This is an optimization exercise on Yosys and OpenROAD, whose aim is small area, not a production implementation.
At most, simulation tests tie the RTL to the original design; equivalence was not proved.
The series may have gaps, and a smaller design here may also do less where the tests do not look.
For runs 2 and 3, only the layout was checked, not whether the RTL still works.

<file path="design/flow/design.v">
module MultCell(
  input         clock,
  input         reset,
  input         io_rstn,
  input         io_en,
  input  [19:0] io_mult1,
  input  [9:0]  io_mult2,
  input  [19:0] io_mult1_acci,
  output [19:0] io_mult1_o,
  output [9:0]  io_mult2_shift,
  output [19:0] io_mult1_acco,
  output        io_rdy
);
  reg [9:0] mult2_shift_reg;  
  reg [19:0] mult1_o_reg;  
  reg [19:0] mult1_acc_reg;  
  reg  rdy_reg;  
  wire [9:0] _mult2_shift_reg_T = {{1'd0}, io_mult2[9:1]};  
  wire [20:0] _mult1_o_reg_T = {io_mult1, 1'h0};  
  wire [19:0] _mult1_acc_reg_T_1 = io_mult1_acci + io_mult1;  
  wire [20:0] _GEN_3 = io_en ? _mult1_o_reg_T : 21'h0;  
  wire [20:0] _GEN_6 = ~io_rstn ? 21'h0 : _GEN_3;  
  wire [20:0] _GEN_10 = reset ? 21'h0 : _GEN_6;  
  assign io_mult1_o = mult1_o_reg;  
  assign io_mult2_shift = mult2_shift_reg;  
  assign io_mult1_acco = mult1_acc_reg;  
  assign io_rdy = rdy_reg;  
  always @(posedge clock) begin
    if (reset) begin  
      mult2_shift_reg <= 10'h0;  
    end else if (~io_rstn) begin  
      mult2_shift_reg <= 10'h0;  
    end else if (io_en) begin  
      mult2_shift_reg <= _mult2_shift_reg_T;  
    end else begin
      mult2_shift_reg <= 10'h0;  
    end
    mult1_o_reg <= _GEN_10[19:0];  
    if (reset) begin  
      mult1_acc_reg <= 20'h0;  
    end else if (~io_rstn) begin  
      mult1_acc_reg <= 20'h0;  
    end else if (io_en) begin  
      if (io_mult2[0]) begin  
        mult1_acc_reg <= _mult1_acc_reg_T_1;  
      end else begin
        mult1_acc_reg <= io_mult1_acci;  
      end
    end else begin
      mult1_acc_reg <= 20'h0;  
    end
    if (reset) begin  
      rdy_reg <= 1'h0;  
    end else if (~io_rstn) begin  
      rdy_reg <= 1'h0;  
    end else begin
      rdy_reg <= io_en;
    end
  end
endmodule
module MultMan(
  input         clock,
  input         reset,
  input         io_rstn,
  input         io_data_rdy,
  input  [9:0]  io_mult1,
  input  [9:0]  io_mult2,
  output        io_res_rdy,
  output [19:0] io_res
);
  wire  u_mult_step0_clock;  
  wire  u_mult_step0_reset;  
  wire  u_mult_step0_io_rstn;  
  wire  u_mult_step0_io_en;  
  wire [19:0] u_mult_step0_io_mult1;  
  wire [9:0] u_mult_step0_io_mult2;  
  wire [19:0] u_mult_step0_io_mult1_acci;  
  wire [19:0] u_mult_step0_io_mult1_o;  
  wire [9:0] u_mult_step0_io_mult2_shift;  
  wire [19:0] u_mult_step0_io_mult1_acco;  
  wire  u_mult_step0_io_rdy;  
  wire  u_mult_step_clock;  
  wire  u_mult_step_reset;  
  wire  u_mult_step_io_rstn;  
  wire  u_mult_step_io_en;  
  wire [19:0] u_mult_step_io_mult1;  
  wire [9:0] u_mult_step_io_mult2;  
  wire [19:0] u_mult_step_io_mult1_acci;  
  wire [19:0] u_mult_step_io_mult1_o;  
  wire [9:0] u_mult_step_io_mult2_shift;  
  wire [19:0] u_mult_step_io_mult1_acco;  
  wire  u_mult_step_io_rdy;  
  wire  u_mult_step_1_clock;  
  wire  u_mult_step_1_reset;  
  wire  u_mult_step_1_io_rstn;  
  wire  u_mult_step_1_io_en;  
  wire [19:0] u_mult_step_1_io_mult1;  
  wire [9:0] u_mult_step_1_io_mult2;  
  wire [19:0] u_mult_step_1_io_mult1_acci;  
  wire [19:0] u_mult_step_1_io_mult1_o;  
  wire [9:0] u_mult_step_1_io_mult2_shift;  
  wire [19:0] u_mult_step_1_io_mult1_acco;  
  wire  u_mult_step_1_io_rdy;  
  wire  u_mult_step_2_clock;  
  wire  u_mult_step_2_reset;  
  wire  u_mult_step_2_io_rstn;  
  wire  u_mult_step_2_io_en;  
  wire [19:0] u_mult_step_2_io_mult1;  
  wire [9:0] u_mult_step_2_io_mult2;  
  wire [19:0] u_mult_step_2_io_mult1_acci;  
  wire [19:0] u_mult_step_2_io_mult1_o;  
  wire [9:0] u_mult_step_2_io_mult2_shift;  
  wire [19:0] u_mult_step_2_io_mult1_acco;  
  wire  u_mult_step_2_io_rdy;  
  wire  u_mult_step_3_clock;  
  wire  u_mult_step_3_reset;  
  wire  u_mult_step_3_io_rstn;  
  wire  u_mult_step_3_io_en;  
  wire [19:0] u_mult_step_3_io_mult1;  
  wire [9:0] u_mult_step_3_io_mult2;  
  wire [19:0] u_mult_step_3_io_mult1_acci;  
  wire [19:0] u_mult_step_3_io_mult1_o;  
  wire [9:0] u_mult_step_3_io_mult2_shift;  
  wire [19:0] u_mult_step_3_io_mult1_acco;  
  wire  u_mult_step_3_io_rdy;  
  wire  u_mult_step_4_clock;  
  wire  u_mult_step_4_reset;  
  wire  u_mult_step_4_io_rstn;  
  wire  u_mult_step_4_io_en;  
  wire [19:0] u_mult_step_4_io_mult1;  
  wire [9:0] u_mult_step_4_io_mult2;  
  wire [19:0] u_mult_step_4_io_mult1_acci;  
  wire [19:0] u_mult_step_4_io_mult1_o;  
  wire [9:0] u_mult_step_4_io_mult2_shift;  
  wire [19:0] u_mult_step_4_io_mult1_acco;  
  wire  u_mult_step_4_io_rdy;  
  wire  u_mult_step_5_clock;  
  wire  u_mult_step_5_reset;  
  wire  u_mult_step_5_io_rstn;  
  wire  u_mult_step_5_io_en;  
  wire [19:0] u_mult_step_5_io_mult1;  
  wire [9:0] u_mult_step_5_io_mult2;  
  wire [19:0] u_mult_step_5_io_mult1_acci;  
  wire [19:0] u_mult_step_5_io_mult1_o;  
  wire [9:0] u_mult_step_5_io_mult2_shift;  
  wire [19:0] u_mult_step_5_io_mult1_acco;  
  wire  u_mult_step_5_io_rdy;  
  wire  u_mult_step_6_clock;  
  wire  u_mult_step_6_reset;  
  wire  u_mult_step_6_io_rstn;  
  wire  u_mult_step_6_io_en;  
  wire [19:0] u_mult_step_6_io_mult1;  
  wire [9:0] u_mult_step_6_io_mult2;  
  wire [19:0] u_mult_step_6_io_mult1_acci;  
  wire [19:0] u_mult_step_6_io_mult1_o;  
  wire [9:0] u_mult_step_6_io_mult2_shift;  
  wire [19:0] u_mult_step_6_io_mult1_acco;  
  wire  u_mult_step_6_io_rdy;  
  wire  u_mult_step_7_clock;  
  wire  u_mult_step_7_reset;  
  wire  u_mult_step_7_io_rstn;  
  wire  u_mult_step_7_io_en;  
  wire [19:0] u_mult_step_7_io_mult1;  
  wire [9:0] u_mult_step_7_io_mult2;  
  wire [19:0] u_mult_step_7_io_mult1_acci;  
  wire [19:0] u_mult_step_7_io_mult1_o;  
  wire [9:0] u_mult_step_7_io_mult2_shift;  
  wire [19:0] u_mult_step_7_io_mult1_acco;  
  wire  u_mult_step_7_io_rdy;  
  wire  u_mult_step_8_clock;  
  wire  u_mult_step_8_reset;  
  wire  u_mult_step_8_io_rstn;  
  wire  u_mult_step_8_io_en;  
  wire [19:0] u_mult_step_8_io_mult1;  
  wire [9:0] u_mult_step_8_io_mult2;  
  wire [19:0] u_mult_step_8_io_mult1_acci;  
  wire [19:0] u_mult_step_8_io_mult1_o;  
  wire [9:0] u_mult_step_8_io_mult2_shift;  
  wire [19:0] u_mult_step_8_io_mult1_acco;  
  wire  u_mult_step_8_io_rdy;  
  MultCell u_mult_step0 (  
    .clock(u_mult_step0_clock),
    .reset(u_mult_step0_reset),
    .io_rstn(u_mult_step0_io_rstn),
    .io_en(u_mult_step0_io_en),
    .io_mult1(u_mult_step0_io_mult1),
    .io_mult2(u_mult_step0_io_mult2),
    .io_mult1_acci(u_mult_step0_io_mult1_acci),
    .io_mult1_o(u_mult_step0_io_mult1_o),
    .io_mult2_shift(u_mult_step0_io_mult2_shift),
    .io_mult1_acco(u_mult_step0_io_mult1_acco),
    .io_rdy(u_mult_step0_io_rdy)
  );
  MultCell u_mult_step (  
    .clock(u_mult_step_clock),
    .reset(u_mult_step_reset),
    .io_rstn(u_mult_step_io_rstn),
    .io_en(u_mult_step_io_en),
    .io_mult1(u_mult_step_io_mult1),
    .io_mult2(u_mult_step_io_mult2),
    .io_mult1_acci(u_mult_step_io_mult1_acci),
    .io_mult1_o(u_mult_step_io_mult1_o),
    .io_mult2_shift(u_mult_step_io_mult2_shift),
    .io_mult1_acco(u_mult_step_io_mult1_acco),
    .io_rdy(u_mult_step_io_rdy)
  );
  MultCell u_mult_step_1 (  
    .clock(u_mult_step_1_clock),
    .reset(u_mult_step_1_reset),
    .io_rstn(u_mult_step_1_io_rstn),
    .io_en(u_mult_step_1_io_en),
    .io_mult1(u_mult_step_1_io_mult1),
    .io_mult2(u_mult_step_1_io_mult2),
    .io_mult1_acci(u_mult_step_1_io_mult1_acci),
    .io_mult1_o(u_mult_step_1_io_mult1_o),
    .io_mult2_shift(u_mult_step_1_io_mult2_shift),
    .io_mult1_acco(u_mult_step_1_io_mult1_acco),
    .io_rdy(u_mult_step_1_io_rdy)
  );
  MultCell u_mult_step_2 (  
    .clock(u_mult_step_2_clock),
    .reset(u_mult_step_2_reset),
    .io_rstn(u_mult_step_2_io_rstn),
    .io_en(u_mult_step_2_io_en),
    .io_mult1(u_mult_step_2_io_mult1),
    .io_mult2(u_mult_step_2_io_mult2),
    .io_mult1_acci(u_mult_step_2_io_mult1_acci),
    .io_mult1_o(u_mult_step_2_io_mult1_o),
    .io_mult2_shift(u_mult_step_2_io_mult2_shift),
    .io_mult1_acco(u_mult_step_2_io_mult1_acco),
    .io_rdy(u_mult_step_2_io_rdy)
  );
  MultCell u_mult_step_3 (  
    .clock(u_mult_step_3_clock),
    .reset(u_mult_step_3_reset),
    .io_rstn(u_mult_step_3_io_rstn),
    .io_en(u_mult_step_3_io_en),
    .io_mult1(u_mult_step_3_io_mult1),
    .io_mult2(u_mult_step_3_io_mult2),
    .io_mult1_acci(u_mult_step_3_io_mult1_acci),
    .io_mult1_o(u_mult_step_3_io_mult1_o),
    .io_mult2_shift(u_mult_step_3_io_mult2_shift),
    .io_mult1_acco(u_mult_step_3_io_mult1_acco),
    .io_rdy(u_mult_step_3_io_rdy)
  );
  MultCell u_mult_step_4 (  
    .clock(u_mult_step_4_clock),
    .reset(u_mult_step_4_reset),
    .io_rstn(u_mult_step_4_io_rstn),
    .io_en(u_mult_step_4_io_en),
    .io_mult1(u_mult_step_4_io_mult1),
    .io_mult2(u_mult_step_4_io_mult2),
    .io_mult1_acci(u_mult_step_4_io_mult1_acci),
    .io_mult1_o(u_mult_step_4_io_mult1_o),
    .io_mult2_shift(u_mult_step_4_io_mult2_shift),
    .io_mult1_acco(u_mult_step_4_io_mult1_acco),
    .io_rdy(u_mult_step_4_io_rdy)
  );
  MultCell u_mult_step_5 (  
    .clock(u_mult_step_5_clock),
    .reset(u_mult_step_5_reset),
    .io_rstn(u_mult_step_5_io_rstn),
    .io_en(u_mult_step_5_io_en),
    .io_mult1(u_mult_step_5_io_mult1),
    .io_mult2(u_mult_step_5_io_mult2),
    .io_mult1_acci(u_mult_step_5_io_mult1_acci),
    .io_mult1_o(u_mult_step_5_io_mult1_o),
    .io_mult2_shift(u_mult_step_5_io_mult2_shift),
    .io_mult1_acco(u_mult_step_5_io_mult1_acco),
    .io_rdy(u_mult_step_5_io_rdy)
  );
  MultCell u_mult_step_6 (  
    .clock(u_mult_step_6_clock),
    .reset(u_mult_step_6_reset),
    .io_rstn(u_mult_step_6_io_rstn),
    .io_en(u_mult_step_6_io_en),
    .io_mult1(u_mult_step_6_io_mult1),
    .io_mult2(u_mult_step_6_io_mult2),
    .io_mult1_acci(u_mult_step_6_io_mult1_acci),
    .io_mult1_o(u_mult_step_6_io_mult1_o),
    .io_mult2_shift(u_mult_step_6_io_mult2_shift),
    .io_mult1_acco(u_mult_step_6_io_mult1_acco),
    .io_rdy(u_mult_step_6_io_rdy)
  );
  MultCell u_mult_step_7 (  
    .clock(u_mult_step_7_clock),
    .reset(u_mult_step_7_reset),
    .io_rstn(u_mult_step_7_io_rstn),
    .io_en(u_mult_step_7_io_en),
    .io_mult1(u_mult_step_7_io_mult1),
    .io_mult2(u_mult_step_7_io_mult2),
    .io_mult1_acci(u_mult_step_7_io_mult1_acci),
    .io_mult1_o(u_mult_step_7_io_mult1_o),
    .io_mult2_shift(u_mult_step_7_io_mult2_shift),
    .io_mult1_acco(u_mult_step_7_io_mult1_acco),
    .io_rdy(u_mult_step_7_io_rdy)
  );
  MultCell u_mult_step_8 (  
    .clock(u_mult_step_8_clock),
    .reset(u_mult_step_8_reset),
    .io_rstn(u_mult_step_8_io_rstn),
    .io_en(u_mult_step_8_io_en),
    .io_mult1(u_mult_step_8_io_mult1),
    .io_mult2(u_mult_step_8_io_mult2),
    .io_mult1_acci(u_mult_step_8_io_mult1_acci),
    .io_mult1_o(u_mult_step_8_io_mult1_o),
    .io_mult2_shift(u_mult_step_8_io_mult2_shift),
    .io_mult1_acco(u_mult_step_8_io_mult1_acco),
    .io_rdy(u_mult_step_8_io_rdy)
  );
  assign io_res_rdy = u_mult_step_8_io_rdy;  
  assign io_res = u_mult_step_8_io_mult1_acco;  
  assign u_mult_step0_clock = clock;
  assign u_mult_step0_reset = reset;
  assign u_mult_step0_io_rstn = io_rstn;  
  assign u_mult_step0_io_en = io_data_rdy;  
  assign u_mult_step0_io_mult1 = {10'h0,io_mult1};  
  assign u_mult_step0_io_mult2 = io_mult2;  
  assign u_mult_step0_io_mult1_acci = 20'h0;  
  assign u_mult_step_clock = clock;
  assign u_mult_step_reset = reset;
  assign u_mult_step_io_rstn = io_rstn;  
  assign u_mult_step_io_en = u_mult_step0_io_rdy;  
  assign u_mult_step_io_mult1 = u_mult_step0_io_mult1_o;  
  assign u_mult_step_io_mult2 = u_mult_step0_io_mult2_shift;  
  assign u_mult_step_io_mult1_acci = u_mult_step0_io_mult1_acco;  
  assign u_mult_step_1_clock = clock;
  assign u_mult_step_1_reset = reset;
  assign u_mult_step_1_io_rstn = io_rstn;  
  assign u_mult_step_1_io_en = u_mult_step_io_rdy;  
  assign u_mult_step_1_io_mult1 = u_mult_step_io_mult1_o;  
  assign u_mult_step_1_io_mult2 = u_mult_step_io_mult2_shift;  
  assign u_mult_step_1_io_mult1_acci = u_mult_step_io_mult1_acco;  
  assign u_mult_step_2_clock = clock;
  assign u_mult_step_2_reset = reset;
  assign u_mult_step_2_io_rstn = io_rstn;  
  assign u_mult_step_2_io_en = u_mult_step_1_io_rdy;  
  assign u_mult_step_2_io_mult1 = u_mult_step_1_io_mult1_o;  
  assign u_mult_step_2_io_mult2 = u_mult_step_1_io_mult2_shift;  
  assign u_mult_step_2_io_mult1_acci = u_mult_step_1_io_mult1_acco;  
  assign u_mult_step_3_clock = clock;
  assign u_mult_step_3_reset = reset;
  assign u_mult_step_3_io_rstn = io_rstn;  
  assign u_mult_step_3_io_en = u_mult_step_2_io_rdy;  
  assign u_mult_step_3_io_mult1 = u_mult_step_2_io_mult1_o;  
  assign u_mult_step_3_io_mult2 = u_mult_step_2_io_mult2_shift;  
  assign u_mult_step_3_io_mult1_acci = u_mult_step_2_io_mult1_acco;  
  assign u_mult_step_4_clock = clock;
  assign u_mult_step_4_reset = reset;
  assign u_mult_step_4_io_rstn = io_rstn;  
  assign u_mult_step_4_io_en = u_mult_step_3_io_rdy;  
  assign u_mult_step_4_io_mult1 = u_mult_step_3_io_mult1_o;  
  assign u_mult_step_4_io_mult2 = u_mult_step_3_io_mult2_shift;  
  assign u_mult_step_4_io_mult1_acci = u_mult_step_3_io_mult1_acco;  
  assign u_mult_step_5_clock = clock;
  assign u_mult_step_5_reset = reset;
  assign u_mult_step_5_io_rstn = io_rstn;  
  assign u_mult_step_5_io_en = u_mult_step_4_io_rdy;  
  assign u_mult_step_5_io_mult1 = u_mult_step_4_io_mult1_o;  
  assign u_mult_step_5_io_mult2 = u_mult_step_4_io_mult2_shift;  
  assign u_mult_step_5_io_mult1_acci = u_mult_step_4_io_mult1_acco;  
  assign u_mult_step_6_clock = clock;
  assign u_mult_step_6_reset = reset;
  assign u_mult_step_6_io_rstn = io_rstn;  
  assign u_mult_step_6_io_en = u_mult_step_5_io_rdy;  
  assign u_mult_step_6_io_mult1 = u_mult_step_5_io_mult1_o;  
  assign u_mult_step_6_io_mult2 = u_mult_step_5_io_mult2_shift;  
  assign u_mult_step_6_io_mult1_acci = u_mult_step_5_io_mult1_acco;  
  assign u_mult_step_7_clock = clock;
  assign u_mult_step_7_reset = reset;
  assign u_mult_step_7_io_rstn = io_rstn;  
  assign u_mult_step_7_io_en = u_mult_step_6_io_rdy;  
  assign u_mult_step_7_io_mult1 = u_mult_step_6_io_mult1_o;  
  assign u_mult_step_7_io_mult2 = u_mult_step_6_io_mult2_shift;  
  assign u_mult_step_7_io_mult1_acci = u_mult_step_6_io_mult1_acco;  
  assign u_mult_step_8_clock = clock;
  assign u_mult_step_8_reset = reset;
  assign u_mult_step_8_io_rstn = io_rstn;  
  assign u_mult_step_8_io_en = u_mult_step_7_io_rdy;  
  assign u_mult_step_8_io_mult1 = u_mult_step_7_io_mult1_o;  
  assign u_mult_step_8_io_mult2 = u_mult_step_7_io_mult2_shift;  
  assign u_mult_step_8_io_mult1_acci = u_mult_step_7_io_mult1_acco;  
endmodule
</file>
<file path="design/flow/run.sh">
#!/bin/bash
# synth_recipe.tcl (not shown) runs the flow's synth.tcl, then flattens the netlist and writes it again
# the make line also repeats each setting of config.mk as NAME=value (left out here)
make -C /OpenROAD-flow-scripts/flow DESIGN_CONFIG=/design/flow/config.mk WORK_HOME=/design/flow/orfs CLKGATE_MAP_FILE= SYNTH_SCRIPT=/design/flow/synth_recipe.tcl finish
</file>
<file path="design/flow/config.mk">
export PLATFORM = sky130hd
export DESIGN_NAME = MultMan
export DESIGN_NICKNAME = MultMan
export VERILOG_FILES = /design/flow/design.v
export SDC_FILE = /design/flow/constraint.sdc
export NUM_CORES = 4
export LEC_CHECK = 0
export CAP_MARGIN = 20
export CORE_MARGIN = 2
export CORE_UTILIZATION = 40
export SLEW_MARGIN = 20
</file>
<file path="design/flow/constraint.sdc">
create_clock -name core_clock -period 8.0 [get_ports {clock}]
set_input_delay 1.6000 -clock core_clock [delete_from_list [all_inputs] [get_ports {clock}]]
set_output_delay 1.6000 -clock core_clock [all_outputs]
set_load 0.01 [all_outputs]
</file>
**Run 1: congestion heat map**

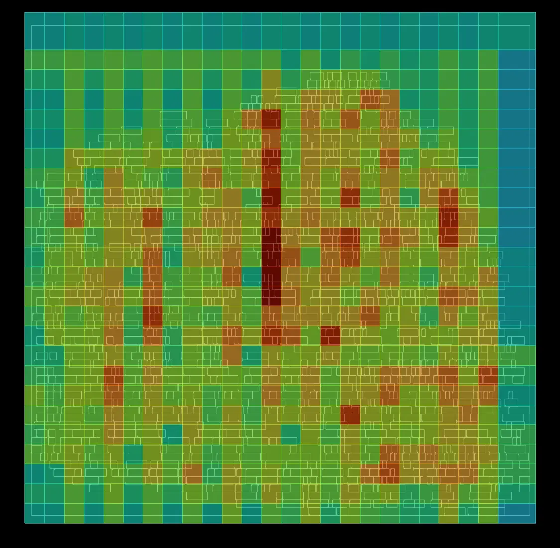
Routed WL per cell: 13.9 um
gr usage total: 0.147
fin util: 0.469

**Run 1: M1 wires**

Drawn at 2 px/um.
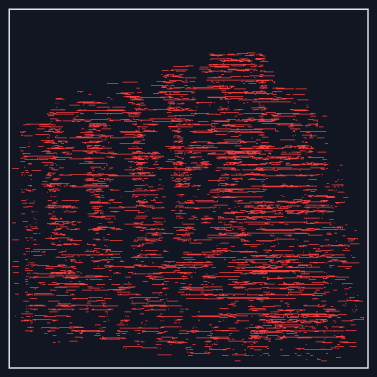
wire length on this layer: 9,950 um
share of all routed wire: 44%
nets with wire on the layer: 1,295
vias: 8,202
final wirelength: 22.9 mm

==> flow_summary_export.csv, run 1 <==
group,metric,value,unit
detailed_routing,dr.pass1.iters,4,
sta,skew,0.00844,ns
setup_path,critPathMaxFanout,183,
floorplanning,row_count,63,
finish,final.clkbuf_count,40,
floorplanning,die_h,179,um
finish,multi_input_cells,813,
finish,largest_reg_flops,20,
sta,fin_crit_sh,0.413,
sta,rsz0062_at_grt,"false",
setup_path,rr_worst_depth,9,
synth,muxShareOfSynthArea,0.0509,
finish,syn_to_final_growth,14.7,%
clock_network,cts_tree,"built",
synth,yosysSeqAreaShare,0.490,
finish,nonClkBufAreaFrac,0.0329,
setup_path,reg2reg_from,"u_mult_step_7.mult1_acc_reg[9]",
place,hpwl,17.0,mm
clock_network,post_cts_resized,0,
global_route,antenna_found_initial,0,
synth,synth.most_common_cell,"dfxtp_1",
synth,async_flop_share,0,
synth,synthXorXnorAreaFrac,0.0452,
finish,clockNetworkAreaShare,0.0728,
clock_network,ctsHoldBuffers,0,
floorplanning,die_w,179,um
finish,multi_input_area_share,0.420,
finish,finalNetCount,1355,
synth,synth_cell_types,41,
status,status,"timing/DRC/antenna clean",
sta,setup_viol_count_final,0,
clock_network,postCtsSetupBuffers,0,
finish,seq_cell_count,299,
min_path,hold_path_end,"u_mult_step_6.mult1_acc_reg[3]",
global_route,overflow,0,
min_path,hold_path.class,"register to register",
setup_path,critPathKind,"input pin to register",
finish,fill_cells,2799,
detailed_routing,ant_nets,0,
clock_network,path_clk_slew,0.06,ns
setup_path,arrival,3.76,ns
finish,drive_gt1_frac,0.0486,
sta,final_hold_viol_count,0,
finish,n_antenna_cell,0,
synth,synth_compound_area_frac,0.0920,
detailed_routing,avgViaCountPerCell,4.99,
detailed_routing,drt-initial-drc-count,379,
synth,synth_common_cells,"dfxtp_1, and3_1, nor2_1, ha_1, mux2i_1",
finish,seq_area,0.00599,mm2
clock_network,cts_sinks,299,
setup_path,cpLargestDelayFamily,"buffers and inverters",
clock_network,cts_buffers,31,
sta,hold_ws,0.454,ns
setup_path,timing.reg2reg.setup_slack,5.89,ns
place,placed_cell_area,0.0130,mm2
floorplanning,io_pins,45,
synth,syn_nets,1325,
min_path,min_from,"u_mult_step_5.mult1_acc_reg[3]",
synth,ys_ff_latch,299,
floorplanning,fp.dieArea,0.0319,mm2
setup_path,endpoint_kind,"register",
synth,yosys_warnings,1,
finish,post-route-cell-area,0.0140,mm2
setup_path,critical_path_required,8.46,ns
synth,synth_area,0.0122,mm2
global_route,grt_pass1_vias,8203,
setup_path,crit_chain,"clkdlybuf4s50_1 > nor2b_4 > buf_12 > nand2_1 > inv_1 > nand2_1 > o31ai_1",
synth,avgSynthCellArea,10.1,um2
sta,tightest_slew,0.682,ns
setup_path,crit_top_cell,"nand2_1",
**Run 1: M2 wires**

Drawn at 3 px/um.
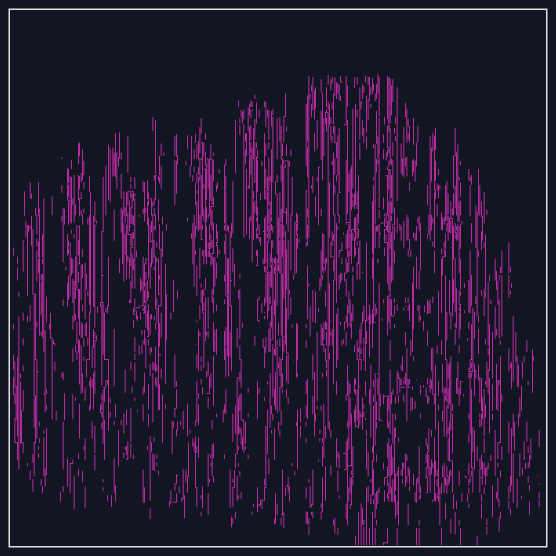
main direction: vertical
nets with wire on the layer: 1,116

==> run 1: per-layer routing <==
layer | GRT usage | wire length (um)
met5 | 0 | 0
met4 | 0.0400 | 539
met3 | 0.0246 | 613
met1 | 0.171 | 9950
met2 | 0.276 | 11800
==> run 1: worst max path at each step <==
stage / start / endpoint / depth (start not counted)
after CTS: io_rstn / u_mult_step_5.mult1_acc_reg[15] / 7
after floorplan: io_rstn / u_mult_step_1.mult1_o_reg[12] / 5
after detailed placement: io_rstn / u_mult_step_5.mult1_acc_reg[15] / 7
after global routing: io_rstn / u_mult_step_5.mult1_acc_reg[15] / 7
after global placement: io_rstn / u_mult_step_5.mult1_acc_reg[15] / 7
final: io_rstn / u_mult_step_4.mult1_acc_reg[14] / 7
==> run 1: placed cells by master, fill, tap and decap left out, drive strengths merged, types with 38 or more instances in the layout <==
cell type and n:
a21oi 38, and3 173, clkbuf 40, clkdlybuf4s50 44
dfxtp 299, ha 89, inv 44, mux2i 53
nor2 119, xnor2 38
==> run 1: worst register-to-register path: cells and delay by family (launching register included) <==
kind,cells,cell delay [ns]
compound gates,2,0.48
xor+xnor,1,0.22
fa+ha+maj,2,0.62
buf+inv,1,0.06
flops,1,0.33
mux,1,0.10
simple gates,2,0.23
**Run 1: the metal 3 layer**

Drawn at 3 px/um.
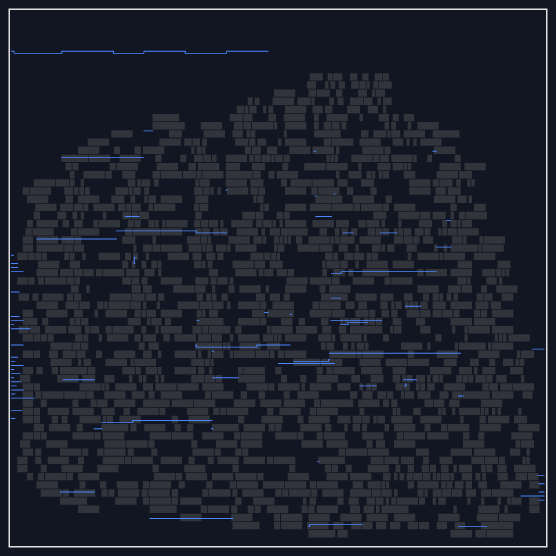

==> run 2: changes to the inputs <==
==> design/flow/design.v (replaced) <==
module MultMan(
  input         clock,
  input         reset,
  input         io_rstn,
  input         io_data_rdy,
  input  [9:0]  io_mult1,
  input  [9:0]  io_mult2,
  output        io_res_rdy,
  output [19:0] io_res
);
  reg [99:0] a;
  reg [99:0] b;
  reg [9:0]  v;
  wire clr = reset | ~io_rstn;
  always @(posedge clock) begin
    a <= {a[89:0], io_mult1};
    b <= {b[89:0], io_mult2};
    v <= clr ? 10'd0 : {v[8:0], io_data_rdy};
  end
  assign io_res_rdy = v[9];
  assign io_res = (a[99:90] & {10{v[9]}}) * b[99:90];
endmodule
**Run 2: the metal 3 layer**

Drawn at 3 px/um.
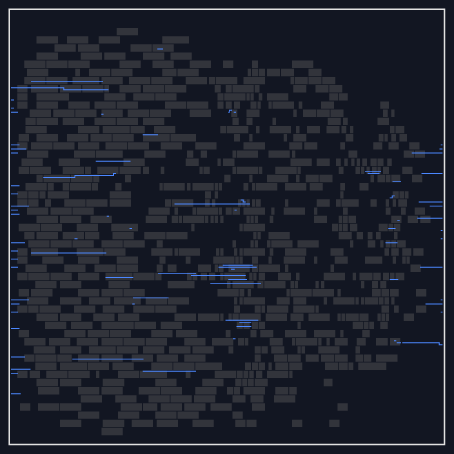
share of all routed wire: 3.8%
wire length on this layer: 466 um
main direction: horizontal

==> run 2 against run 1 <==
Still clean. Count of clock-buffer cells in the layout is 17 lower. Worst setup slack worse by 4.4 ns. Core utilization rose by 0.30 points. Die area fell by 35%. Flip-flop and latch count shrank 89. Critical path depth is 11 higher. Cell count fell by 41%. Clock skew fell by 0.0046 ns. Highest routed layer unchanged.
==> flow_summary_export.csv, run 2 <==
group,metric,value,unit
setup_path,crit_slowest_cell,"clkdlybuf4s50_1",
detailed_routing,ant_nets,0,
synth,synth.most_common_cell,"dfxtp_1",
min_path,hold_path_end,"a[27]",
clock_network,postCtsSetupBuffers,0,
synth,synth_area_leader_cell,"dfxtp_1",
synth,yosysSeqAreaShare,0.532,
place,hpwl,9.33,mm
synth,yosys.area_share.simple,0.112,
detailed_routing,met1_length,5.68,mm
synth,yosys_warnings,1,
detailed_routing,topRoutingLayerUsed,"met4",
finish,drive_gt1_frac,0.0568,
synth,synth_compound_area_frac,0.0469,
synth,avgSynthCellArea,12.0,um2
synth,ys_ff_latch,210,
setup_path,rr_worst_depth,1,
global_route,grtUsageMet2,0.216,
sta,fin_crit_sh,0.959,
global_route,overflow,0,
sta,tightest_slew,0.551,ns
detailed_routing,route.met3.wl,465,um
place,portBuffers,44,
setup_path,critPathMaxFanout,26,
setup_path,r2r_end,"v[9]",
finish,layout_commonest_cell,"dfxtp_1",
setup_path,endpoint_kind,"primary output",
detailed_routing,totalWireLength,12.2,mm
finish,post-route-util,0.472,
synth,synthXorXnorAreaFrac,0.0133,
status,status,"timing/DRC/antenna clean",
setup_path,endpoint,"io_res[19]",
global_route,antenna_found_initial,0,
floorplanning,die_w,145,um
clock_network,clk_latency,0.45,ns
detailed_routing,wl_met2,5.69,mm
finish,seq_area,0.00421,mm2
global_route,grt_max_degree,47,
global_route,grt_use_met3,0.0129,
detailed_routing,via_count,4343,
finish,finalNetCount,835,
sta,rsz0062_at_grt,"false",
finish,mostFrequentLayoutCells,"dfxtp_1, inv_1, fa_1",
detailed_routing,drt-initial-drc-count,122,
sta,final_hold_viol_count,0,
floorplanning,fp.dieArea,0.0209,mm2
global_route,grt_pass1_vias,4476,
setup_path,crit_chain,"and2_1 > nand2_1 > fa_1 > inv_1 > fa_1 > inv_1 > fa_1 > inv_1 > fa_1 > inv_1 > fa_1 > inv_1 > ha_1 > nand4_1 > a211oi_4 > nor4_1 > nor4_1 > clkdlybuf4s50_1",
setup_path,reg2reg_from,"v[8]",
setup_path,worstSetupPathDepth,18,
sta,fmaxAchievable,130,MHz
setup_path,cpLargestDelayFamily,"adder cells",
synth,async_flop_share,0,
clock_network,cts_buffers,17,
clock_network,cts_tree,"built",
clock_network,cts-root-buf,"clkbuf_16",
setup_path,arrival,6.07,ns
setup_path,start_kind,"register",
synth,synth_cell_types,46,
setup_path,critical_path_required,6.40,ns
synth,yosysTopAreaCellShare,0.532,
min_path,hold-path-cell-count,0,
synth,synth_cells,659,
finish,fill_cells,1799,
global_route,busiest_layer,"met2",
setup_path,timing.reg2reg.setup_slack,7.47,ns
detailed_routing,dr.pass1.iters,4,
synth,muxShareOfSynthArea,0,
synth,synth-edff-count,0,
detailed_routing,avgViaCountPerCell,4.48,
floorplanning,die_h,145,um
finish,syn_to_final_growth,15.7,%
setup_path,critPathKind,"register to primary output",
clock_network,clock_path_buffers,3,
synth,syn_nets,800,
min_path,hold_path.class,"register to register",
floorplanning,io_pins,45,
sta,setup_viol_count_final,0,
global_route,grt_pass1_wl,21.1,mm
clock_network,path_clk_slew,0.07,ns
finish,n_antenna_cell,0,
clock_network,cts_sinks,210,
synth,synth_area,0.00791,mm2
clock_network,h-tree-depth,1,
floorplanning,row_count,51,
sta,skew,0.00384,ns
synth,synth_common_cells,"dfxtp_1, inv_1, fa_1, ha_1, and3_1",
setup_path,startpoint,"v[9]",
min_path,min_from,"a[17]",
**Run 2: congestion heat map**

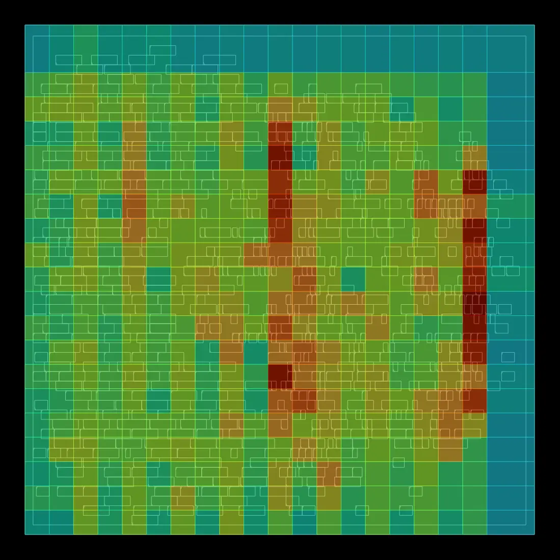
met1 Use GR: 0.160
gr usage total: 0.125
Routed WL per cell: 12.6 um

## run 2: metrics by stage
step	hold WS [ns]	area, um2	instances
after floorplan	0.310	7910	659
after global placement	0.310	8550	940
after detailed placement	0.312	8550	940
after CTS	0.321	9130	969
after global routing	0.328	9150	969
final	0.324	9150	969
## run 2: cell families after synthesis
group | count (synthesis)
buffers and inverters | 103
xor gates and xnor gates | 12
AOI/OAI and AO/OA | 49
DFF | 210
adders and majority gates | 117
and+or+nand+nor | 168
## run 2: cell type report
cell class / count / share of cell area
multi-input cells: 346 / 0.360
well taps: 265 / 0.0362
inverters: 74 / 0.0304
clock buffers: 23 / 0.0544
flip-flops and latches: 210 / 0.460
repair buffers: 45 / 0.0494
clock inverters: 6 / 0.00916
## run 2: timing repair
item	CTS	global route
hold buffers	0	0
setup endpoints to repair	1	9
resized for setup	1	4
**Run 2: M1 wires**

Drawn at 2 px/um.
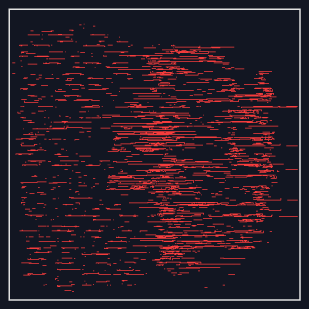

--- run 3 (changed files replaced; the others as in run 2) ---
==> design/flow/design.v <==
module MultMan(
  input         clock,
  input         reset,
  input         io_rstn,
  input         io_data_rdy,
  input  [9:0]  io_mult1,
  input  [9:0]  io_mult2,
  output        io_res_rdy,
  output [19:0] io_res
);
  reg [89:0] a;
  reg [89:0] b;
  reg [9:0]  v;
  reg [19:0] res;
  wire clr = reset | ~io_rstn;
  wire [19:0] prod;
  mul10 u_mul(.x(a[89:80]), .y(b[89:80]), .g(v[8] & ~clr), .p(prod));
  always @(posedge clock) begin
    a <= {a[79:0], io_mult1};
    b <= {b[79:0], io_mult2};
    v <= clr ? 10'd0 : {v[8:0], io_data_rdy};
    res <= prod;
  end
  assign io_res_rdy = v[9];
  assign io_res = res;
endmodule
module mul10(
  input [9:0] x,
  input [9:0] y,
  input g,
  output [19:0] p
);
  wire pp_0_0 = x[0] & y[0] & g;
  wire pp_0_1 = x[0] & y[1] & g;
  wire pp_0_2 = x[0] & y[2] & g;
  wire pp_0_3 = x[0] & y[3] & g;
  wire pp_0_4 = x[0] & y[4] & g;
  wire pp_0_5 = x[0] & y[5] & g;
  wire pp_0_6 = x[0] & y[6] & g;
  wire pp_0_7 = x[0] & y[7] & g;
  wire pp_0_8 = x[0] & y[8] & g;
  wire pp_0_9 = x[0] & y[9] & g;
  wire pp_1_0 = x[1] & y[0] & g;
  wire pp_1_1 = x[1] & y[1] & g;
  wire pp_1_2 = x[1] & y[2] & g;
  wire pp_1_3 = x[1] & y[3] & g;
  wire pp_1_4 = x[1] & y[4] & g;
  wire pp_1_5 = x[1] & y[5] & g;
  wire pp_1_6 = x[1] & y[6] & g;
  wire pp_1_7 = x[1] & y[7] & g;
  wire pp_1_8 = x[1] & y[8] & g;
  wire pp_1_9 = x[1] & y[9] & g;
  wire pp_2_0 = x[2] & y[0] & g;
  wire pp_2_1 = x[2] & y[1] & g;
  wire pp_2_2 = x[2] & y[2] & g;
  wire pp_2_3 = x[2] & y[3] & g;
  wire pp_2_4 = x[2] & y[4] & g;
  wire pp_2_5 = x[2] & y[5] & g;
  wire pp_2_6 = x[2] & y[6] & g;
  wire pp_2_7 = x[2] & y[7] & g;
  wire pp_2_8 = x[2] & y[8] & g;
  wire pp_2_9 = x[2] & y[9] & g;
  wire pp_3_0 = x[3] & y[0] & g;
  wire pp_3_1 = x[3] & y[1] & g;
  wire pp_3_2 = x[3] & y[2] & g;
  wire pp_3_3 = x[3] & y[3] & g;
  wire pp_3_4 = x[3] & y[4] & g;
  wire pp_3_5 = x[3] & y[5] & g;
  wire pp_3_6 = x[3] & y[6] & g;
  wire pp_3_7 = x[3] & y[7] & g;
  wire pp_3_8 = x[3] & y[8] & g;
  wire pp_3_9 = x[3] & y[9] & g;
  wire pp_4_0 = x[4] & y[0] & g;
  wire pp_4_1 = x[4] & y[1] & g;
  wire pp_4_2 = x[4] & y[2] & g;
  wire pp_4_3 = x[4] & y[3] & g;
  wire pp_4_4 = x[4] & y[4] & g;
  wire pp_4_5 = x[4] & y[5] & g;
  wire pp_4_6 = x[4] & y[6] & g;
  wire pp_4_7 = x[4] & y[7] & g;
  wire pp_4_8 = x[4] & y[8] & g;
  wire pp_4_9 = x[4] & y[9] & g;
  wire pp_5_0 = x[5] & y[0] & g;
  wire pp_5_1 = x[5] & y[1] & g;
  wire pp_5_2 = x[5] & y[2] & g;
  wire pp_5_3 = x[5] & y[3] & g;
  wire pp_5_4 = x[5] & y[4] & g;
  wire pp_5_5 = x[5] & y[5] & g;
  wire pp_5_6 = x[5] & y[6] & g;
  wire pp_5_7 = x[5] & y[7] & g;
  wire pp_5_8 = x[5] & y[8] & g;
  wire pp_5_9 = x[5] & y[9] & g;
  wire pp_6_0 = x[6] & y[0] & g;
  wire pp_6_1 = x[6] & y[1] & g;
  wire pp_6_2 = x[6] & y[2] & g;
  wire pp_6_3 = x[6] & y[3] & g;
  wire pp_6_4 = x[6] & y[4] & g;
  wire pp_6_5 = x[6] & y[5] & g;
  wire pp_6_6 = x[6] & y[6] & g;
  wire pp_6_7 = x[6] & y[7] & g;
  wire pp_6_8 = x[6] & y[8] & g;
  wire pp_6_9 = x[6] & y[9] & g;
  wire pp_7_0 = x[7] & y[0] & g;
  wire pp_7_1 = x[7] & y[1] & g;
  wire pp_7_2 = x[7] & y[2] & g;
  wire pp_7_3 = x[7] & y[3] & g;
  wire pp_7_4 = x[7] & y[4] & g;
  wire pp_7_5 = x[7] & y[5] & g;
  wire pp_7_6 = x[7] & y[6] & g;
  wire pp_7_7 = x[7] & y[7] & g;
  wire pp_7_8 = x[7] & y[8] & g;
  wire pp_7_9 = x[7] & y[9] & g;
  wire pp_8_0 = x[8] & y[0] & g;
  wire pp_8_1 = x[8] & y[1] & g;
  wire pp_8_2 = x[8] & y[2] & g;
  wire pp_8_3 = x[8] & y[3] & g;
  wire pp_8_4 = x[8] & y[4] & g;
  wire pp_8_5 = x[8] & y[5] & g;
  wire pp_8_6 = x[8] & y[6] & g;
  wire pp_8_7 = x[8] & y[7] & g;
  wire pp_8_8 = x[8] & y[8] & g;
  wire pp_8_9 = x[8] & y[9] & g;
  wire pp_9_0 = x[9] & y[0] & g;
  wire pp_9_1 = x[9] & y[1] & g;
  wire pp_9_2 = x[9] & y[2] & g;
  wire pp_9_3 = x[9] & y[3] & g;
  wire pp_9_4 = x[9] & y[4] & g;
  wire pp_9_5 = x[9] & y[5] & g;
  wire pp_9_6 = x[9] & y[6] & g;
  wire pp_9_7 = x[9] & y[7] & g;
  wire pp_9_8 = x[9] & y[8] & g;
  wire pp_9_9 = x[9] & y[9] & g;
  wire hs0 = pp_0_1 ^ pp_1_0;
  wire hc0 = pp_0_1 & pp_1_0;
  wire fs0 = pp_0_2 ^ pp_1_1 ^ pp_2_0;
  wire fc0 = (pp_0_2 & pp_1_1) | (pp_2_0 & (pp_0_2 ^ pp_1_1));
  wire hs1 = hc0 ^ fs0;
  wire hc1 = hc0 & fs0;
  wire fs1 = pp_0_3 ^ pp_1_2 ^ pp_2_1;
  wire fc1 = (pp_0_3 & pp_1_2) | (pp_2_1 & (pp_0_3 ^ pp_1_2));
  wire fs2 = pp_3_0 ^ fc0 ^ fs1;
  wire fc2 = (pp_3_0 & fc0) | (fs1 & (pp_3_0 ^ fc0));
  wire hs2 = hc1 ^ fs2;
  wire hc2 = hc1 & fs2;
  wire fs3 = pp_0_4 ^ pp_1_3 ^ pp_2_2;
  wire fc3 = (pp_0_4 & pp_1_3) | (pp_2_2 & (pp_0_4 ^ pp_1_3));
  wire fs4 = pp_3_1 ^ pp_4_0 ^ fc1;
  wire fc4 = (pp_3_1 & pp_4_0) | (fc1 & (pp_3_1 ^ pp_4_0));
  wire fs5 = fs3 ^ fs4 ^ fc2;
  wire fc5 = (fs3 & fs4) | (fc2 & (fs3 ^ fs4));
  wire hs3 = hc2 ^ fs5;
  wire hc3 = hc2 & fs5;
  wire fs6 = pp_0_5 ^ pp_1_4 ^ pp_2_3;
  wire fc6 = (pp_0_5 & pp_1_4) | (pp_2_3 & (pp_0_5 ^ pp_1_4));
  wire fs7 = pp_3_2 ^ pp_4_1 ^ pp_5_0;
  wire fc7 = (pp_3_2 & pp_4_1) | (pp_5_0 & (pp_3_2 ^ pp_4_1));
  wire fs8 = fc3 ^ fs6 ^ fs7;
  wire fc8 = (fc3 & fs6) | (fs7 & (fc3 ^ fs6));
  wire fs9 = fc4 ^ fs8 ^ fc5;
  wire fc9 = (fc4 & fs8) | (fc5 & (fc4 ^ fs8));
  wire hs4 = hc3 ^ fs9;
  wire hc4 = hc3 & fs9;
  wire fs10 = pp_0_6 ^ pp_1_5 ^ pp_2_4;
  wire fc10 = (pp_0_6 & pp_1_5) | (pp_2_4 & (pp_0_6 ^ pp_1_5));
  wire fs11 = pp_3_3 ^ pp_4_2 ^ pp_5_1;
  wire fc11 = (pp_3_3 & pp_4_2) | (pp_5_1 & (pp_3_3 ^ pp_4_2));
  wire fs12 = pp_6_0 ^ fc6 ^ fc7;
  wire fc12 = (pp_6_0 & fc6) | (fc7 & (pp_6_0 ^ fc6));
  wire fs13 = fs10 ^ fs11 ^ fc8;
  wire fc13 = (fs10 & fs11) | (fc8 & (fs10 ^ fs11));
  wire fs14 = fs12 ^ fs13 ^ fc9;
  wire fc14 = (fs12 & fs13) | (fc9 & (fs12 ^ fs13));
  wire hs5 = hc4 ^ fs14;
  wire hc5 = hc4 & fs14;
  wire fs15 = pp_0_7 ^ pp_1_6 ^ pp_2_5;
  wire fc15 = (pp_0_7 & pp_1_6) | (pp_2_5 & (pp_0_7 ^ pp_1_6));
  wire fs16 = pp_3_4 ^ pp_4_3 ^ pp_5_2;
  wire fc16 = (pp_3_4 & pp_4_3) | (pp_5_2 & (pp_3_4 ^ pp_4_3));
  wire fs17 = pp_6_1 ^ pp_7_0 ^ fc10;
  wire fc17 = (pp_6_1 & pp_7_0) | (fc10 & (pp_6_1 ^ pp_7_0));
  wire fs18 = fc11 ^ fs15 ^ fs16;
  wire fc18 = (fc11 & fs15) | (fs16 & (fc11 ^ fs15));
  wire fs19 = fs17 ^ fc12 ^ fs18;
  wire fc19 = (fs17 & fc12) | (fs18 & (fs17 ^ fc12));
  wire fs20 = fc13 ^ fs19 ^ fc14;
  wire fc20 = (fc13 & fs19) | (fc14 & (fc13 ^ fs19));
  wire hs6 = hc5 ^ fs20;
  wire hc6 = hc5 & fs20;
  wire fs21 = pp_0_8 ^ pp_1_7 ^ pp_2_6;
  wire fc21 = (pp_0_8 & pp_1_7) | (pp_2_6 & (pp_0_8 ^ pp_1_7));
  wire fs22 = pp_3_5 ^ pp_4_4 ^ pp_5_3;
  wire fc22 = (pp_3_5 & pp_4_4) | (pp_5_3 & (pp_3_5 ^ pp_4_4));
  wire fs23 = pp_6_2 ^ pp_7_1 ^ pp_8_0;
  wire fc23 = (pp_6_2 & pp_7_1) | (pp_8_0 & (pp_6_2 ^ pp_7_1));
  wire fs24 = fc15 ^ fc16 ^ fs21;
  wire fc24 = (fc15 & fc16) | (fs21 & (fc15 ^ fc16));
  wire fs25 = fs22 ^ fs23 ^ fc17;
  wire fc25 = (fs22 & fs23) | (fc17 & (fs22 ^ fs23));
  wire fs26 = fc18 ^ fs24 ^ fs25;
  wire fc26 = (fc18 & fs24) | (fs25 & (fc18 ^ fs24));
  wire fs27 = fc19 ^ fs26 ^ fc20;
  wire fc27 = (fc19 & fs26) | (fc20 & (fc19 ^ fs26));
  wire hs7 = hc6 ^ fs27;
  wire hc7 = hc6 & fs27;
  wire fs28 = pp_0_9 ^ pp_1_8 ^ pp_2_7;
  wire fc28 = (pp_0_9 & pp_1_8) | (pp_2_7 & (pp_0_9 ^ pp_1_8));
  wire fs29 = pp_3_6 ^ pp_4_5 ^ pp_5_4;
  wire fc29 = (pp_3_6 & pp_4_5) | (pp_5_4 & (pp_3_6 ^ pp_4_5));
  wire fs30 = pp_6_3 ^ pp_7_2 ^ pp_8_1;
  wire fc30 = (pp_6_3 & pp_7_2) | (pp_8_1 & (pp_6_3 ^ pp_7_2));
  wire fs31 = pp_9_0 ^ fc21 ^ fc22;
  wire fc31 = (pp_9_0 & fc21) | (fc22 & (pp_9_0 ^ fc21));
  wire fs32 = fc23 ^ fs28 ^ fs29;
  wire fc32 = (fc23 & fs28) | (fs29 & (fc23 ^ fs28));
  wire fs33 = fs30 ^ fc24 ^ fs31;
  wire fc33 = (fs30 & fc24) | (fs31 & (fs30 ^ fc24));
  wire fs34 = fs32 ^ fc25 ^ fs33;
  wire fc34 = (fs32 & fc25) | (fs33 & (fs32 ^ fc25));
  wire fs35 = fc26 ^ fs34 ^ fc27;
  wire fc35 = (fc26 & fs34) | (fc27 & (fc26 ^ fs34));
  wire hs8 = hc7 ^ fs35;
  wire hc8 = hc7 & fs35;
  wire fs36 = pp_1_9 ^ pp_2_8 ^ pp_3_7;
  wire fc36 = (pp_1_9 & pp_2_8) | (pp_3_7 & (pp_1_9 ^ pp_2_8));
  wire fs37 = pp_4_6 ^ pp_5_5 ^ pp_6_4;
  wire fc37 = (pp_4_6 & pp_5_5) | (pp_6_4 & (pp_4_6 ^ pp_5_5));
  wire fs38 = pp_7_3 ^ pp_8_2 ^ pp_9_1;
  wire fc38 = (pp_7_3 & pp_8_2) | (pp_9_1 & (pp_7_3 ^ pp_8_2));
  wire fs39 = fc28 ^ fc29 ^ fc30;
  wire fc39 = (fc28 & fc29) | (fc30 & (fc28 ^ fc29));
  wire fs40 = fs36 ^ fs37 ^ fs38;
  wire fc40 = (fs36 & fs37) | (fs38 & (fs36 ^ fs37));
  wire fs41 = fc31 ^ fc32 ^ fs39;
  wire fc41 = (fc31 & fc32) | (fs39 & (fc31 ^ fc32));
  wire fs42 = fs40 ^ fc33 ^ fs41;
  wire fc42 = (fs40 & fc33) | (fs41 & (fs40 ^ fc33));
  wire fs43 = fc34 ^ fs42 ^ fc35;
  wire fc43 = (fc34 & fs42) | (fc35 & (fc34 ^ fs42));
  wire hs9 = hc8 ^ fs43;
  wire hc9 = hc8 & fs43;
  wire fs44 = pp_2_9 ^ pp_3_8 ^ pp_4_7;
  wire fc44 = (pp_2_9 & pp_3_8) | (pp_4_7 & (pp_2_9 ^ pp_3_8));
  wire fs45 = pp_5_6 ^ pp_6_5 ^ pp_7_4;
  wire fc45 = (pp_5_6 & pp_6_5) | (pp_7_4 & (pp_5_6 ^ pp_6_5));
  wire fs46 = pp_8_3 ^ pp_9_2 ^ fc36;
  wire fc46 = (pp_8_3 & pp_9_2) | (fc36 & (pp_8_3 ^ pp_9_2));
  wire fs47 = fc37 ^ fc38 ^ fs44;
  wire fc47 = (fc37 & fc38) | (fs44 & (fc37 ^ fc38));
  wire fs48 = fs45 ^ fs46 ^ fc39;
  wire fc48 = (fs45 & fs46) | (fc39 & (fs45 ^ fs46));
  wire fs49 = fc40 ^ fs47 ^ fs48;
  wire fc49 = (fc40 & fs47) | (fs48 & (fc40 ^ fs47));
  wire fs50 = fc41 ^ fs49 ^ fc42;
  wire fc50 = (fc41 & fs49) | (fc42 & (fc41 ^ fs49));
  wire fs51 = fs50 ^ fc43 ^ hc9;
  wire fc51 = (fs50 & fc43) | (hc9 & (fs50 ^ fc43));
  wire fs52 = pp_3_9 ^ pp_4_8 ^ pp_5_7;
  wire fc52 = (pp_3_9 & pp_4_8) | (pp_5_7 & (pp_3_9 ^ pp_4_8));
  wire fs53 = pp_6_6 ^ pp_7_5 ^ pp_8_4;
  wire fc53 = (pp_6_6 & pp_7_5) | (pp_8_4 & (pp_6_6 ^ pp_7_5));
  wire fs54 = pp_9_3 ^ fc44 ^ fc45;
  wire fc54 = (pp_9_3 & fc44) | (fc45 & (pp_9_3 ^ fc44));
  wire fs55 = fs52 ^ fs53 ^ fc46;
  wire fc55 = (fs52 & fs53) | (fc46 & (fs52 ^ fs53));
  wire fs56 = fc47 ^ fs54 ^ fs55;
  wire fc56 = (fc47 & fs54) | (fs55 & (fc47 ^ fs54));
  wire fs57 = fc48 ^ fs56 ^ fc49;
  wire fc57 = (fc48 & fs56) | (fc49 & (fc48 ^ fs56));
  wire fs58 = fs57 ^ fc50 ^ fc51;
  wire fc58 = (fs57 & fc50) | (fc51 & (fs57 ^ fc50));
  wire fs59 = pp_4_9 ^ pp_5_8 ^ pp_6_7;
  wire fc59 = (pp_4_9 & pp_5_8) | (pp_6_7 & (pp_4_9 ^ pp_5_8));
  wire fs60 = pp_7_6 ^ pp_8_5 ^ pp_9_4;
  wire fc60 = (pp_7_6 & pp_8_5) | (pp_9_4 & (pp_7_6 ^ pp_8_5));
  wire fs61 = fc52 ^ fc53 ^ fs59;
  wire fc61 = (fc52 & fc53) | (fs59 & (fc52 ^ fc53));
  wire fs62 = fs60 ^ fc54 ^ fs61;
  wire fc62 = (fs60 & fc54) | (fs61 & (fs60 ^ fc54));
  wire fs63 = fc55 ^ fs62 ^ fc56;
  wire fc63 = (fc55 & fs62) | (fc56 & (fc55 ^ fs62));
  wire fs64 = fs63 ^ fc57 ^ fc58;
  wire fc64 = (fs63 & fc57) | (fc58 & (fs63 ^ fc57));
  wire fs65 = pp_5_9 ^ pp_6_8 ^ pp_7_7;
  wire fc65 = (pp_5_9 & pp_6_8) | (pp_7_7 & (pp_5_9 ^ pp_6_8));
  wire fs66 = pp_8_6 ^ pp_9_5 ^ fc59;
  wire fc66 = (pp_8_6 & pp_9_5) | (fc59 & (pp_8_6 ^ pp_9_5));
  wire fs67 = fc60 ^ fs65 ^ fs66;
  wire fc67 = (fc60 & fs65) | (fs66 & (fc60 ^ fs65));
  wire fs68 = fc61 ^ fs67 ^ fc62;
  wire fc68 = (fc61 & fs67) | (fc62 & (fc61 ^ fs67));
  wire fs69 = fs68 ^ fc63 ^ fc64;
  wire fc69 = (fs68 & fc63) | (fc64 & (fs68 ^ fc63));
  wire fs70 = pp_6_9 ^ pp_7_8 ^ pp_8_7;
  wire fc70 = (pp_6_9 & pp_7_8) | (pp_8_7 & (pp_6_9 ^ pp_7_8));
  wire fs71 = pp_9_6 ^ fc65 ^ fs70;
  wire fc71 = (pp_9_6 & fc65) | (fs70 & (pp_9_6 ^ fc65));
  wire fs72 = fc66 ^ fs71 ^ fc67;
  wire fc72 = (fc66 & fs71) | (fc67 & (fc66 ^ fs71));
  wire fs73 = fs72 ^ fc68 ^ fc69;
  wire fc73 = (fs72 & fc68) | (fc69 & (fs72 ^ fc68));
  wire fs74 = pp_7_9 ^ pp_8_8 ^ pp_9_7;
  wire fc74 = (pp_7_9 & pp_8_8) | (pp_9_7 & (pp_7_9 ^ pp_8_8));
  wire fs75 = fc70 ^ fs74 ^ fc71;
  wire fc75 = (fc70 & fs74) | (fc71 & (fc70 ^ fs74));
  wire fs76 = fs75 ^ fc72 ^ fc73;
  wire fc76 = (fs75 & fc72) | (fc73 & (fs75 ^ fc72));
  wire fs77 = pp_8_9 ^ pp_9_8 ^ fc74;
  wire fc77 = (pp_8_9 & pp_9_8) | (fc74 & (pp_8_9 ^ pp_9_8));
  wire fs78 = fs77 ^ fc75 ^ fc76;
  wire fc78 = (fs77 & fc75) | (fc76 & (fs77 ^ fc75));
  wire fs79 = pp_9_9 ^ fc77 ^ fc78;
  wire fc79 = (pp_9_9 & fc77) | (fc78 & (pp_9_9 ^ fc77));
  assign p = {fc79, fs79, fs78, fs76, fs73, fs69, fs64, fs58, fs51, hs9, hs8, hs7, hs6, hs5, hs4, hs3, hs2, hs1, hs0, pp_0_0};
endmodule
**Run 3: M1 wires**

Drawn at 3 px/um.
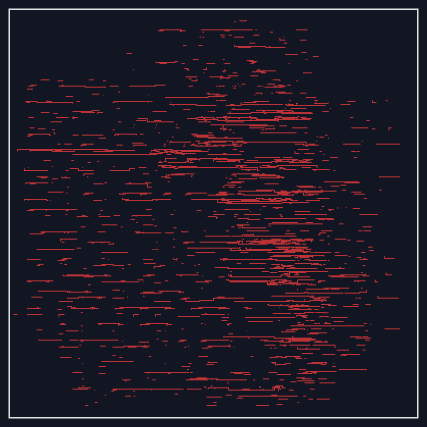
final wirelength: 9.82 mm
vias: 3,402
met1 Use GR: 0.140

==> run 3 against run 2 <==
The layout now fails its checks (negative setup slack). Register-to-register slack got worse by 6.8 ns. Clock skew rose by 0.0034 ns. Cell area fell by 7.8%. Highest routed layer unchanged.
==> flow_summary_export.csv, run 3 <==
group,metric,value,unit
status,status,"finished with violations",
status,violations,"negative setup slack",
setup_path,r2r_end,"res[18]",
min_path,hold-path-cell-count,0,
finish,mostFrequentLayoutCells,"dfxtp_1, fa_1, inv_1",
global_route,grt_usage,0.118,
finish,final.clkbuf_count,25,
place,portBuffers,44,
finish,nNonClkInverters,59,
min_path,hold_path_end,"b[85]",
clock_network,path_clk_slew,0.06,ns
global_route,antenna_found_initial,0,
clock_network,clk_latency,0.50,ns
synth,yosysSeqAreaShare,0.606,
synth,synth_cells,500,
detailed_routing,drt-initial-drc-count,140,
synth,synth_common_cells,"dfxtp_1, fa_1, inv_1, and3_1, nand3_1",
sta,fin_crit_sh,1.02,
finish,seq_cell_count,210,
synth,yosys_warnings,1,
sta,fmaxAchievable,123,MHz
sta,tightest_slew,0.466,ns
finish,post-route-util,0.493,
finish,seq_area,0.00420,mm2
setup_path,rr_worst_depth,21,
finish,seq_share,0.498,
global_route,overflow,0,
setup_path,start_kind,"input pin",
floorplanning,row_count,48,
synth,avgSynthCellArea,13.9,um2
sta,rsz0062_at_grt,"true",
global_route,grt_max_degree,34,
min_path,hold_path.class,"register to register",
clock_network,cts_buffers,20,
detailed_routing,ant_nets,0,
finish,fill_cells,1499,
floorplanning,die_h,136,um
floorplanning,fp.dieArea,0.0184,mm2
clock_network,clock_path_buffers,3,
detailed_routing,dr.pass1.iters,4,
clock_network,postCtsSetupBuffers,0,
setup_path,reg2reg_from,"b[83]",
min_path,min_from,"b[75]",
place,place_inst,751,
setup_path,arrival,8.59,ns
synth,synth_cell_types,15,
floorplanning,n_tap_cell,225,
finish,finalNonFillerCells,787,
sta,skew,0.00720,ns
setup_path,critPathKind,"input pin to register",
setup_path,timing.reg2reg.setup_slack,0.66,ns
finish,layout_commonest_cell,"dfxtp_1",
finish,signal_buffers,54,
sta,final_hold_viol_count,0,
finish,finalNetCount,662,
finish,nonClkBufAreaFrac,0.0628,
clock_network,h-tree-depth,1,
setup_path,endpoint_kind,"register",
setup_path,endpoint,"res[18]",
finish,dominant_cells,"registers",
setup_path,critPathMaxFanout,5,
place,placed_cell_area,0.00762,mm2
sta,setup_viol_count_final,2,
synth,async_flop_share,0,
place,hpwl,6.76,mm
clock_network,post_cts_resized,15,
synth,ys_ff_latch,210,
synth,synth.most_common_cell,"dfxtp_1",
clock_network,ctsHoldBuffers,0,
synth,syn_nets,614,
synth,synth-edff-count,0,
detailed_routing,wire_per_inst,12.5,um
sta,setup_ws,-0.144,ns
global_route,grt_pass1_wl,17.2,mm
clock_network,cts-root-buf,"clkbuf_16",
clock_network,cts_tree,"built",
**Run 3: M2 wires**

Drawn at 4 px/um.
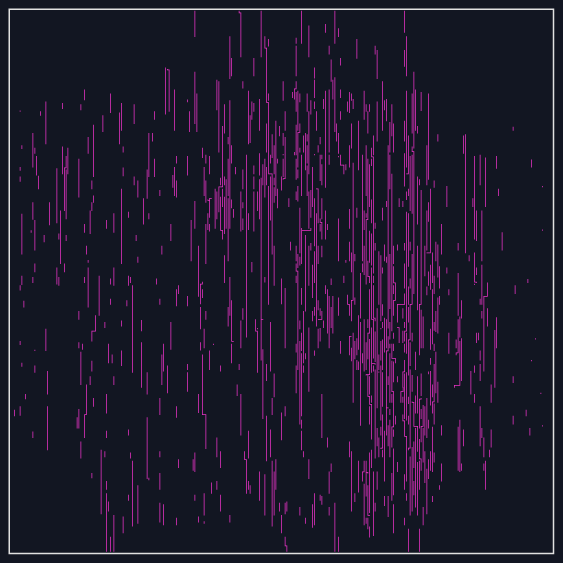
longest straight run: 45.7 um
wire length on this layer: 4,940 um
main direction: vertical
nets with wire on the layer: 562
share of all routed wire: 50%

[run 3: cell types whose count changed in the layout (fill, tap and decap cells not counted), sizes merged, moves of 11 or more]
cell   delta
ha       -45
a21oi    -17
fa       +18
and3     -12
nand3    +17
inv      -15
nand2    -32
buf      +11
[run 3: kinds of logic (layout without fill, tap and decap cells)]
kind of cell | count (synthesis) | count (layout) | synth area share
AND/OR/NAND/NOR | 113 | 113 | 0.0900
flip-flops | 210 | 210 | 0.606
buffers and inverters | 87 | 149 | 0.0550
adder cells (fa/ha/maj) | 90 | 90 | 0.249
[run 3: worst max-delay path, stage by stage]
cell	delay, ns
buf_6	0.09
and3b_2	0.28
and3_4	0.20
fa_2	0.44
fa_2	0.36
fa_2	0.37
fa_2	0.35
fa_2	0.36
fa_2	0.35
fa_2	0.35
fa_2	0.35
fa_1	0.45
ha_2	0.19
fa_2	0.34
fa_2	0.35
fa_2	0.35
fa_2	0.35
fa_2	0.34
inv_2	0.06
fa_2	0.18
inv_2	0.04
fa_2	0.33
fa_2	0.52
[run 3: layer usage]
layer  GRT usage  part of all wire
met1       0.140              0.40
met2       0.207              0.50
met4      0.0428             0.035
met5           0                 0
met3      0.0303             0.060
**Run 3: signal wires on met4**

Drawn at 4 px/um.
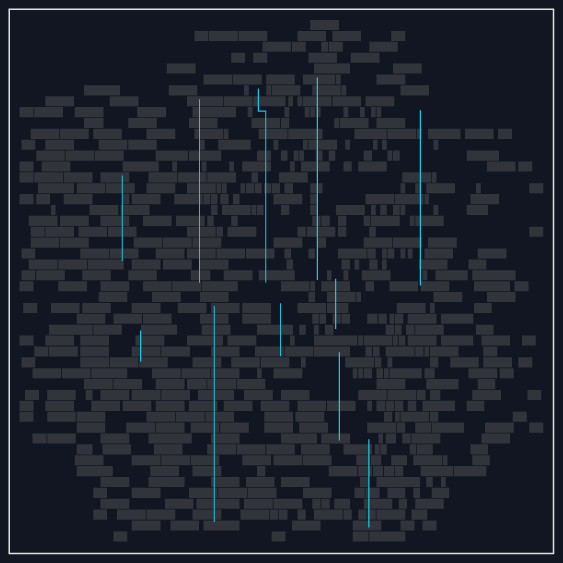

## Run 4: files that changed since run 3, shown whole
==> design/flow/design.v <==
module MultMan(
  input         clock,
  input         reset,
  input         io_rstn,
  input         io_data_rdy,
  input  [9:0]  io_mult1,
  input  [9:0]  io_mult2,
  output        io_res_rdy,
  output [19:0] io_res
);
  reg [89:0] a;
  reg [89:0] b;
  reg [19:0] res;
  reg v1n, v2, v3n, v4, v5n, v6, v7n, v8, v9n, v10;
  wire clr, clrn;
  ClearDecode u_clr(.reset(reset), .rstn(io_rstn), .clr(clr), .clrn(clrn));
  wire v1n_d, v2_d, v3n_d, v4_d, v5n_d, v6_d, v7n_d, v8_d, v9n_d, v10_d, gn;
  Nand2 u_v1 (.a(io_data_rdy), .b(clrn), .y(v1n_d));
  Nor2  u_v2 (.a(clr), .b(v1n), .y(v2_d));
  Nand2 u_v3 (.a(v2), .b(clrn), .y(v3n_d));
  Nor2  u_v4 (.a(clr), .b(v3n), .y(v4_d));
  Nand2 u_v5 (.a(v4), .b(clrn), .y(v5n_d));
  Nor2  u_v6 (.a(clr), .b(v5n), .y(v6_d));
  Nand2 u_v7 (.a(v6), .b(clrn), .y(v7n_d));
  Nor2  u_v8 (.a(clr), .b(v7n), .y(v8_d));
  Nand2 u_v9 (.a(v8), .b(clrn), .y(v9n_d));
  Nor2  u_v10(.a(clr), .b(v9n), .y(v10_d));
  Inv   u_gn (.a(v10_d), .y(gn));
  wire [19:0] pn, res_d;
  wire pn_0_0;
  Nand2 u_pn_0_0(.a(a[80]), .b(b[80]), .y(pn_0_0));
  wire pn_0_1;
  Nand2 u_pn_0_1(.a(a[80]), .b(b[81]), .y(pn_0_1));
  wire pn_0_2;
  Nand2 u_pn_0_2(.a(a[80]), .b(b[82]), .y(pn_0_2));
  wire pn_0_3;
  Nand2 u_pn_0_3(.a(a[80]), .b(b[83]), .y(pn_0_3));
  wire pn_0_4;
  Nand2 u_pn_0_4(.a(a[80]), .b(b[84]), .y(pn_0_4));
  wire pn_0_5;
  Nand2 u_pn_0_5(.a(a[80]), .b(b[85]), .y(pn_0_5));
  wire pn_0_6;
  Nand2 u_pn_0_6(.a(a[80]), .b(b[86]), .y(pn_0_6));
  wire pn_0_7;
  Nand2 u_pn_0_7(.a(a[80]), .b(b[87]), .y(pn_0_7));
  wire pn_0_8;
  Nand2 u_pn_0_8(.a(a[80]), .b(b[88]), .y(pn_0_8));
  wire pn_0_9;
  Nand2 u_pn_0_9(.a(a[80]), .b(b[89]), .y(pn_0_9));
  wire pn_1_0;
  Nand2 u_pn_1_0(.a(a[81]), .b(b[80]), .y(pn_1_0));
  wire pn_1_1;
  Nand2 u_pn_1_1(.a(a[81]), .b(b[81]), .y(pn_1_1));
  wire pn_1_2;
  Nand2 u_pn_1_2(.a(a[81]), .b(b[82]), .y(pn_1_2));
  wire pn_1_3;
  Nand2 u_pn_1_3(.a(a[81]), .b(b[83]), .y(pn_1_3));
  wire pn_1_4;
  Nand2 u_pn_1_4(.a(a[81]), .b(b[84]), .y(pn_1_4));
  wire pn_1_5;
  Nand2 u_pn_1_5(.a(a[81]), .b(b[85]), .y(pn_1_5));
  wire pn_1_6;
  Nand2 u_pn_1_6(.a(a[81]), .b(b[86]), .y(pn_1_6));
  wire pn_1_7;
  Nand2 u_pn_1_7(.a(a[81]), .b(b[87]), .y(pn_1_7));
  wire pn_1_8;
  Nand2 u_pn_1_8(.a(a[81]), .b(b[88]), .y(pn_1_8));
  wire pn_1_9;
  Nand2 u_pn_1_9(.a(a[81]), .b(b[89]), .y(pn_1_9));
  wire pn_2_0;
  Nand2 u_pn_2_0(.a(a[82]), .b(b[80]), .y(pn_2_0));
  wire pn_2_1;
  Nand2 u_pn_2_1(.a(a[82]), .b(b[81]), .y(pn_2_1));
  wire pn_2_2;
  Nand2 u_pn_2_2(.a(a[82]), .b(b[82]), .y(pn_2_2));
  wire pn_2_3;
  Nand2 u_pn_2_3(.a(a[82]), .b(b[83]), .y(pn_2_3));
  wire pn_2_4;
  Nand2 u_pn_2_4(.a(a[82]), .b(b[84]), .y(pn_2_4));
  wire pn_2_5;
  Nand2 u_pn_2_5(.a(a[82]), .b(b[85]), .y(pn_2_5));
  wire pn_2_6;
  Nand2 u_pn_2_6(.a(a[82]), .b(b[86]), .y(pn_2_6));
  wire pn_2_7;
  Nand2 u_pn_2_7(.a(a[82]), .b(b[87]), .y(pn_2_7));
  wire pn_2_8;
  Nand2 u_pn_2_8(.a(a[82]), .b(b[88]), .y(pn_2_8));
  wire pn_2_9;
  Nand2 u_pn_2_9(.a(a[82]), .b(b[89]), .y(pn_2_9));
  wire pn_3_0;
  Nand2 u_pn_3_0(.a(a[83]), .b(b[80]), .y(pn_3_0));
  wire pn_3_1;
  Nand2 u_pn_3_1(.a(a[83]), .b(b[81]), .y(pn_3_1));
  wire pn_3_2;
  Nand2 u_pn_3_2(.a(a[83]), .b(b[82]), .y(pn_3_2));
  wire pn_3_3;
  Nand2 u_pn_3_3(.a(a[83]), .b(b[83]), .y(pn_3_3));
  wire pn_3_4;
  Nand2 u_pn_3_4(.a(a[83]), .b(b[84]), .y(pn_3_4));
  wire pn_3_5;
  Nand2 u_pn_3_5(.a(a[83]), .b(b[85]), .y(pn_3_5));
  wire pn_3_6;
  Nand2 u_pn_3_6(.a(a[83]), .b(b[86]), .y(pn_3_6));
  wire pn_3_7;
  Nand2 u_pn_3_7(.a(a[83]), .b(b[87]), .y(pn_3_7));
  wire pn_3_8;
  Nand2 u_pn_3_8(.a(a[83]), .b(b[88]), .y(pn_3_8));
  wire pn_3_9;
  Nand2 u_pn_3_9(.a(a[83]), .b(b[89]), .y(pn_3_9));
  wire pn_4_0;
  Nand2 u_pn_4_0(.a(a[84]), .b(b[80]), .y(pn_4_0));
  wire pn_4_1;
  Nand2 u_pn_4_1(.a(a[84]), .b(b[81]), .y(pn_4_1));
  wire pn_4_2;
  Nand2 u_pn_4_2(.a(a[84]), .b(b[82]), .y(pn_4_2));
  wire pn_4_3;
  Nand2 u_pn_4_3(.a(a[84]), .b(b[83]), .y(pn_4_3));
  wire pn_4_4;
  Nand2 u_pn_4_4(.a(a[84]), .b(b[84]), .y(pn_4_4));
  wire pn_4_5;
  Nand2 u_pn_4_5(.a(a[84]), .b(b[85]), .y(pn_4_5));
  wire pn_4_6;
  Nand2 u_pn_4_6(.a(a[84]), .b(b[86]), .y(pn_4_6));
  wire pn_4_7;
  Nand2 u_pn_4_7(.a(a[84]), .b(b[87]), .y(pn_4_7));
  wire pn_4_8;
  Nand2 u_pn_4_8(.a(a[84]), .b(b[88]), .y(pn_4_8));
  wire pn_4_9;
  Nand2 u_pn_4_9(.a(a[84]), .b(b[89]), .y(pn_4_9));
  wire pn_5_0;
  Nand2 u_pn_5_0(.a(a[85]), .b(b[80]), .y(pn_5_0));
  wire pn_5_1;
  Nand2 u_pn_5_1(.a(a[85]), .b(b[81]), .y(pn_5_1));
  wire pn_5_2;
  Nand2 u_pn_5_2(.a(a[85]), .b(b[82]), .y(pn_5_2));
  wire pn_5_3;
  Nand2 u_pn_5_3(.a(a[85]), .b(b[83]), .y(pn_5_3));
  wire pn_5_4;
  Nand2 u_pn_5_4(.a(a[85]), .b(b[84]), .y(pn_5_4));
  wire pn_5_5;
  Nand2 u_pn_5_5(.a(a[85]), .b(b[85]), .y(pn_5_5));
  wire pn_5_6;
  Nand2 u_pn_5_6(.a(a[85]), .b(b[86]), .y(pn_5_6));
  wire pn_5_7;
  Nand2 u_pn_5_7(.a(a[85]), .b(b[87]), .y(pn_5_7));
  wire pn_5_8;
  Nand2 u_pn_5_8(.a(a[85]), .b(b[88]), .y(pn_5_8));
  wire pn_5_9;
  Nand2 u_pn_5_9(.a(a[85]), .b(b[89]), .y(pn_5_9));
  wire pn_6_0;
  Nand2 u_pn_6_0(.a(a[86]), .b(b[80]), .y(pn_6_0));
  wire pn_6_1;
  Nand2 u_pn_6_1(.a(a[86]), .b(b[81]), .y(pn_6_1));
  wire pn_6_2;
  Nand2 u_pn_6_2(.a(a[86]), .b(b[82]), .y(pn_6_2));
  wire pn_6_3;
  Nand2 u_pn_6_3(.a(a[86]), .b(b[83]), .y(pn_6_3));
  wire pn_6_4;
  Nand2 u_pn_6_4(.a(a[86]), .b(b[84]), .y(pn_6_4));
  wire pn_6_5;
  Nand2 u_pn_6_5(.a(a[86]), .b(b[85]), .y(pn_6_5));
  wire pn_6_6;
  Nand2 u_pn_6_6(.a(a[86]), .b(b[86]), .y(pn_6_6));
  wire pn_6_7;
  Nand2 u_pn_6_7(.a(a[86]), .b(b[87]), .y(pn_6_7));
  wire pn_6_8;
  Nand2 u_pn_6_8(.a(a[86]), .b(b[88]), .y(pn_6_8));
  wire pn_6_9;
  Nand2 u_pn_6_9(.a(a[86]), .b(b[89]), .y(pn_6_9));
  wire pn_7_0;
  Nand2 u_pn_7_0(.a(a[87]), .b(b[80]), .y(pn_7_0));
  wire pn_7_1;
  Nand2 u_pn_7_1(.a(a[87]), .b(b[81]), .y(pn_7_1));
  wire pn_7_2;
  Nand2 u_pn_7_2(.a(a[87]), .b(b[82]), .y(pn_7_2));
  wire pn_7_3;
  Nand2 u_pn_7_3(.a(a[87]), .b(b[83]), .y(pn_7_3));
  wire pn_7_4;
  Nand2 u_pn_7_4(.a(a[87]), .b(b[84]), .y(pn_7_4));
  wire pn_7_5;
  Nand2 u_pn_7_5(.a(a[87]), .b(b[85]), .y(pn_7_5));
  wire pn_7_6;
  Nand2 u_pn_7_6(.a(a[87]), .b(b[86]), .y(pn_7_6));
  wire pn_7_7;
  Nand2 u_pn_7_7(.a(a[87]), .b(b[87]), .y(pn_7_7));
  wire pn_7_8;
  Nand2 u_pn_7_8(.a(a[87]), .b(b[88]), .y(pn_7_8));
  wire pn_7_9;
  Nand2 u_pn_7_9(.a(a[87]), .b(b[89]), .y(pn_7_9));
  wire pn_8_0;
  Nand2 u_pn_8_0(.a(a[88]), .b(b[80]), .y(pn_8_0));
  wire pn_8_1;
  Nand2 u_pn_8_1(.a(a[88]), .b(b[81]), .y(pn_8_1));
  wire pn_8_2;
  Nand2 u_pn_8_2(.a(a[88]), .b(b[82]), .y(pn_8_2));
  wire pn_8_3;
  Nand2 u_pn_8_3(.a(a[88]), .b(b[83]), .y(pn_8_3));
  wire pn_8_4;
  Nand2 u_pn_8_4(.a(a[88]), .b(b[84]), .y(pn_8_4));
  wire pn_8_5;
  Nand2 u_pn_8_5(.a(a[88]), .b(b[85]), .y(pn_8_5));
  wire pn_8_6;
  Nand2 u_pn_8_6(.a(a[88]), .b(b[86]), .y(pn_8_6));
  wire pn_8_7;
  Nand2 u_pn_8_7(.a(a[88]), .b(b[87]), .y(pn_8_7));
  wire pn_8_8;
  Nand2 u_pn_8_8(.a(a[88]), .b(b[88]), .y(pn_8_8));
  wire pn_8_9;
  Nand2 u_pn_8_9(.a(a[88]), .b(b[89]), .y(pn_8_9));
  wire pn_9_0;
  Nand2 u_pn_9_0(.a(a[89]), .b(b[80]), .y(pn_9_0));
  wire pn_9_1;
  Nand2 u_pn_9_1(.a(a[89]), .b(b[81]), .y(pn_9_1));
  wire pn_9_2;
  Nand2 u_pn_9_2(.a(a[89]), .b(b[82]), .y(pn_9_2));
  wire pn_9_3;
  Nand2 u_pn_9_3(.a(a[89]), .b(b[83]), .y(pn_9_3));
  wire pn_9_4;
  Nand2 u_pn_9_4(.a(a[89]), .b(b[84]), .y(pn_9_4));
  wire pn_9_5;
  Nand2 u_pn_9_5(.a(a[89]), .b(b[85]), .y(pn_9_5));
  wire pn_9_6;
  Nand2 u_pn_9_6(.a(a[89]), .b(b[86]), .y(pn_9_6));
  wire pn_9_7;
  Nand2 u_pn_9_7(.a(a[89]), .b(b[87]), .y(pn_9_7));
  wire pn_9_8;
  Nand2 u_pn_9_8(.a(a[89]), .b(b[88]), .y(pn_9_8));
  wire pn_9_9;
  Nand2 u_pn_9_9(.a(a[89]), .b(b[89]), .y(pn_9_9));
  wire hsn0;
  Xnor2 u_hsn0(.a(pn_0_1), .b(pn_1_0), .y(hsn0));
  wire hcn0;
  Or2 u_hcn0(.a(pn_0_1), .b(pn_1_0), .y(hcn0));
  wire fsn0, fcn0;
  FullAdd u_fsn0(.a(pn_0_2), .b(pn_1_1), .c(pn_2_0), .s(fsn0), .co(fcn0));
  wire hsn1;
  Xnor2 u_hsn1(.a(hcn0), .b(fsn0), .y(hsn1));
  wire hcn1;
  Or2 u_hcn1(.a(hcn0), .b(fsn0), .y(hcn1));
  wire fsn1, fcn1;
  FullAdd u_fsn1(.a(pn_0_3), .b(pn_1_2), .c(pn_2_1), .s(fsn1), .co(fcn1));
  wire fsn2, fcn2;
  FullAdd u_fsn2(.a(pn_3_0), .b(fcn0), .c(fsn1), .s(fsn2), .co(fcn2));
  wire hsn2;
  Xnor2 u_hsn2(.a(hcn1), .b(fsn2), .y(hsn2));
  wire hcn2;
  Or2 u_hcn2(.a(hcn1), .b(fsn2), .y(hcn2));
  wire fsn3, fcn3;
  FullAdd u_fsn3(.a(pn_0_4), .b(pn_1_3), .c(pn_2_2), .s(fsn3), .co(fcn3));
  wire fsn4, fcn4;
  FullAdd u_fsn4(.a(pn_3_1), .b(pn_4_0), .c(fcn1), .s(fsn4), .co(fcn4));
  wire fsn5, fcn5;
  FullAdd u_fsn5(.a(fsn3), .b(fcn2), .c(fsn4), .s(fsn5), .co(fcn5));
  wire hsn3;
  Xnor2 u_hsn3(.a(hcn2), .b(fsn5), .y(hsn3));
  wire hcn3;
  Or2 u_hcn3(.a(hcn2), .b(fsn5), .y(hcn3));
  wire fsn6, fcn6;
  FullAdd u_fsn6(.a(pn_0_5), .b(pn_1_4), .c(pn_2_3), .s(fsn6), .co(fcn6));
  wire fsn7, fcn7;
  FullAdd u_fsn7(.a(pn_3_2), .b(pn_4_1), .c(pn_5_0), .s(fsn7), .co(fcn7));
  wire fsn8, fcn8;
  FullAdd u_fsn8(.a(fcn3), .b(fsn6), .c(fsn7), .s(fsn8), .co(fcn8));
  wire fsn9, fcn9;
  FullAdd u_fsn9(.a(fcn4), .b(fsn8), .c(fcn5), .s(fsn9), .co(fcn9));
  wire hsn4;
  Xnor2 u_hsn4(.a(hcn3), .b(fsn9), .y(hsn4));
  wire hcn4;
  Or2 u_hcn4(.a(hcn3), .b(fsn9), .y(hcn4));
  wire fsn10, fcn10;
  FullAdd u_fsn10(.a(pn_0_6), .b(pn_1_5), .c(pn_2_4), .s(fsn10), .co(fcn10));
  wire fsn11, fcn11;
  FullAdd u_fsn11(.a(pn_3_3), .b(pn_4_2), .c(pn_5_1), .s(fsn11), .co(fcn11));
  wire fsn12, fcn12;
  FullAdd u_fsn12(.a(pn_6_0), .b(fcn6), .c(fcn7), .s(fsn12), .co(fcn12));
  wire fsn13, fcn13;
  FullAdd u_fsn13(.a(fsn10), .b(fsn11), .c(fcn8), .s(fsn13), .co(fcn13));
  wire fsn14, fcn14;
  FullAdd u_fsn14(.a(fsn12), .b(fsn13), .c(fcn9), .s(fsn14), .co(fcn14));
  wire hsn5;
  Xnor2 u_hsn5(.a(hcn4), .b(fsn14), .y(hsn5));
  wire hcn5;
  Or2 u_hcn5(.a(hcn4), .b(fsn14), .y(hcn5));
  wire fsn15, fcn15;
  FullAdd u_fsn15(.a(pn_0_7), .b(pn_1_6), .c(pn_2_5), .s(fsn15), .co(fcn15));
  wire fsn16, fcn16;
  FullAdd u_fsn16(.a(pn_3_4), .b(pn_4_3), .c(pn_5_2), .s(fsn16), .co(fcn16));
  wire fsn17, fcn17;
  FullAdd u_fsn17(.a(pn_6_1), .b(pn_7_0), .c(fcn10), .s(fsn17), .co(fcn17));
  wire fsn18, fcn18;
  FullAdd u_fsn18(.a(fcn11), .b(fsn15), .c(fsn16), .s(fsn18), .co(fcn18));
  wire fsn19, fcn19;
  FullAdd u_fsn19(.a(fcn12), .b(fsn17), .c(fsn18), .s(fsn19), .co(fcn19));
  wire fsn20, fcn20;
  FullAdd u_fsn20(.a(fcn13), .b(fsn19), .c(fcn14), .s(fsn20), .co(fcn20));
  wire hsn6;
  Xnor2 u_hsn6(.a(hcn5), .b(fsn20), .y(hsn6));
  wire hcn6;
  Or2 u_hcn6(.a(hcn5), .b(fsn20), .y(hcn6));
  wire fsn21, fcn21;
  FullAdd u_fsn21(.a(pn_0_8), .b(pn_1_7), .c(pn_2_6), .s(fsn21), .co(fcn21));
  wire fsn22, fcn22;
  FullAdd u_fsn22(.a(pn_3_5), .b(pn_4_4), .c(pn_5_3), .s(fsn22), .co(fcn22));
  wire fsn23, fcn23;
  FullAdd u_fsn23(.a(pn_6_2), .b(pn_7_1), .c(pn_8_0), .s(fsn23), .co(fcn23));
  wire fsn24, fcn24;
  FullAdd u_fsn24(.a(fcn15), .b(fcn16), .c(fsn21), .s(fsn24), .co(fcn24));
  wire fsn25, fcn25;
  FullAdd u_fsn25(.a(fsn22), .b(fsn23), .c(fcn17), .s(fsn25), .co(fcn25));
  wire fsn26, fcn26;
  FullAdd u_fsn26(.a(fcn18), .b(fsn24), .c(fsn25), .s(fsn26), .co(fcn26));
  wire fsn27, fcn27;
  FullAdd u_fsn27(.a(fcn19), .b(fsn26), .c(fcn20), .s(fsn27), .co(fcn27));
  wire hsn7;
  Xnor2 u_hsn7(.a(hcn6), .b(fsn27), .y(hsn7));
  wire hcn7;
  Or2 u_hcn7(.a(hcn6), .b(fsn27), .y(hcn7));
  wire fsn28, fcn28;
  FullAdd u_fsn28(.a(pn_0_9), .b(pn_1_8), .c(pn_2_7), .s(fsn28), .co(fcn28));
  wire fsn29, fcn29;
  FullAdd u_fsn29(.a(pn_3_6), .b(pn_4_5), .c(pn_5_4), .s(fsn29), .co(fcn29));
  wire fsn30, fcn30;
  FullAdd u_fsn30(.a(pn_6_3), .b(pn_7_2), .c(pn_8_1), .s(fsn30), .co(fcn30));
  wire fsn31, fcn31;
  FullAdd u_fsn31(.a(pn_9_0), .b(fcn21), .c(fcn22), .s(fsn31), .co(fcn31));
  wire fsn32, fcn32;
  FullAdd u_fsn32(.a(fcn23), .b(fsn28), .c(fsn29), .s(fsn32), .co(fcn32));
  wire fsn33, fcn33;
  FullAdd u_fsn33(.a(fsn30), .b(fcn24), .c(fsn31), .s(fsn33), .co(fcn33));
  wire fsn34, fcn34;
  FullAdd u_fsn34(.a(fsn32), .b(fcn25), .c(fsn33), .s(fsn34), .co(fcn34));
  wire fsn35, fcn35;
  FullAdd u_fsn35(.a(fcn26), .b(fsn34), .c(fcn27), .s(fsn35), .co(fcn35));
  wire hsn8;
  Xnor2 u_hsn8(.a(hcn7), .b(fsn35), .y(hsn8));
  wire hcn8;
  Or2 u_hcn8(.a(hcn7), .b(fsn35), .y(hcn8));
  wire fsn36, fcn36;
  FullAdd u_fsn36(.a(pn_1_9), .b(pn_2_8), .c(pn_3_7), .s(fsn36), .co(fcn36));
  wire fsn37, fcn37;
  FullAdd u_fsn37(.a(pn_4_6), .b(pn_5_5), .c(pn_6_4), .s(fsn37), .co(fcn37));
  wire fsn38, fcn38;
  FullAdd u_fsn38(.a(pn_7_3), .b(pn_8_2), .c(pn_9_1), .s(fsn38), .co(fcn38));
  wire fsn39, fcn39;
  FullAdd u_fsn39(.a(fcn28), .b(fcn29), .c(fcn30), .s(fsn39), .co(fcn39));
  wire fsn40, fcn40;
  FullAdd u_fsn40(.a(fsn36), .b(fsn37), .c(fsn38), .s(fsn40), .co(fcn40));
  wire fsn41, fcn41;
  FullAdd u_fsn41(.a(fcn31), .b(fcn32), .c(fsn39), .s(fsn41), .co(fcn41));
  wire fsn42, fcn42;
  FullAdd u_fsn42(.a(fsn40), .b(fcn33), .c(fsn41), .s(fsn42), .co(fcn42));
  wire fsn43, fcn43;
  FullAdd u_fsn43(.a(fcn34), .b(fsn42), .c(fcn35), .s(fsn43), .co(fcn43));
  wire hsn9;
  Xnor2 u_hsn9(.a(hcn8), .b(fsn43), .y(hsn9));
  wire hcn9;
  Or2 u_hcn9(.a(hcn8), .b(fsn43), .y(hcn9));
  wire fsn44, fcn44;
  FullAdd u_fsn44(.a(pn_2_9), .b(pn_3_8), .c(pn_4_7), .s(fsn44), .co(fcn44));
  wire fsn45, fcn45;
  FullAdd u_fsn45(.a(pn_5_6), .b(pn_6_5), .c(pn_7_4), .s(fsn45), .co(fcn45));
  wire fsn46, fcn46;
  FullAdd u_fsn46(.a(pn_8_3), .b(pn_9_2), .c(fcn36), .s(fsn46), .co(fcn46));
  wire fsn47, fcn47;
  FullAdd u_fsn47(.a(fcn37), .b(fcn38), .c(fsn44), .s(fsn47), .co(fcn47));
  wire fsn48, fcn48;
  FullAdd u_fsn48(.a(fsn45), .b(fcn39), .c(fcn40), .s(fsn48), .co(fcn48));
  wire fsn49, fcn49;
  FullAdd u_fsn49(.a(fsn46), .b(fsn47), .c(fcn41), .s(fsn49), .co(fcn49));
  wire fsn50, fcn50;
  FullAdd u_fsn50(.a(fsn48), .b(fsn49), .c(fcn42), .s(fsn50), .co(fcn50));
  wire fsn51, fcn51;
  FullAdd u_fsn51(.a(fsn50), .b(fcn43), .c(hcn9), .s(fsn51), .co(fcn51));
  wire fsn52, fcn52;
  FullAdd u_fsn52(.a(pn_3_9), .b(pn_4_8), .c(pn_5_7), .s(fsn52), .co(fcn52));
  wire fsn53, fcn53;
  FullAdd u_fsn53(.a(pn_6_6), .b(pn_7_5), .c(pn_8_4), .s(fsn53), .co(fcn53));
  wire fsn54, fcn54;
  FullAdd u_fsn54(.a(pn_9_3), .b(fcn44), .c(fcn45), .s(fsn54), .co(fcn54));
  wire fsn55, fcn55;
  FullAdd u_fsn55(.a(fsn52), .b(fsn53), .c(fcn46), .s(fsn55), .co(fcn55));
  wire fsn56, fcn56;
  FullAdd u_fsn56(.a(fcn47), .b(fsn54), .c(fcn48), .s(fsn56), .co(fcn56));
  wire fsn57, fcn57;
  FullAdd u_fsn57(.a(fsn55), .b(fcn49), .c(fsn56), .s(fsn57), .co(fcn57));
  wire fsn58, fcn58;
  FullAdd u_fsn58(.a(fcn50), .b(fsn57), .c(fcn51), .s(fsn58), .co(fcn58));
  wire fsn59, fcn59;
  FullAdd u_fsn59(.a(pn_4_9), .b(pn_5_8), .c(pn_6_7), .s(fsn59), .co(fcn59));
  wire fsn60, fcn60;
  FullAdd u_fsn60(.a(pn_7_6), .b(pn_8_5), .c(pn_9_4), .s(fsn60), .co(fcn60));
  wire fsn61, fcn61;
  FullAdd u_fsn61(.a(fcn52), .b(fcn53), .c(fsn59), .s(fsn61), .co(fcn61));
  wire fsn62, fcn62;
  FullAdd u_fsn62(.a(fsn60), .b(fcn54), .c(fsn61), .s(fsn62), .co(fcn62));
  wire fsn63, fcn63;
  FullAdd u_fsn63(.a(fcn55), .b(fsn62), .c(fcn56), .s(fsn63), .co(fcn63));
  wire fsn64, fcn64;
  FullAdd u_fsn64(.a(fcn57), .b(fsn63), .c(fcn58), .s(fsn64), .co(fcn64));
  wire fsn65, fcn65;
  FullAdd u_fsn65(.a(pn_5_9), .b(pn_6_8), .c(pn_7_7), .s(fsn65), .co(fcn65));
  wire fsn66, fcn66;
  FullAdd u_fsn66(.a(pn_8_6), .b(pn_9_5), .c(fcn59), .s(fsn66), .co(fcn66));
  wire fsn67, fcn67;
  FullAdd u_fsn67(.a(fcn60), .b(fsn65), .c(fcn61), .s(fsn67), .co(fcn67));
  wire fsn68, fcn68;
  FullAdd u_fsn68(.a(fsn66), .b(fcn62), .c(fsn67), .s(fsn68), .co(fcn68));
  wire fsn69, fcn69;
  FullAdd u_fsn69(.a(fsn68), .b(fcn63), .c(fcn64), .s(fsn69), .co(fcn69));
  wire fsn70, fcn70;
  FullAdd u_fsn70(.a(pn_6_9), .b(pn_7_8), .c(pn_8_7), .s(fsn70), .co(fcn70));
  wire fsn71, fcn71;
  FullAdd u_fsn71(.a(pn_9_6), .b(fcn65), .c(fsn70), .s(fsn71), .co(fcn71));
  wire fsn72, fcn72;
  FullAdd u_fsn72(.a(fcn66), .b(fsn71), .c(fcn67), .s(fsn72), .co(fcn72));
  wire fsn73, fcn73;
  FullAdd u_fsn73(.a(fsn72), .b(fcn68), .c(fcn69), .s(fsn73), .co(fcn73));
  wire fsn74, fcn74;
  FullAdd u_fsn74(.a(pn_7_9), .b(pn_8_8), .c(pn_9_7), .s(fsn74), .co(fcn74));
  wire fsn75, fcn75;
  FullAdd u_fsn75(.a(fcn70), .b(fsn74), .c(fcn71), .s(fsn75), .co(fcn75));
  wire fsn76, fcn76;
  FullAdd u_fsn76(.a(fsn75), .b(fcn72), .c(fcn73), .s(fsn76), .co(fcn76));
  wire fsn77, fcn77;
  FullAdd u_fsn77(.a(pn_8_9), .b(pn_9_8), .c(fcn74), .s(fsn77), .co(fcn77));
  wire fsn78, fcn78;
  FullAdd u_fsn78(.a(fsn77), .b(fcn75), .c(fcn76), .s(fsn78), .co(fcn78));
  wire fsn79, fcn79;
  FullAdd u_fsn79(.a(pn_9_9), .b(fcn77), .c(fcn78), .s(fsn79), .co(fcn79));
  assign pn = {fcn79, fsn79, fsn78, fsn76, fsn73, fsn69, fsn64, fsn58, fsn51, hsn9, hsn8, hsn7, hsn6, hsn5, hsn4, hsn3, hsn2, hsn1, hsn0, pn_0_0};
  genvar k;
  generate
    for (k = 0; k < 20; k = k + 1) begin : g_res
      Nor2 u_res(.a(pn[k]), .b(gn), .y(res_d[k]));
    end
  endgenerate
  always @(posedge clock) begin
    a <= {a[79:0], io_mult1};
    b <= {b[79:0], io_mult2};
    v1n <= v1n_d;
    v2  <= v2_d;
    v3n <= v3n_d;
    v4  <= v4_d;
    v5n <= v5n_d;
    v6  <= v6_d;
    v7n <= v7n_d;
    v8  <= v8_d;
    v9n <= v9n_d;
    v10 <= v10_d;
    res <= res_d;
  end
  assign io_res_rdy = v10;
  assign io_res = res;
endmodule
module ClearDecode(
  input  reset,
  input  rstn,
  output clr,
  output clrn
);
  assign clrn = rstn & ~reset;
  assign clr  = ~clrn;
endmodule
module FullAdd(
  input  a,
  input  b,
  input  c,
  output s,
  output co
);
  assign s  = a ^ b ^ c;
  assign co = (a & b) | (c & (a ^ b));
endmodule
module Nand2(input a, input b, output y);
  assign y = ~(a & b);
endmodule
module Nor2(input a, input b, output y);
  assign y = ~(a | b);
endmodule
module Or2(input a, input b, output y);
  assign y = a | b;
endmodule
module Xnor2(input a, input b, output y);
  assign y = ~(a ^ b);
endmodule
module Inv(input a, output y);
  assign y = ~a;
endmodule
==> design/flow/config.mk <==
export PLATFORM = sky130hd
export DESIGN_NAME = MultMan
export DESIGN_NICKNAME = MultMan
export VERILOG_FILES = /design/flow/design.v
export SDC_FILE = /design/flow/constraint.sdc
export NUM_CORES = 4
export LEC_CHECK = 0
export CAP_MARGIN = 20
export CORE_MARGIN = 2
export CORE_UTILIZATION = 40
export SLEW_MARGIN = 20
export SYNTH_HIERARCHICAL = 1
**Run 4: signal wires on met4**

Drawn at 4 px/um.
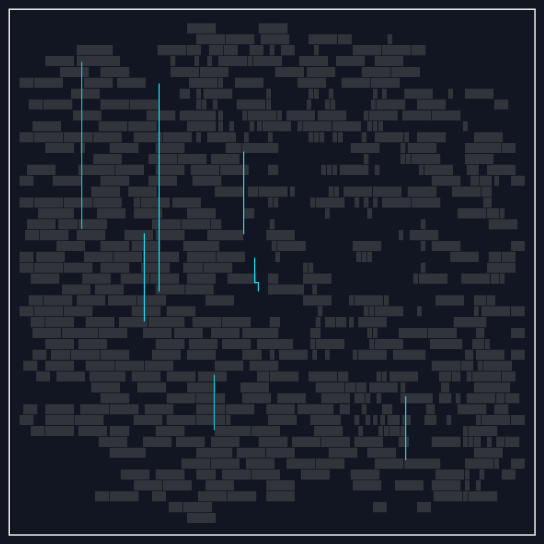
longest straight run: 51.7 um
nets with wire on the layer: 4
main direction: vertical

**Run 4: M1 wires**

Drawn at 3 px/um.
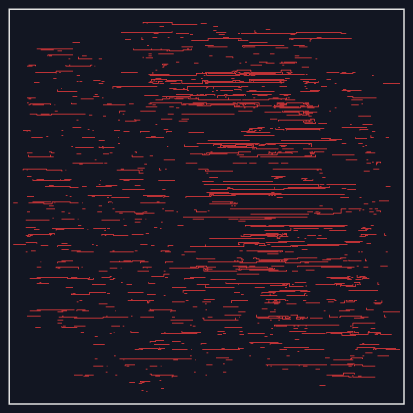
final wirelength: 9.10 mm
vias: 3,101

==> run 4 against run 3 <==
Now clean on timing, DRC and antenna. Register-to-register slack got worse by 0.37 ns. Global-route usage barely moved. Flip-flop and latch count did not move.
==> flow_summary_export.csv, run 4 <==
group,metric,value,unit
clock_network,cts-root-buf,"clkbuf_16",
finish,mostFrequentLayoutCells,"dfxtp_1, nand2_1, fa_1",
place,portBuffers,44,
global_route,grt_usage,0.118,
finish,syn_to_final_growth,24.0,%
synth,synth-adder-area-share,0.248,
detailed_routing,wire_per_inst,12.0,um
global_route,grt_max_degree,21,
sta,skew,0.0153,ns
setup_path,critical_path.max_stage_delay,0.49,ns
detailed_routing,avgViaCountPerCell,4.10,
setup_path,arrival,8.06,ns
finish,drive_gt1_frac,0.105,
global_route,grt_pass1_vias,3368,
finish,layout_commonest_cell,"dfxtp_1",
detailed_routing,dr.pass1.iters,4,
synth,synth-edff-count,0,
finish,finalNetCount,631,
min_path,hold_path.class,"register to register",
floorplanning,fp.dieArea,0.0172,mm2
synth,async_flop_share,0,
setup_path,crit_top_cell,"fa_1",
flow_run,maxCapViolations,0,
synth,synth_top_family_by_area,"adder cells",
synth,synth_area,0.00646,mm2
synth,synth_area_leader_cell,"dfxtp_1",
clock_network,h-tree-depth,1,
sta,final_hold_viol_count,0,
setup_path,reg2reg_from,"a[80]",
detailed_routing,ant_nets,0,
global_route,overflow,0,
detailed_routing,drt-initial-drc-count,126,
finish,post-route-cell-area,0.00801,mm2
setup_path,crit_chain,"nand2_1 > fa_1 > fa_1 > fa_1 > fa_2 > fa_2 > fa_2 > fa_1 > fa_1 > fa_1 > or2_1 > fa_1 > fa_1 > fa_1 > fa_1 > fa_1 > fa_1 > fa_1 > fa_1 > nor2_1",
setup_path,cpLargestDelayFamily,"adder cells",
floorplanning,die_h,131,um
synth,synth_common_cells,"dfxtp_1, nand2_1, fa_1, nor2_1",
place,placed_cell_area,0.00730,mm2
synth,synth.most_common_cell,"dfxtp_1",
setup_path,critPathKind,"register to register",
global_route,antenna_found_initial,0,
floorplanning,io_pins,45,
status,status,"timing/DRC/antenna clean",
floorplanning,die_w,131,um
clock_network,clock_path_buffers,3,
synth,ys_ff_latch,210,
clock_network,postCtsSetupBuffers,0,
sta,fin_crit_sh,0.964,
synth,synth_cells,443,
synth,yosys_warnings,7,
sta,fmaxAchievable,130,MHz
synth,yosys.area_share.simple,0.0872,
setup_path,worst-path-buf-inv,0,
clock_network,cts_buffers,21,
sta,setup_viol_count_final,0,
synth,syn_nets,547,
clock_network,cts_sinks,210,
clock_network,cts_tree,"built",
sta,rsz0062_at_grt,"false",
setup_path,crit_slowest_cell,"fa_1",
clock_network,path_clk_slew,0.06,ns
synth,synth_cell_types,9,
min_path,min_from,"b[34]",
global_route,grt_pass1_wl,15.7,mm
synth,yosysSeqAreaShare,0.651,
setup_path,critical_path_required,8.35,ns
setup_path,start_kind,"register",
setup_path,critPathMaxFanout,5,
synth,yosysTopAreaCellShare,0.651,
setup_path,startpoint,"a[80]",
setup_path,endpoint_kind,"register",
clock_network,post_cts_resized,0,
clock_network,clk_latency,0.48,ns
synth,avgSynthCellArea,14.6,um2
sta,hold_ws,0.313,ns
clock_network,ctsHoldBuffers,0,
finish,n_antenna_cell,0,
setup_path,timing.reg2reg.setup_slack,0.29,ns
place,hpwl,6.64,mm
run 4: changes by cell type after synthesis, moves of 12 or more:
cell     change
and2_1      -12
buf_1       -17
inv_1       -58
nor2_1      +25
and3_1      -40
nand2_1     +88
nand3_1     -40
run 4: metal layers:
metal	track usage	share of wire	up-vias
met5	0	0	-
met4	0.0388	0.019	0
met3	0.0313	0.050	18
met2	0.202	0.49	62
met1	0.145	0.44	1505
li1	-	-	1516
run 4: final cells by class:
type,instances,area [um2]
Fill cell,1374,7820
Sequential cell,210,4210
Multi-Input combinational cell,232,2260
Clock buffer,29,616
Timing Repair Buffer,61,568
Tap cell,216,270
Clock inverter,8,83.8
Inverter,1,3.75
run 4: worst paths after layout:
kind              to  cells after the start
max          res[18]                     20
min            b[44]                      0
max reg2reg  res[18]                     20
min reg2reg    b[44]                      0
run 4: through the flow:
stage	utilization	instances	TNS [ns]	worst slack [ns]
after floorplan	-	443	0	0.266
after CTS	0.505	757	0	0.00937
after detailed placement	0.461	720	-0.00214	-0.00214
after global placement	0.461	720	0	0.0538
after global routing	0.506	757	0	0.0507
final	0.506	757	0	0.291
**Run 4: congestion heat map**

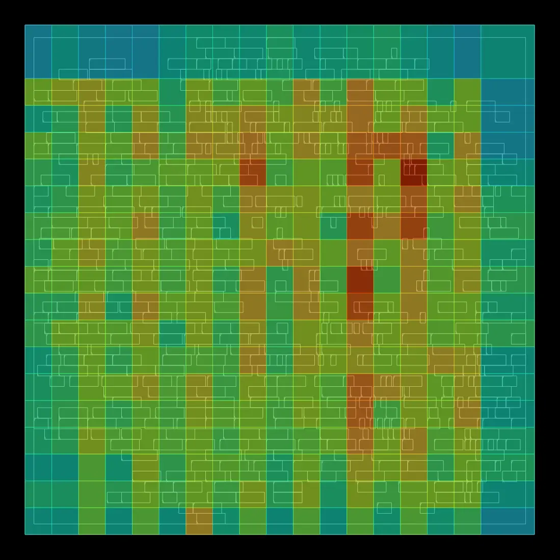

==> run 5: changes to the inputs <==
==> design/flow/flow/run.sh (new file) <==
#!/bin/bash
# Own flow: the standard layout, with the smallest buffer on the ports and
# small clock buffers for the clock tree.
set -euo pipefail
CTS="-sink_clustering_enable -repair_clock_nets -dont_use_dummy_load"
CTS="$CTS -buf_list sky130_fd_sc_hd__clkbuf_4 -root_buf sky130_fd_sc_hd__clkbuf_4"
bash standard.sh \
  "BUFFER_PORTS_ARGS=-buffer_cell sky130_fd_sc_hd__buf_1" \
  "CTS_ARGS=$CTS" \
  finish > standard.log 2>&1
==> design/flow/standard.sh (new file) <==
#!/bin/bash
# synth_recipe.tcl (not shown) runs the flow's synth.tcl, then flattens the netlist and writes it again
# the make line also repeats each setting of config.mk as NAME=value (left out here)
make -C /OpenROAD-flow-scripts/flow DESIGN_CONFIG=/design/flow/config.mk WORK_HOME=/design/flow/orfs CLKGATE_MAP_FILE= SYNTH_SCRIPT=/design/flow/synth_recipe.tcl "${@:-finish}"
removed: design/flow/run.sh
**Run 5: congestion heat map**

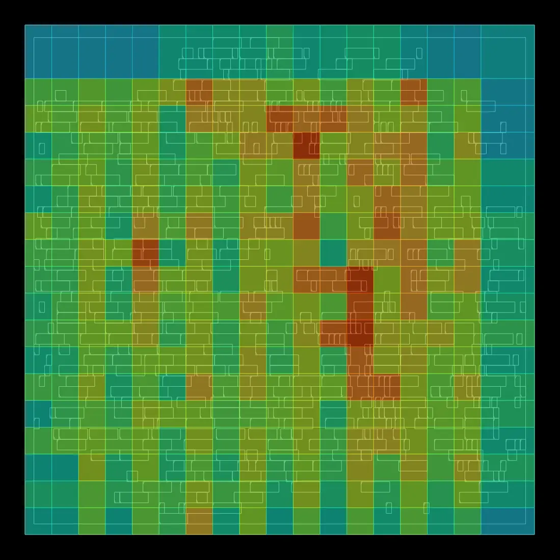
fin util: 0.469
M2 GR Usage: 0.197

==> run 5 against run 4 <==
Still clean on timing, DRC and antenna. Worst hold slack lost 0.045 ns. Count of clock-buffer cells in the layout is 22 higher. Highest routed layer unchanged.
==> flow_summary_export.csv, run 5 <==
group,metric,value,unit
synth,synth_cells,443,
setup_path,critical_path_required,8.47,ns
detailed_routing,drt-initial-drc-count,49,
global_route,busiest_layer,"met2",
finish,multiInputGateArea,0.00226,mm2
synth,synth_area_leader_cell,"dfxtp_1",
clock_network,cts_buffers,51,
synth,yosys_warnings,7,
finish,post-route-cell-area,0.00742,mm2
clock_network,h-tree-depth,2,
sta,fmaxAchievable,130,MHz
synth,synth-adder-area-share,0.248,
min_path,hold_path.class,"register to register",
finish,clockNetworkAreaShare,0.0516,
floorplanning,io_pins,45,
clock_network,clk_latency,0.61,ns
clock_network,post_cts_resized,0,
finish,seq_area,0.00421,mm2
clock_network,clock_path_buffers,3,
detailed_routing,route.met3.wl,651,um
status,status,"timing/DRC/antenna clean",
finish,syn_to_final_growth,14.8,%
setup_path,critPathMaxFanout,5,
finish,nonClkBufAreaFrac,0.0395,
finish,dominant_cells,"registers",
synth,synth_area,0.00646,mm2
flow_run,maxCapViolations,0,
floorplanning,fp.dieArea,0.0172,mm2
global_route,grt_usage,0.118,
detailed_routing,wire_per_inst,11.7,um
synth,yosys.area_share.simple,0.0872,
synth,yosysTopAreaCellShare,0.651,
detailed_routing,wl_met2,4.46,mm
detailed_routing,dr.pass1.iters,4,
synth,synth.most_common_cell,"dfxtp_1",
sta,fin_tns_setup,0,ns
place,pre_cts_ws,0.0263,ns
synth,synth_top_family_by_area,"adder cells",
finish,layout_commonest_cell,"dfxtp_1",
sta,rsz0062_at_grt,"false",
floorplanning,die_h,131,um
finish,finalNetCount,661,
synth,synth_common_cells,"dfxtp_1, nand2_1, fa_1, nor2_1",
finish,seq_share,0.567,
sta,setup_ws,0.311,ns
global_route,grt_pass1_wl,15.5,mm
clock_network,path_clk_slew,0.06,ns
finish,seq_cell_count,210,
global_route,grt_pass1_vias,3511,
place,portBuffers,44,
detailed_routing,avgViaCountPerCell,4.21,
place,hpwl,6.47,mm
clock_network,cts_tree,"built",
synth,avgSynthCellArea,14.6,um2
finish,fill_cells,1435,
finish,n_antenna_cell,0,
global_route,antenna_found_initial,0,
sta,fin_crit_sh,0.961,
synth,syn_nets,547,
detailed_routing,met1_length,3.67,mm
synth,synthXorXnorAreaFrac,0.0136,
floorplanning,row_count,46,
**Run 5: M1 wires**

Drawn at 3 px/um.
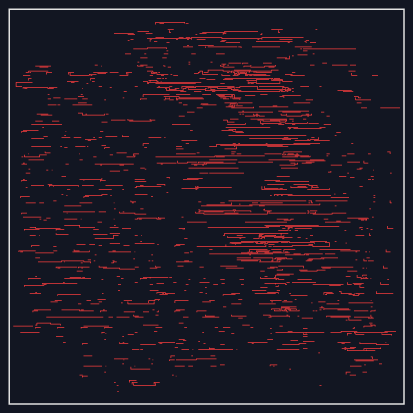
nets with wire on the layer: 587
longest straight run: 31.3 um
wire length on this layer: 3,670 um
main direction: horizontal
share of all routed wire: 41%
vias: 3,244
met1 Use GR: 0.130
final wirelength: 9.05 mm

-- run 5: worst max-delay path, stage by stage, from the launching register on --
cell and delay [ns]:
dfxtp_2 0.36, nand2_1 0.08, fa_1 0.44, fa_1 0.46, fa_1 0.40, fa_1 0.40
fa_1 0.40, fa_1 0.40, fa_2 0.36, fa_2 0.35, fa_1 0.44, or2_1 0.26
fa_1 0.38, fa_1 0.39, fa_1 0.39, fa_1 0.39, fa_1 0.38, fa_1 0.38
fa_1 0.38, fa_1 0.49, nor2_1 0.04
-- run 5: final timing paths --
path / start / endpoint / slack [ns] / cells past startpoint
max: a[80] / res[18] / 0.31 / 20
min: a[8] / a[18] / 0.27 / 0
max reg2reg: a[80] / res[18] / 0.31 / 20
min reg2reg: a[8] / a[18] / 0.27 / 0
**Run 5: signal wires on met4**

Drawn at 4 px/um.
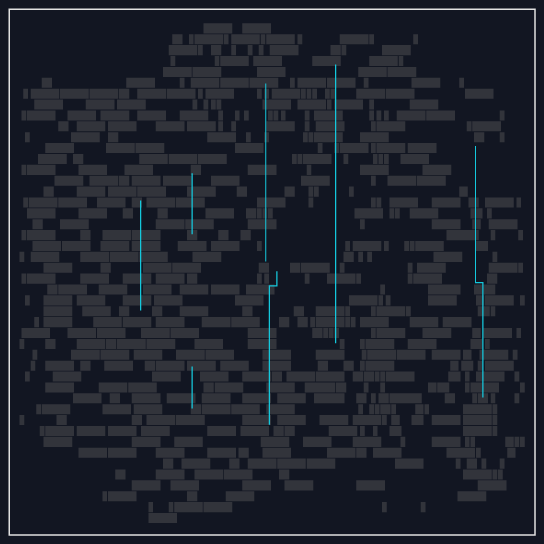

==> run 6: changes to the inputs <==
--- a/design/flow/flow/run.sh
+++ b/design/flow/flow/run.sh
@@ -4,5 +4,6 @@
 set -euo pipefail
 CTS="-sink_clustering_enable -repair_clock_nets -dont_use_dummy_load"
-CTS="$CTS -buf_list sky130_fd_sc_hd__clkbuf_4 -root_buf sky130_fd_sc_hd__clkbuf_4"
+CTS="$CTS -buf_list sky130_fd_sc_hd__clkbuf_8 -root_buf sky130_fd_sc_hd__clkbuf_8"
+CTS="$CTS -sink_clustering_size 22 -sink_clustering_max_diameter 50"
 bash standard.sh \
   "BUFFER_PORTS_ARGS=-buffer_cell sky130_fd_sc_hd__buf_1" \
--- a/design/flow/config.mk
+++ b/design/flow/config.mk
@@ -9,4 +9,5 @@
 export CORE_MARGIN = 2
 export CORE_UTILIZATION = 40
+export GPL_TIMING_DRIVEN = 0
 export SLEW_MARGIN = 20
 export SYNTH_HIERARCHICAL = 1
**Run 6: signal wires on met4**

Drawn at 4 px/um.
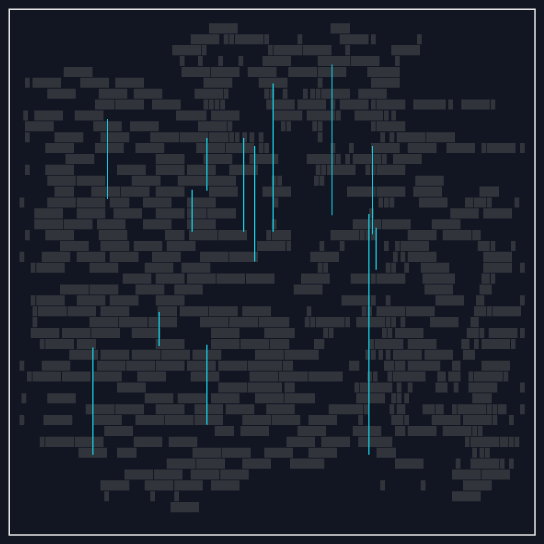
main direction: vertical
wire length on this layer: 315 um

**Run 6: congestion heat map**

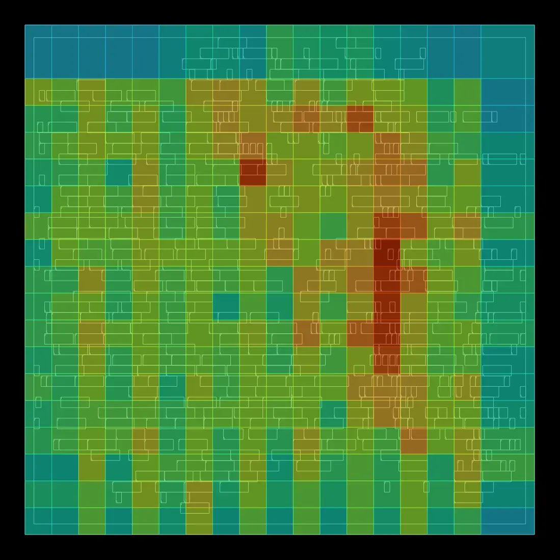
M3 GR Usage: 0.0333
Routed WL per cell: 11.9 um
fin util: 0.457
met1 Use GR: 0.138

==> run 6 against run 5 <==
Wire length decreased by 4.8%. Count of clock-buffer cells in the layout decreased by 34. Worst setup slack improved by 0.019 ns. Worst hold slack improved by 0.031 ns. First-iteration DRC count increased to 2.6 times the previous value. Sequential share of layout area increased by 1.9 points. Critical path type unchanged. Highest routed layer unchanged. Still clean. Register-to-register slack improved by 0.02 ns.
==> flow_summary_export.csv, run 6 <==
group,metric,value,unit
clock_network,postCtsSetupBuffers,7,
synth,synth_compound_area_frac,0,
synth,synth_area,0.00646,mm2
synth,synth_common_cells,"dfxtp_1, nand2_1, fa_1, nor2_1",
finish,n_antenna_cell,0,
global_route,antenna_found_initial,0,
finish,syn_to_final_growth,11.9,%
detailed_routing,wl_met2,4.02,mm
setup_path,timing.reg2reg.setup_slack,0.33,ns
global_route,overflow,0,
sta,setup_viol_count_final,0,
setup_path,cpLargestDelayFamily,"adder cells",
detailed_routing,via_count,3011,
clock_network,post_cts_resized,18,
synth,synthXorXnorAreaFrac,0.0136,
place,hpwl,5.98,mm
clock_network,cts_buffers,17,
global_route,grt_pass1_vias,3160,
setup_path,crit_top_cell,"fa_1",
detailed_routing,dr.pass1.iters,4,
detailed_routing,avgViaCountPerCell,4.14,
setup_path,endpoint,"res[18]",
setup_path,endpoint_kind,"register",
setup_path,startpoint,"b[83]",
setup_path,critical_path.max_stage_delay,0.50,ns
floorplanning,die_w,131,um
synth,async_flop_share,0,
sta,fmaxAchievable,130,MHz
finish,multiInputGateArea,0.00227,mm2
sta,tightest_slew,0.662,ns
synth,synth_top_family_by_area,"adder cells",
setup_path,rr_worst_depth,20,
finish,fill_cells,1424,
synth,synth_cell_types,9,
synth,syn_nets,547,
synth,synth-adder-area-share,0.248,
detailed_routing,met1_length,3.78,mm
setup_path,critical_path_required,8.34,ns
finish,layout_commonest_cell,"dfxtp_1",
clock_network,ctsHoldBuffers,0,
status,status,"timing/DRC/antenna clean",
clock_network,cts_sinks,210,
clock_network,h-tree-depth,1,
detailed_routing,route.met3.wl,501,um
setup_path,worst-path-buf-inv,0,
clock_network,cts_tree,"built",
floorplanning,row_count,46,
finish,mostFrequentLayoutCells,"dfxtp_1, nand2_1, fa_1",
setup_path,critPathKind,"register to register",
min_path,hold_path_end,"b[26]",
finish,seq_area,0.00424,mm2
min_path,hold_path.class,"register to register",
synth,synth_area_leader_cell,"dfxtp_1",
detailed_routing,topRoutingLayerUsed,"met4",
synth,yosys.area_share.simple,0.0872,
global_route,grtUsageMet2,0.183,
detailed_routing,ant_nets,0,
## run 6: cell counts after synthesis
No cell type changed its count.
## run 6: per-stage QoR
stage          setup WS (ns)  area, um2  setup TNS [ns]  hold WS [ns]
2_1_floorplan          0.266       6460               0         0.310
3_5_place_dp          -0.283       6900          -0.407         0.312
4_1_cts              0.00635       7210               0         0.302
3_3_place_gp          -0.222       6900          -0.293         0.310
6_report               0.330       7230               0         0.299
5_1_grt              0.00984       7230               0         0.295
## run 6: layout make-up
cell class | instances | area share
Clock buffer | 17 | 0.0324
Sequential cell | 210 | 0.586
Tap cell | 216 | 0.0374
Inverter | 1 | 0.000519
Multi-Input combinational cell | 232 | 0.314
Timing Repair Buffer | 51 | 0.0301
## run 6: modules after synthesis (local to each module, per instance)
module | times used | cell area [um2] | flops+latches
Inv | 1 | 3.75 | 0
MultMan | 1 | 4200 | 210
Nand2 | 105 | 3.75 | 0
ClearDecode | 1 | 12.5 | 0
FullAdd | 80 | 20.0 | 0
Xnor2 | 10 | 8.76 | 0
Nor2 | 25 | 3.75 | 0
Or2 | 10 | 6.26 | 0
**Run 6: the metal 3 layer**

Drawn at 4 px/um.
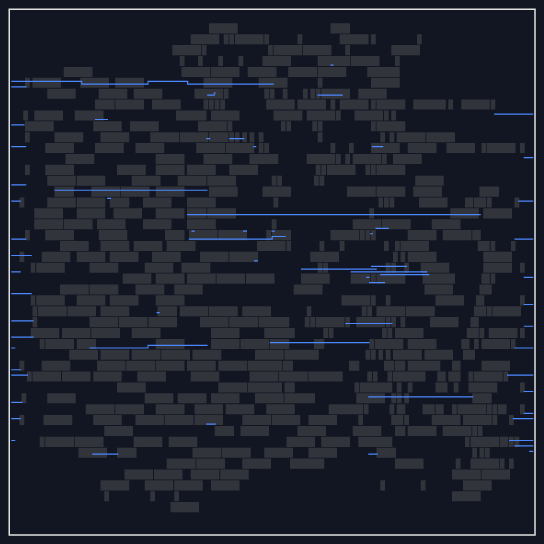

==> run 7: changes to the inputs <==
==> design/flow/flow/run.sh (replaced) <==
#!/bin/bash
# Own flow: the standard layout, with the smallest buffer on the ports and
# small clock buffers for the clock tree.
set -euo pipefail
CTS="-sink_clustering_enable -repair_clock_nets -dont_use_dummy_load"
CTS="$CTS -buf_list sky130_fd_sc_hd__clkbuf_16 -root_buf sky130_fd_sc_hd__clkbuf_16"
CTS="$CTS -sink_clustering_size 40 -sink_clustering_max_diameter 70"
bash standard.sh \
  "BUFFER_PORTS_ARGS=-buffer_cell sky130_fd_sc_hd__buf_1" \
  "CTS_ARGS=$CTS" \
  finish > standard.log 2>&1
**Run 7: the metal 3 layer**

Drawn at 4 px/um.
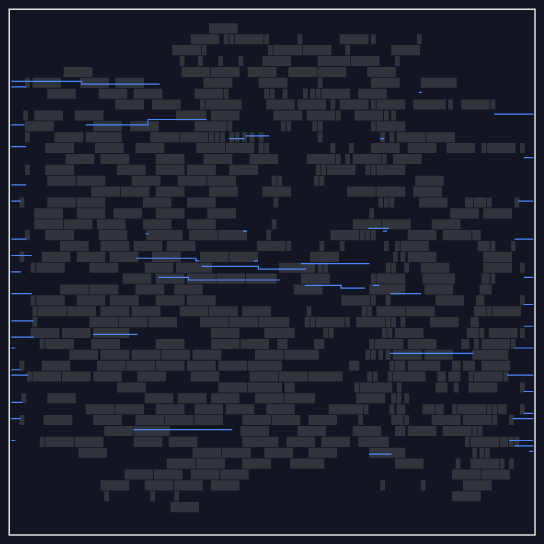
wire length on this layer: 371 um
main direction: horizontal
nets with wire on the layer: 41
share of all routed wire: 4.3%

==> run 7 against run 6 <==
Clock skew is 0.042 ns higher. Wire length is 0.89% lower. Count of clock-buffer cells in the layout is 5 lower. Worst setup slack worse by 0.051 ns. Non-clock buffer count is 1 lower. Via count is 1.7% lower. Cell count is 0.83% lower. Critical path type unchanged. Highest routed layer unchanged.
==> flow_summary_export.csv, run 7 <==
group,metric,value,unit
status,status,"timing/DRC/antenna clean",
finish,post-route-util,0.460,
setup_path,arrival,8.02,ns
detailed_routing,wl_met2,3.99,mm
global_route,grt_max_degree,41,
synth,yosys.area_share.simple,0.0872,
finish,layout_commonest_cell,"dfxtp_1",
setup_path,critPathKind,"register to register",
synth,synth_cells,443,
detailed_routing,topRoutingLayerUsed,"met4",
sta,fin_crit_sh,0.965,
finish,fill_cells,1422,
synth,synth-edff-count,0,
min_path,min_from,"b[60]",
synth,muxShareOfSynthArea,0,
setup_path,critical_path.max_stage_delay,0.51,ns
setup_path,timing.reg2reg.setup_slack,0.28,ns
setup_path,cpLargestDelayFamily,"adder cells",
synth,synth_area,0.00646,mm2
place,portBuffers,44,
min_path,hold_path.class,"register to register",
clock_network,cts_tree,"built",
clock_network,clock_path_buffers,3,
setup_path,critical_path_required,8.30,ns
synth,synthXorXnorAreaFrac,0.0136,
global_route,grt_use_met3,0.0268,
setup_path,crit_top_cell,"fa_1",
finish,n_antenna_cell,0,
flow_run,maxCapViolations,0,
global_route,grt_pass1_wl,14.7,mm
global_route,grtUsageMet2,0.186,
global_route,grt_usage,0.111,
setup_path,start_kind,"register",
global_route,overflow,0,
setup_path,reg2reg_from,"b[83]",
sta,tightest_slew,0.655,ns
sta,setup_viol_count_final,0,
detailed_routing,ant_nets,0,
synth,synth_compound_area_frac,0,
synth,synth_top_family_by_area,"adder cells",
finish,seq_area,0.00423,mm2
synth,synth_area_leader_cell,"dfxtp_1",
synth,synth-adder-area-share,0.248,
setup_path,crit_chain,"nand2_1 > fa_2 > fa_1 > fa_2 > fa_1 > fa_1 > fa_1 > fa_2 > fa_1 > fa_1 > or2_1 > fa_1 > fa_2 > fa_1 > fa_2 > fa_1 > fa_1 > fa_2 > fa_1 > nor2_1",
clock_network,clk_latency,0.49,ns
detailed_routing,met1_length,3.88,mm
place,placed_cell_area,0.00690,mm2
synth,yosysTopAreaCellShare,0.651,
floorplanning,fp.dieArea,0.0172,mm2
synth,ys_ff_latch,210,
place,pre_cts_ws,-0.283,ns
setup_path,endpoint,"res[18]",
clock_network,path_clk_slew,0.12,ns
synth,syn_nets,547,
setup_path,endpoint_kind,"register",
global_route,antenna_found_initial,0,
detailed_routing,route.met3.wl,370,um
floorplanning,io_pins,45,
**Run 7: M1 wires**

Drawn at 3 px/um.
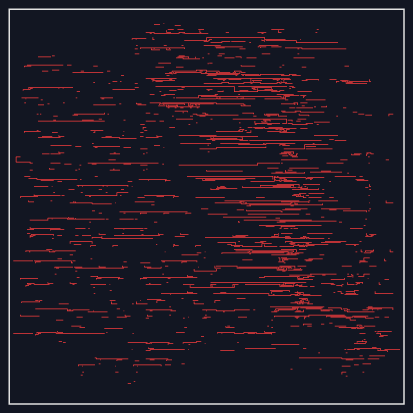
vias: 2,959
met1 Use GR: 0.139

-- run 7: cell count changes in the layout (fill, tap and decap cells not counted) --
cell       before  now
buf_4           7    6
clkbuf_16       0   12
clkbuf_8       17    0
dfxtp_1       199  198
dfxtp_2         4    6
dfxtp_4         7    6
-- run 7: worst min-delay path by stage --
stage,endpoint,slack (ns),cells after the start
global placement,a[79],0.31,0
floorplan,a[10],0.31,0
detailed placement,a[11],0.31,0
global route,b[70],0.23,0
CTS,b[70],0.23,0
finish,b[70],0.23,0
-- run 7: layout make-up --
cell class	instances	area share
clock buffer	12	0.0412
inverter	1	0.000515
multi-input combinational	232	0.311
sequential	210	0.581
tap	216	0.0371
timing repair buffer	50	0.0288
-- run 7: through the flow --
stage	TNS, ns	instances
after global routing	0	721
after global placement	-0.293	703
after detailed placement	-0.407	703
after floorplan	0	443
after CTS	0	721
final	0	721

## Gallery

M2 wires.
Drawn at 4 px/um.
Plate I
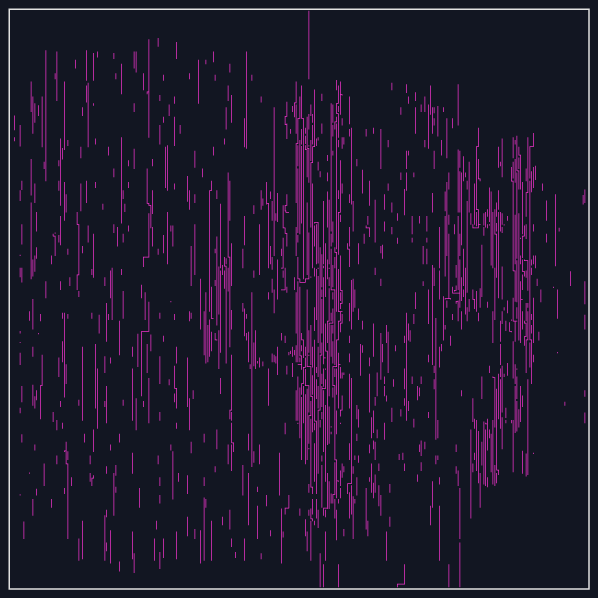
Plate II
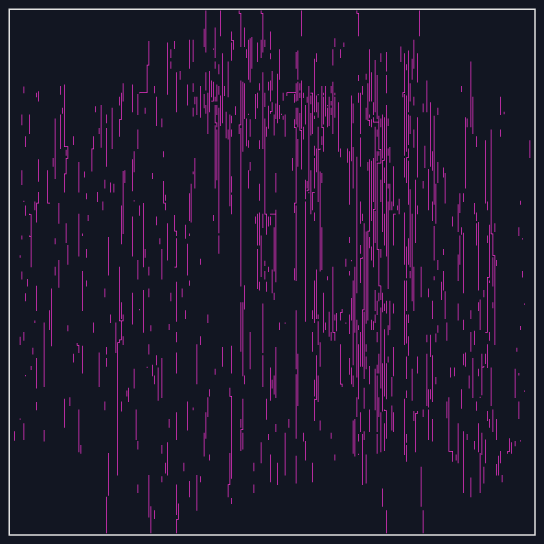
- run 5 = Plate II
- run 2 = Plate I
The one with the largest die is Plate I.

[re-timing with driven ports]
How much do the figures lean on ideal ports? The routed layouts below were timed once more, with nothing changed but the port constraints. Step 1, drivers: a clkbuf_16 drives clock and a buf_2 each remaining input, both assumed. Step 2, shift: input delay + t, output delay - t, t = (earliest + latest rising clock arrival at the registers) / 2. This alone moves slack from input paths to output paths. Three values: ideal ports, drivers, drivers and shift; two values: the first two.
run | shift t [ns] | setup slack, ns | worst setup path after step 2 | worst slew at a driven data input, ns | cell pins on the clock port's net
run 1 | 0.595 | 4.700 / 4.730 / 4.134 | input to register | 0.06 | 1
run 2 | 0.481 | 0.328 / 0.294 / 0.776 | register to output | 0.03 | 1
run 3 | 0.538 | -0.144 / -0.136 / -0.674 | input to register | 0.04 | 1
run 4 | 0.516 | 0.291 / 0.291 / 0.291 | register to register | 0.03 | 1
run 5 | 0.607 | 0.311 / 0.311 / 0.311 | register to register | 0.03 | 1
run 6 | 0.506 | 0.330 / 0.330 / 0.330 | register to register | 0.03 | 1
run 7 | 0.478 | 0.279 / 0.279 / 0.279 | register to register | 0.03 | 1
For run 1, which loses most, drivers alone change the setup slack by +0.030 ns; drivers and shift together by -0.566 ns.
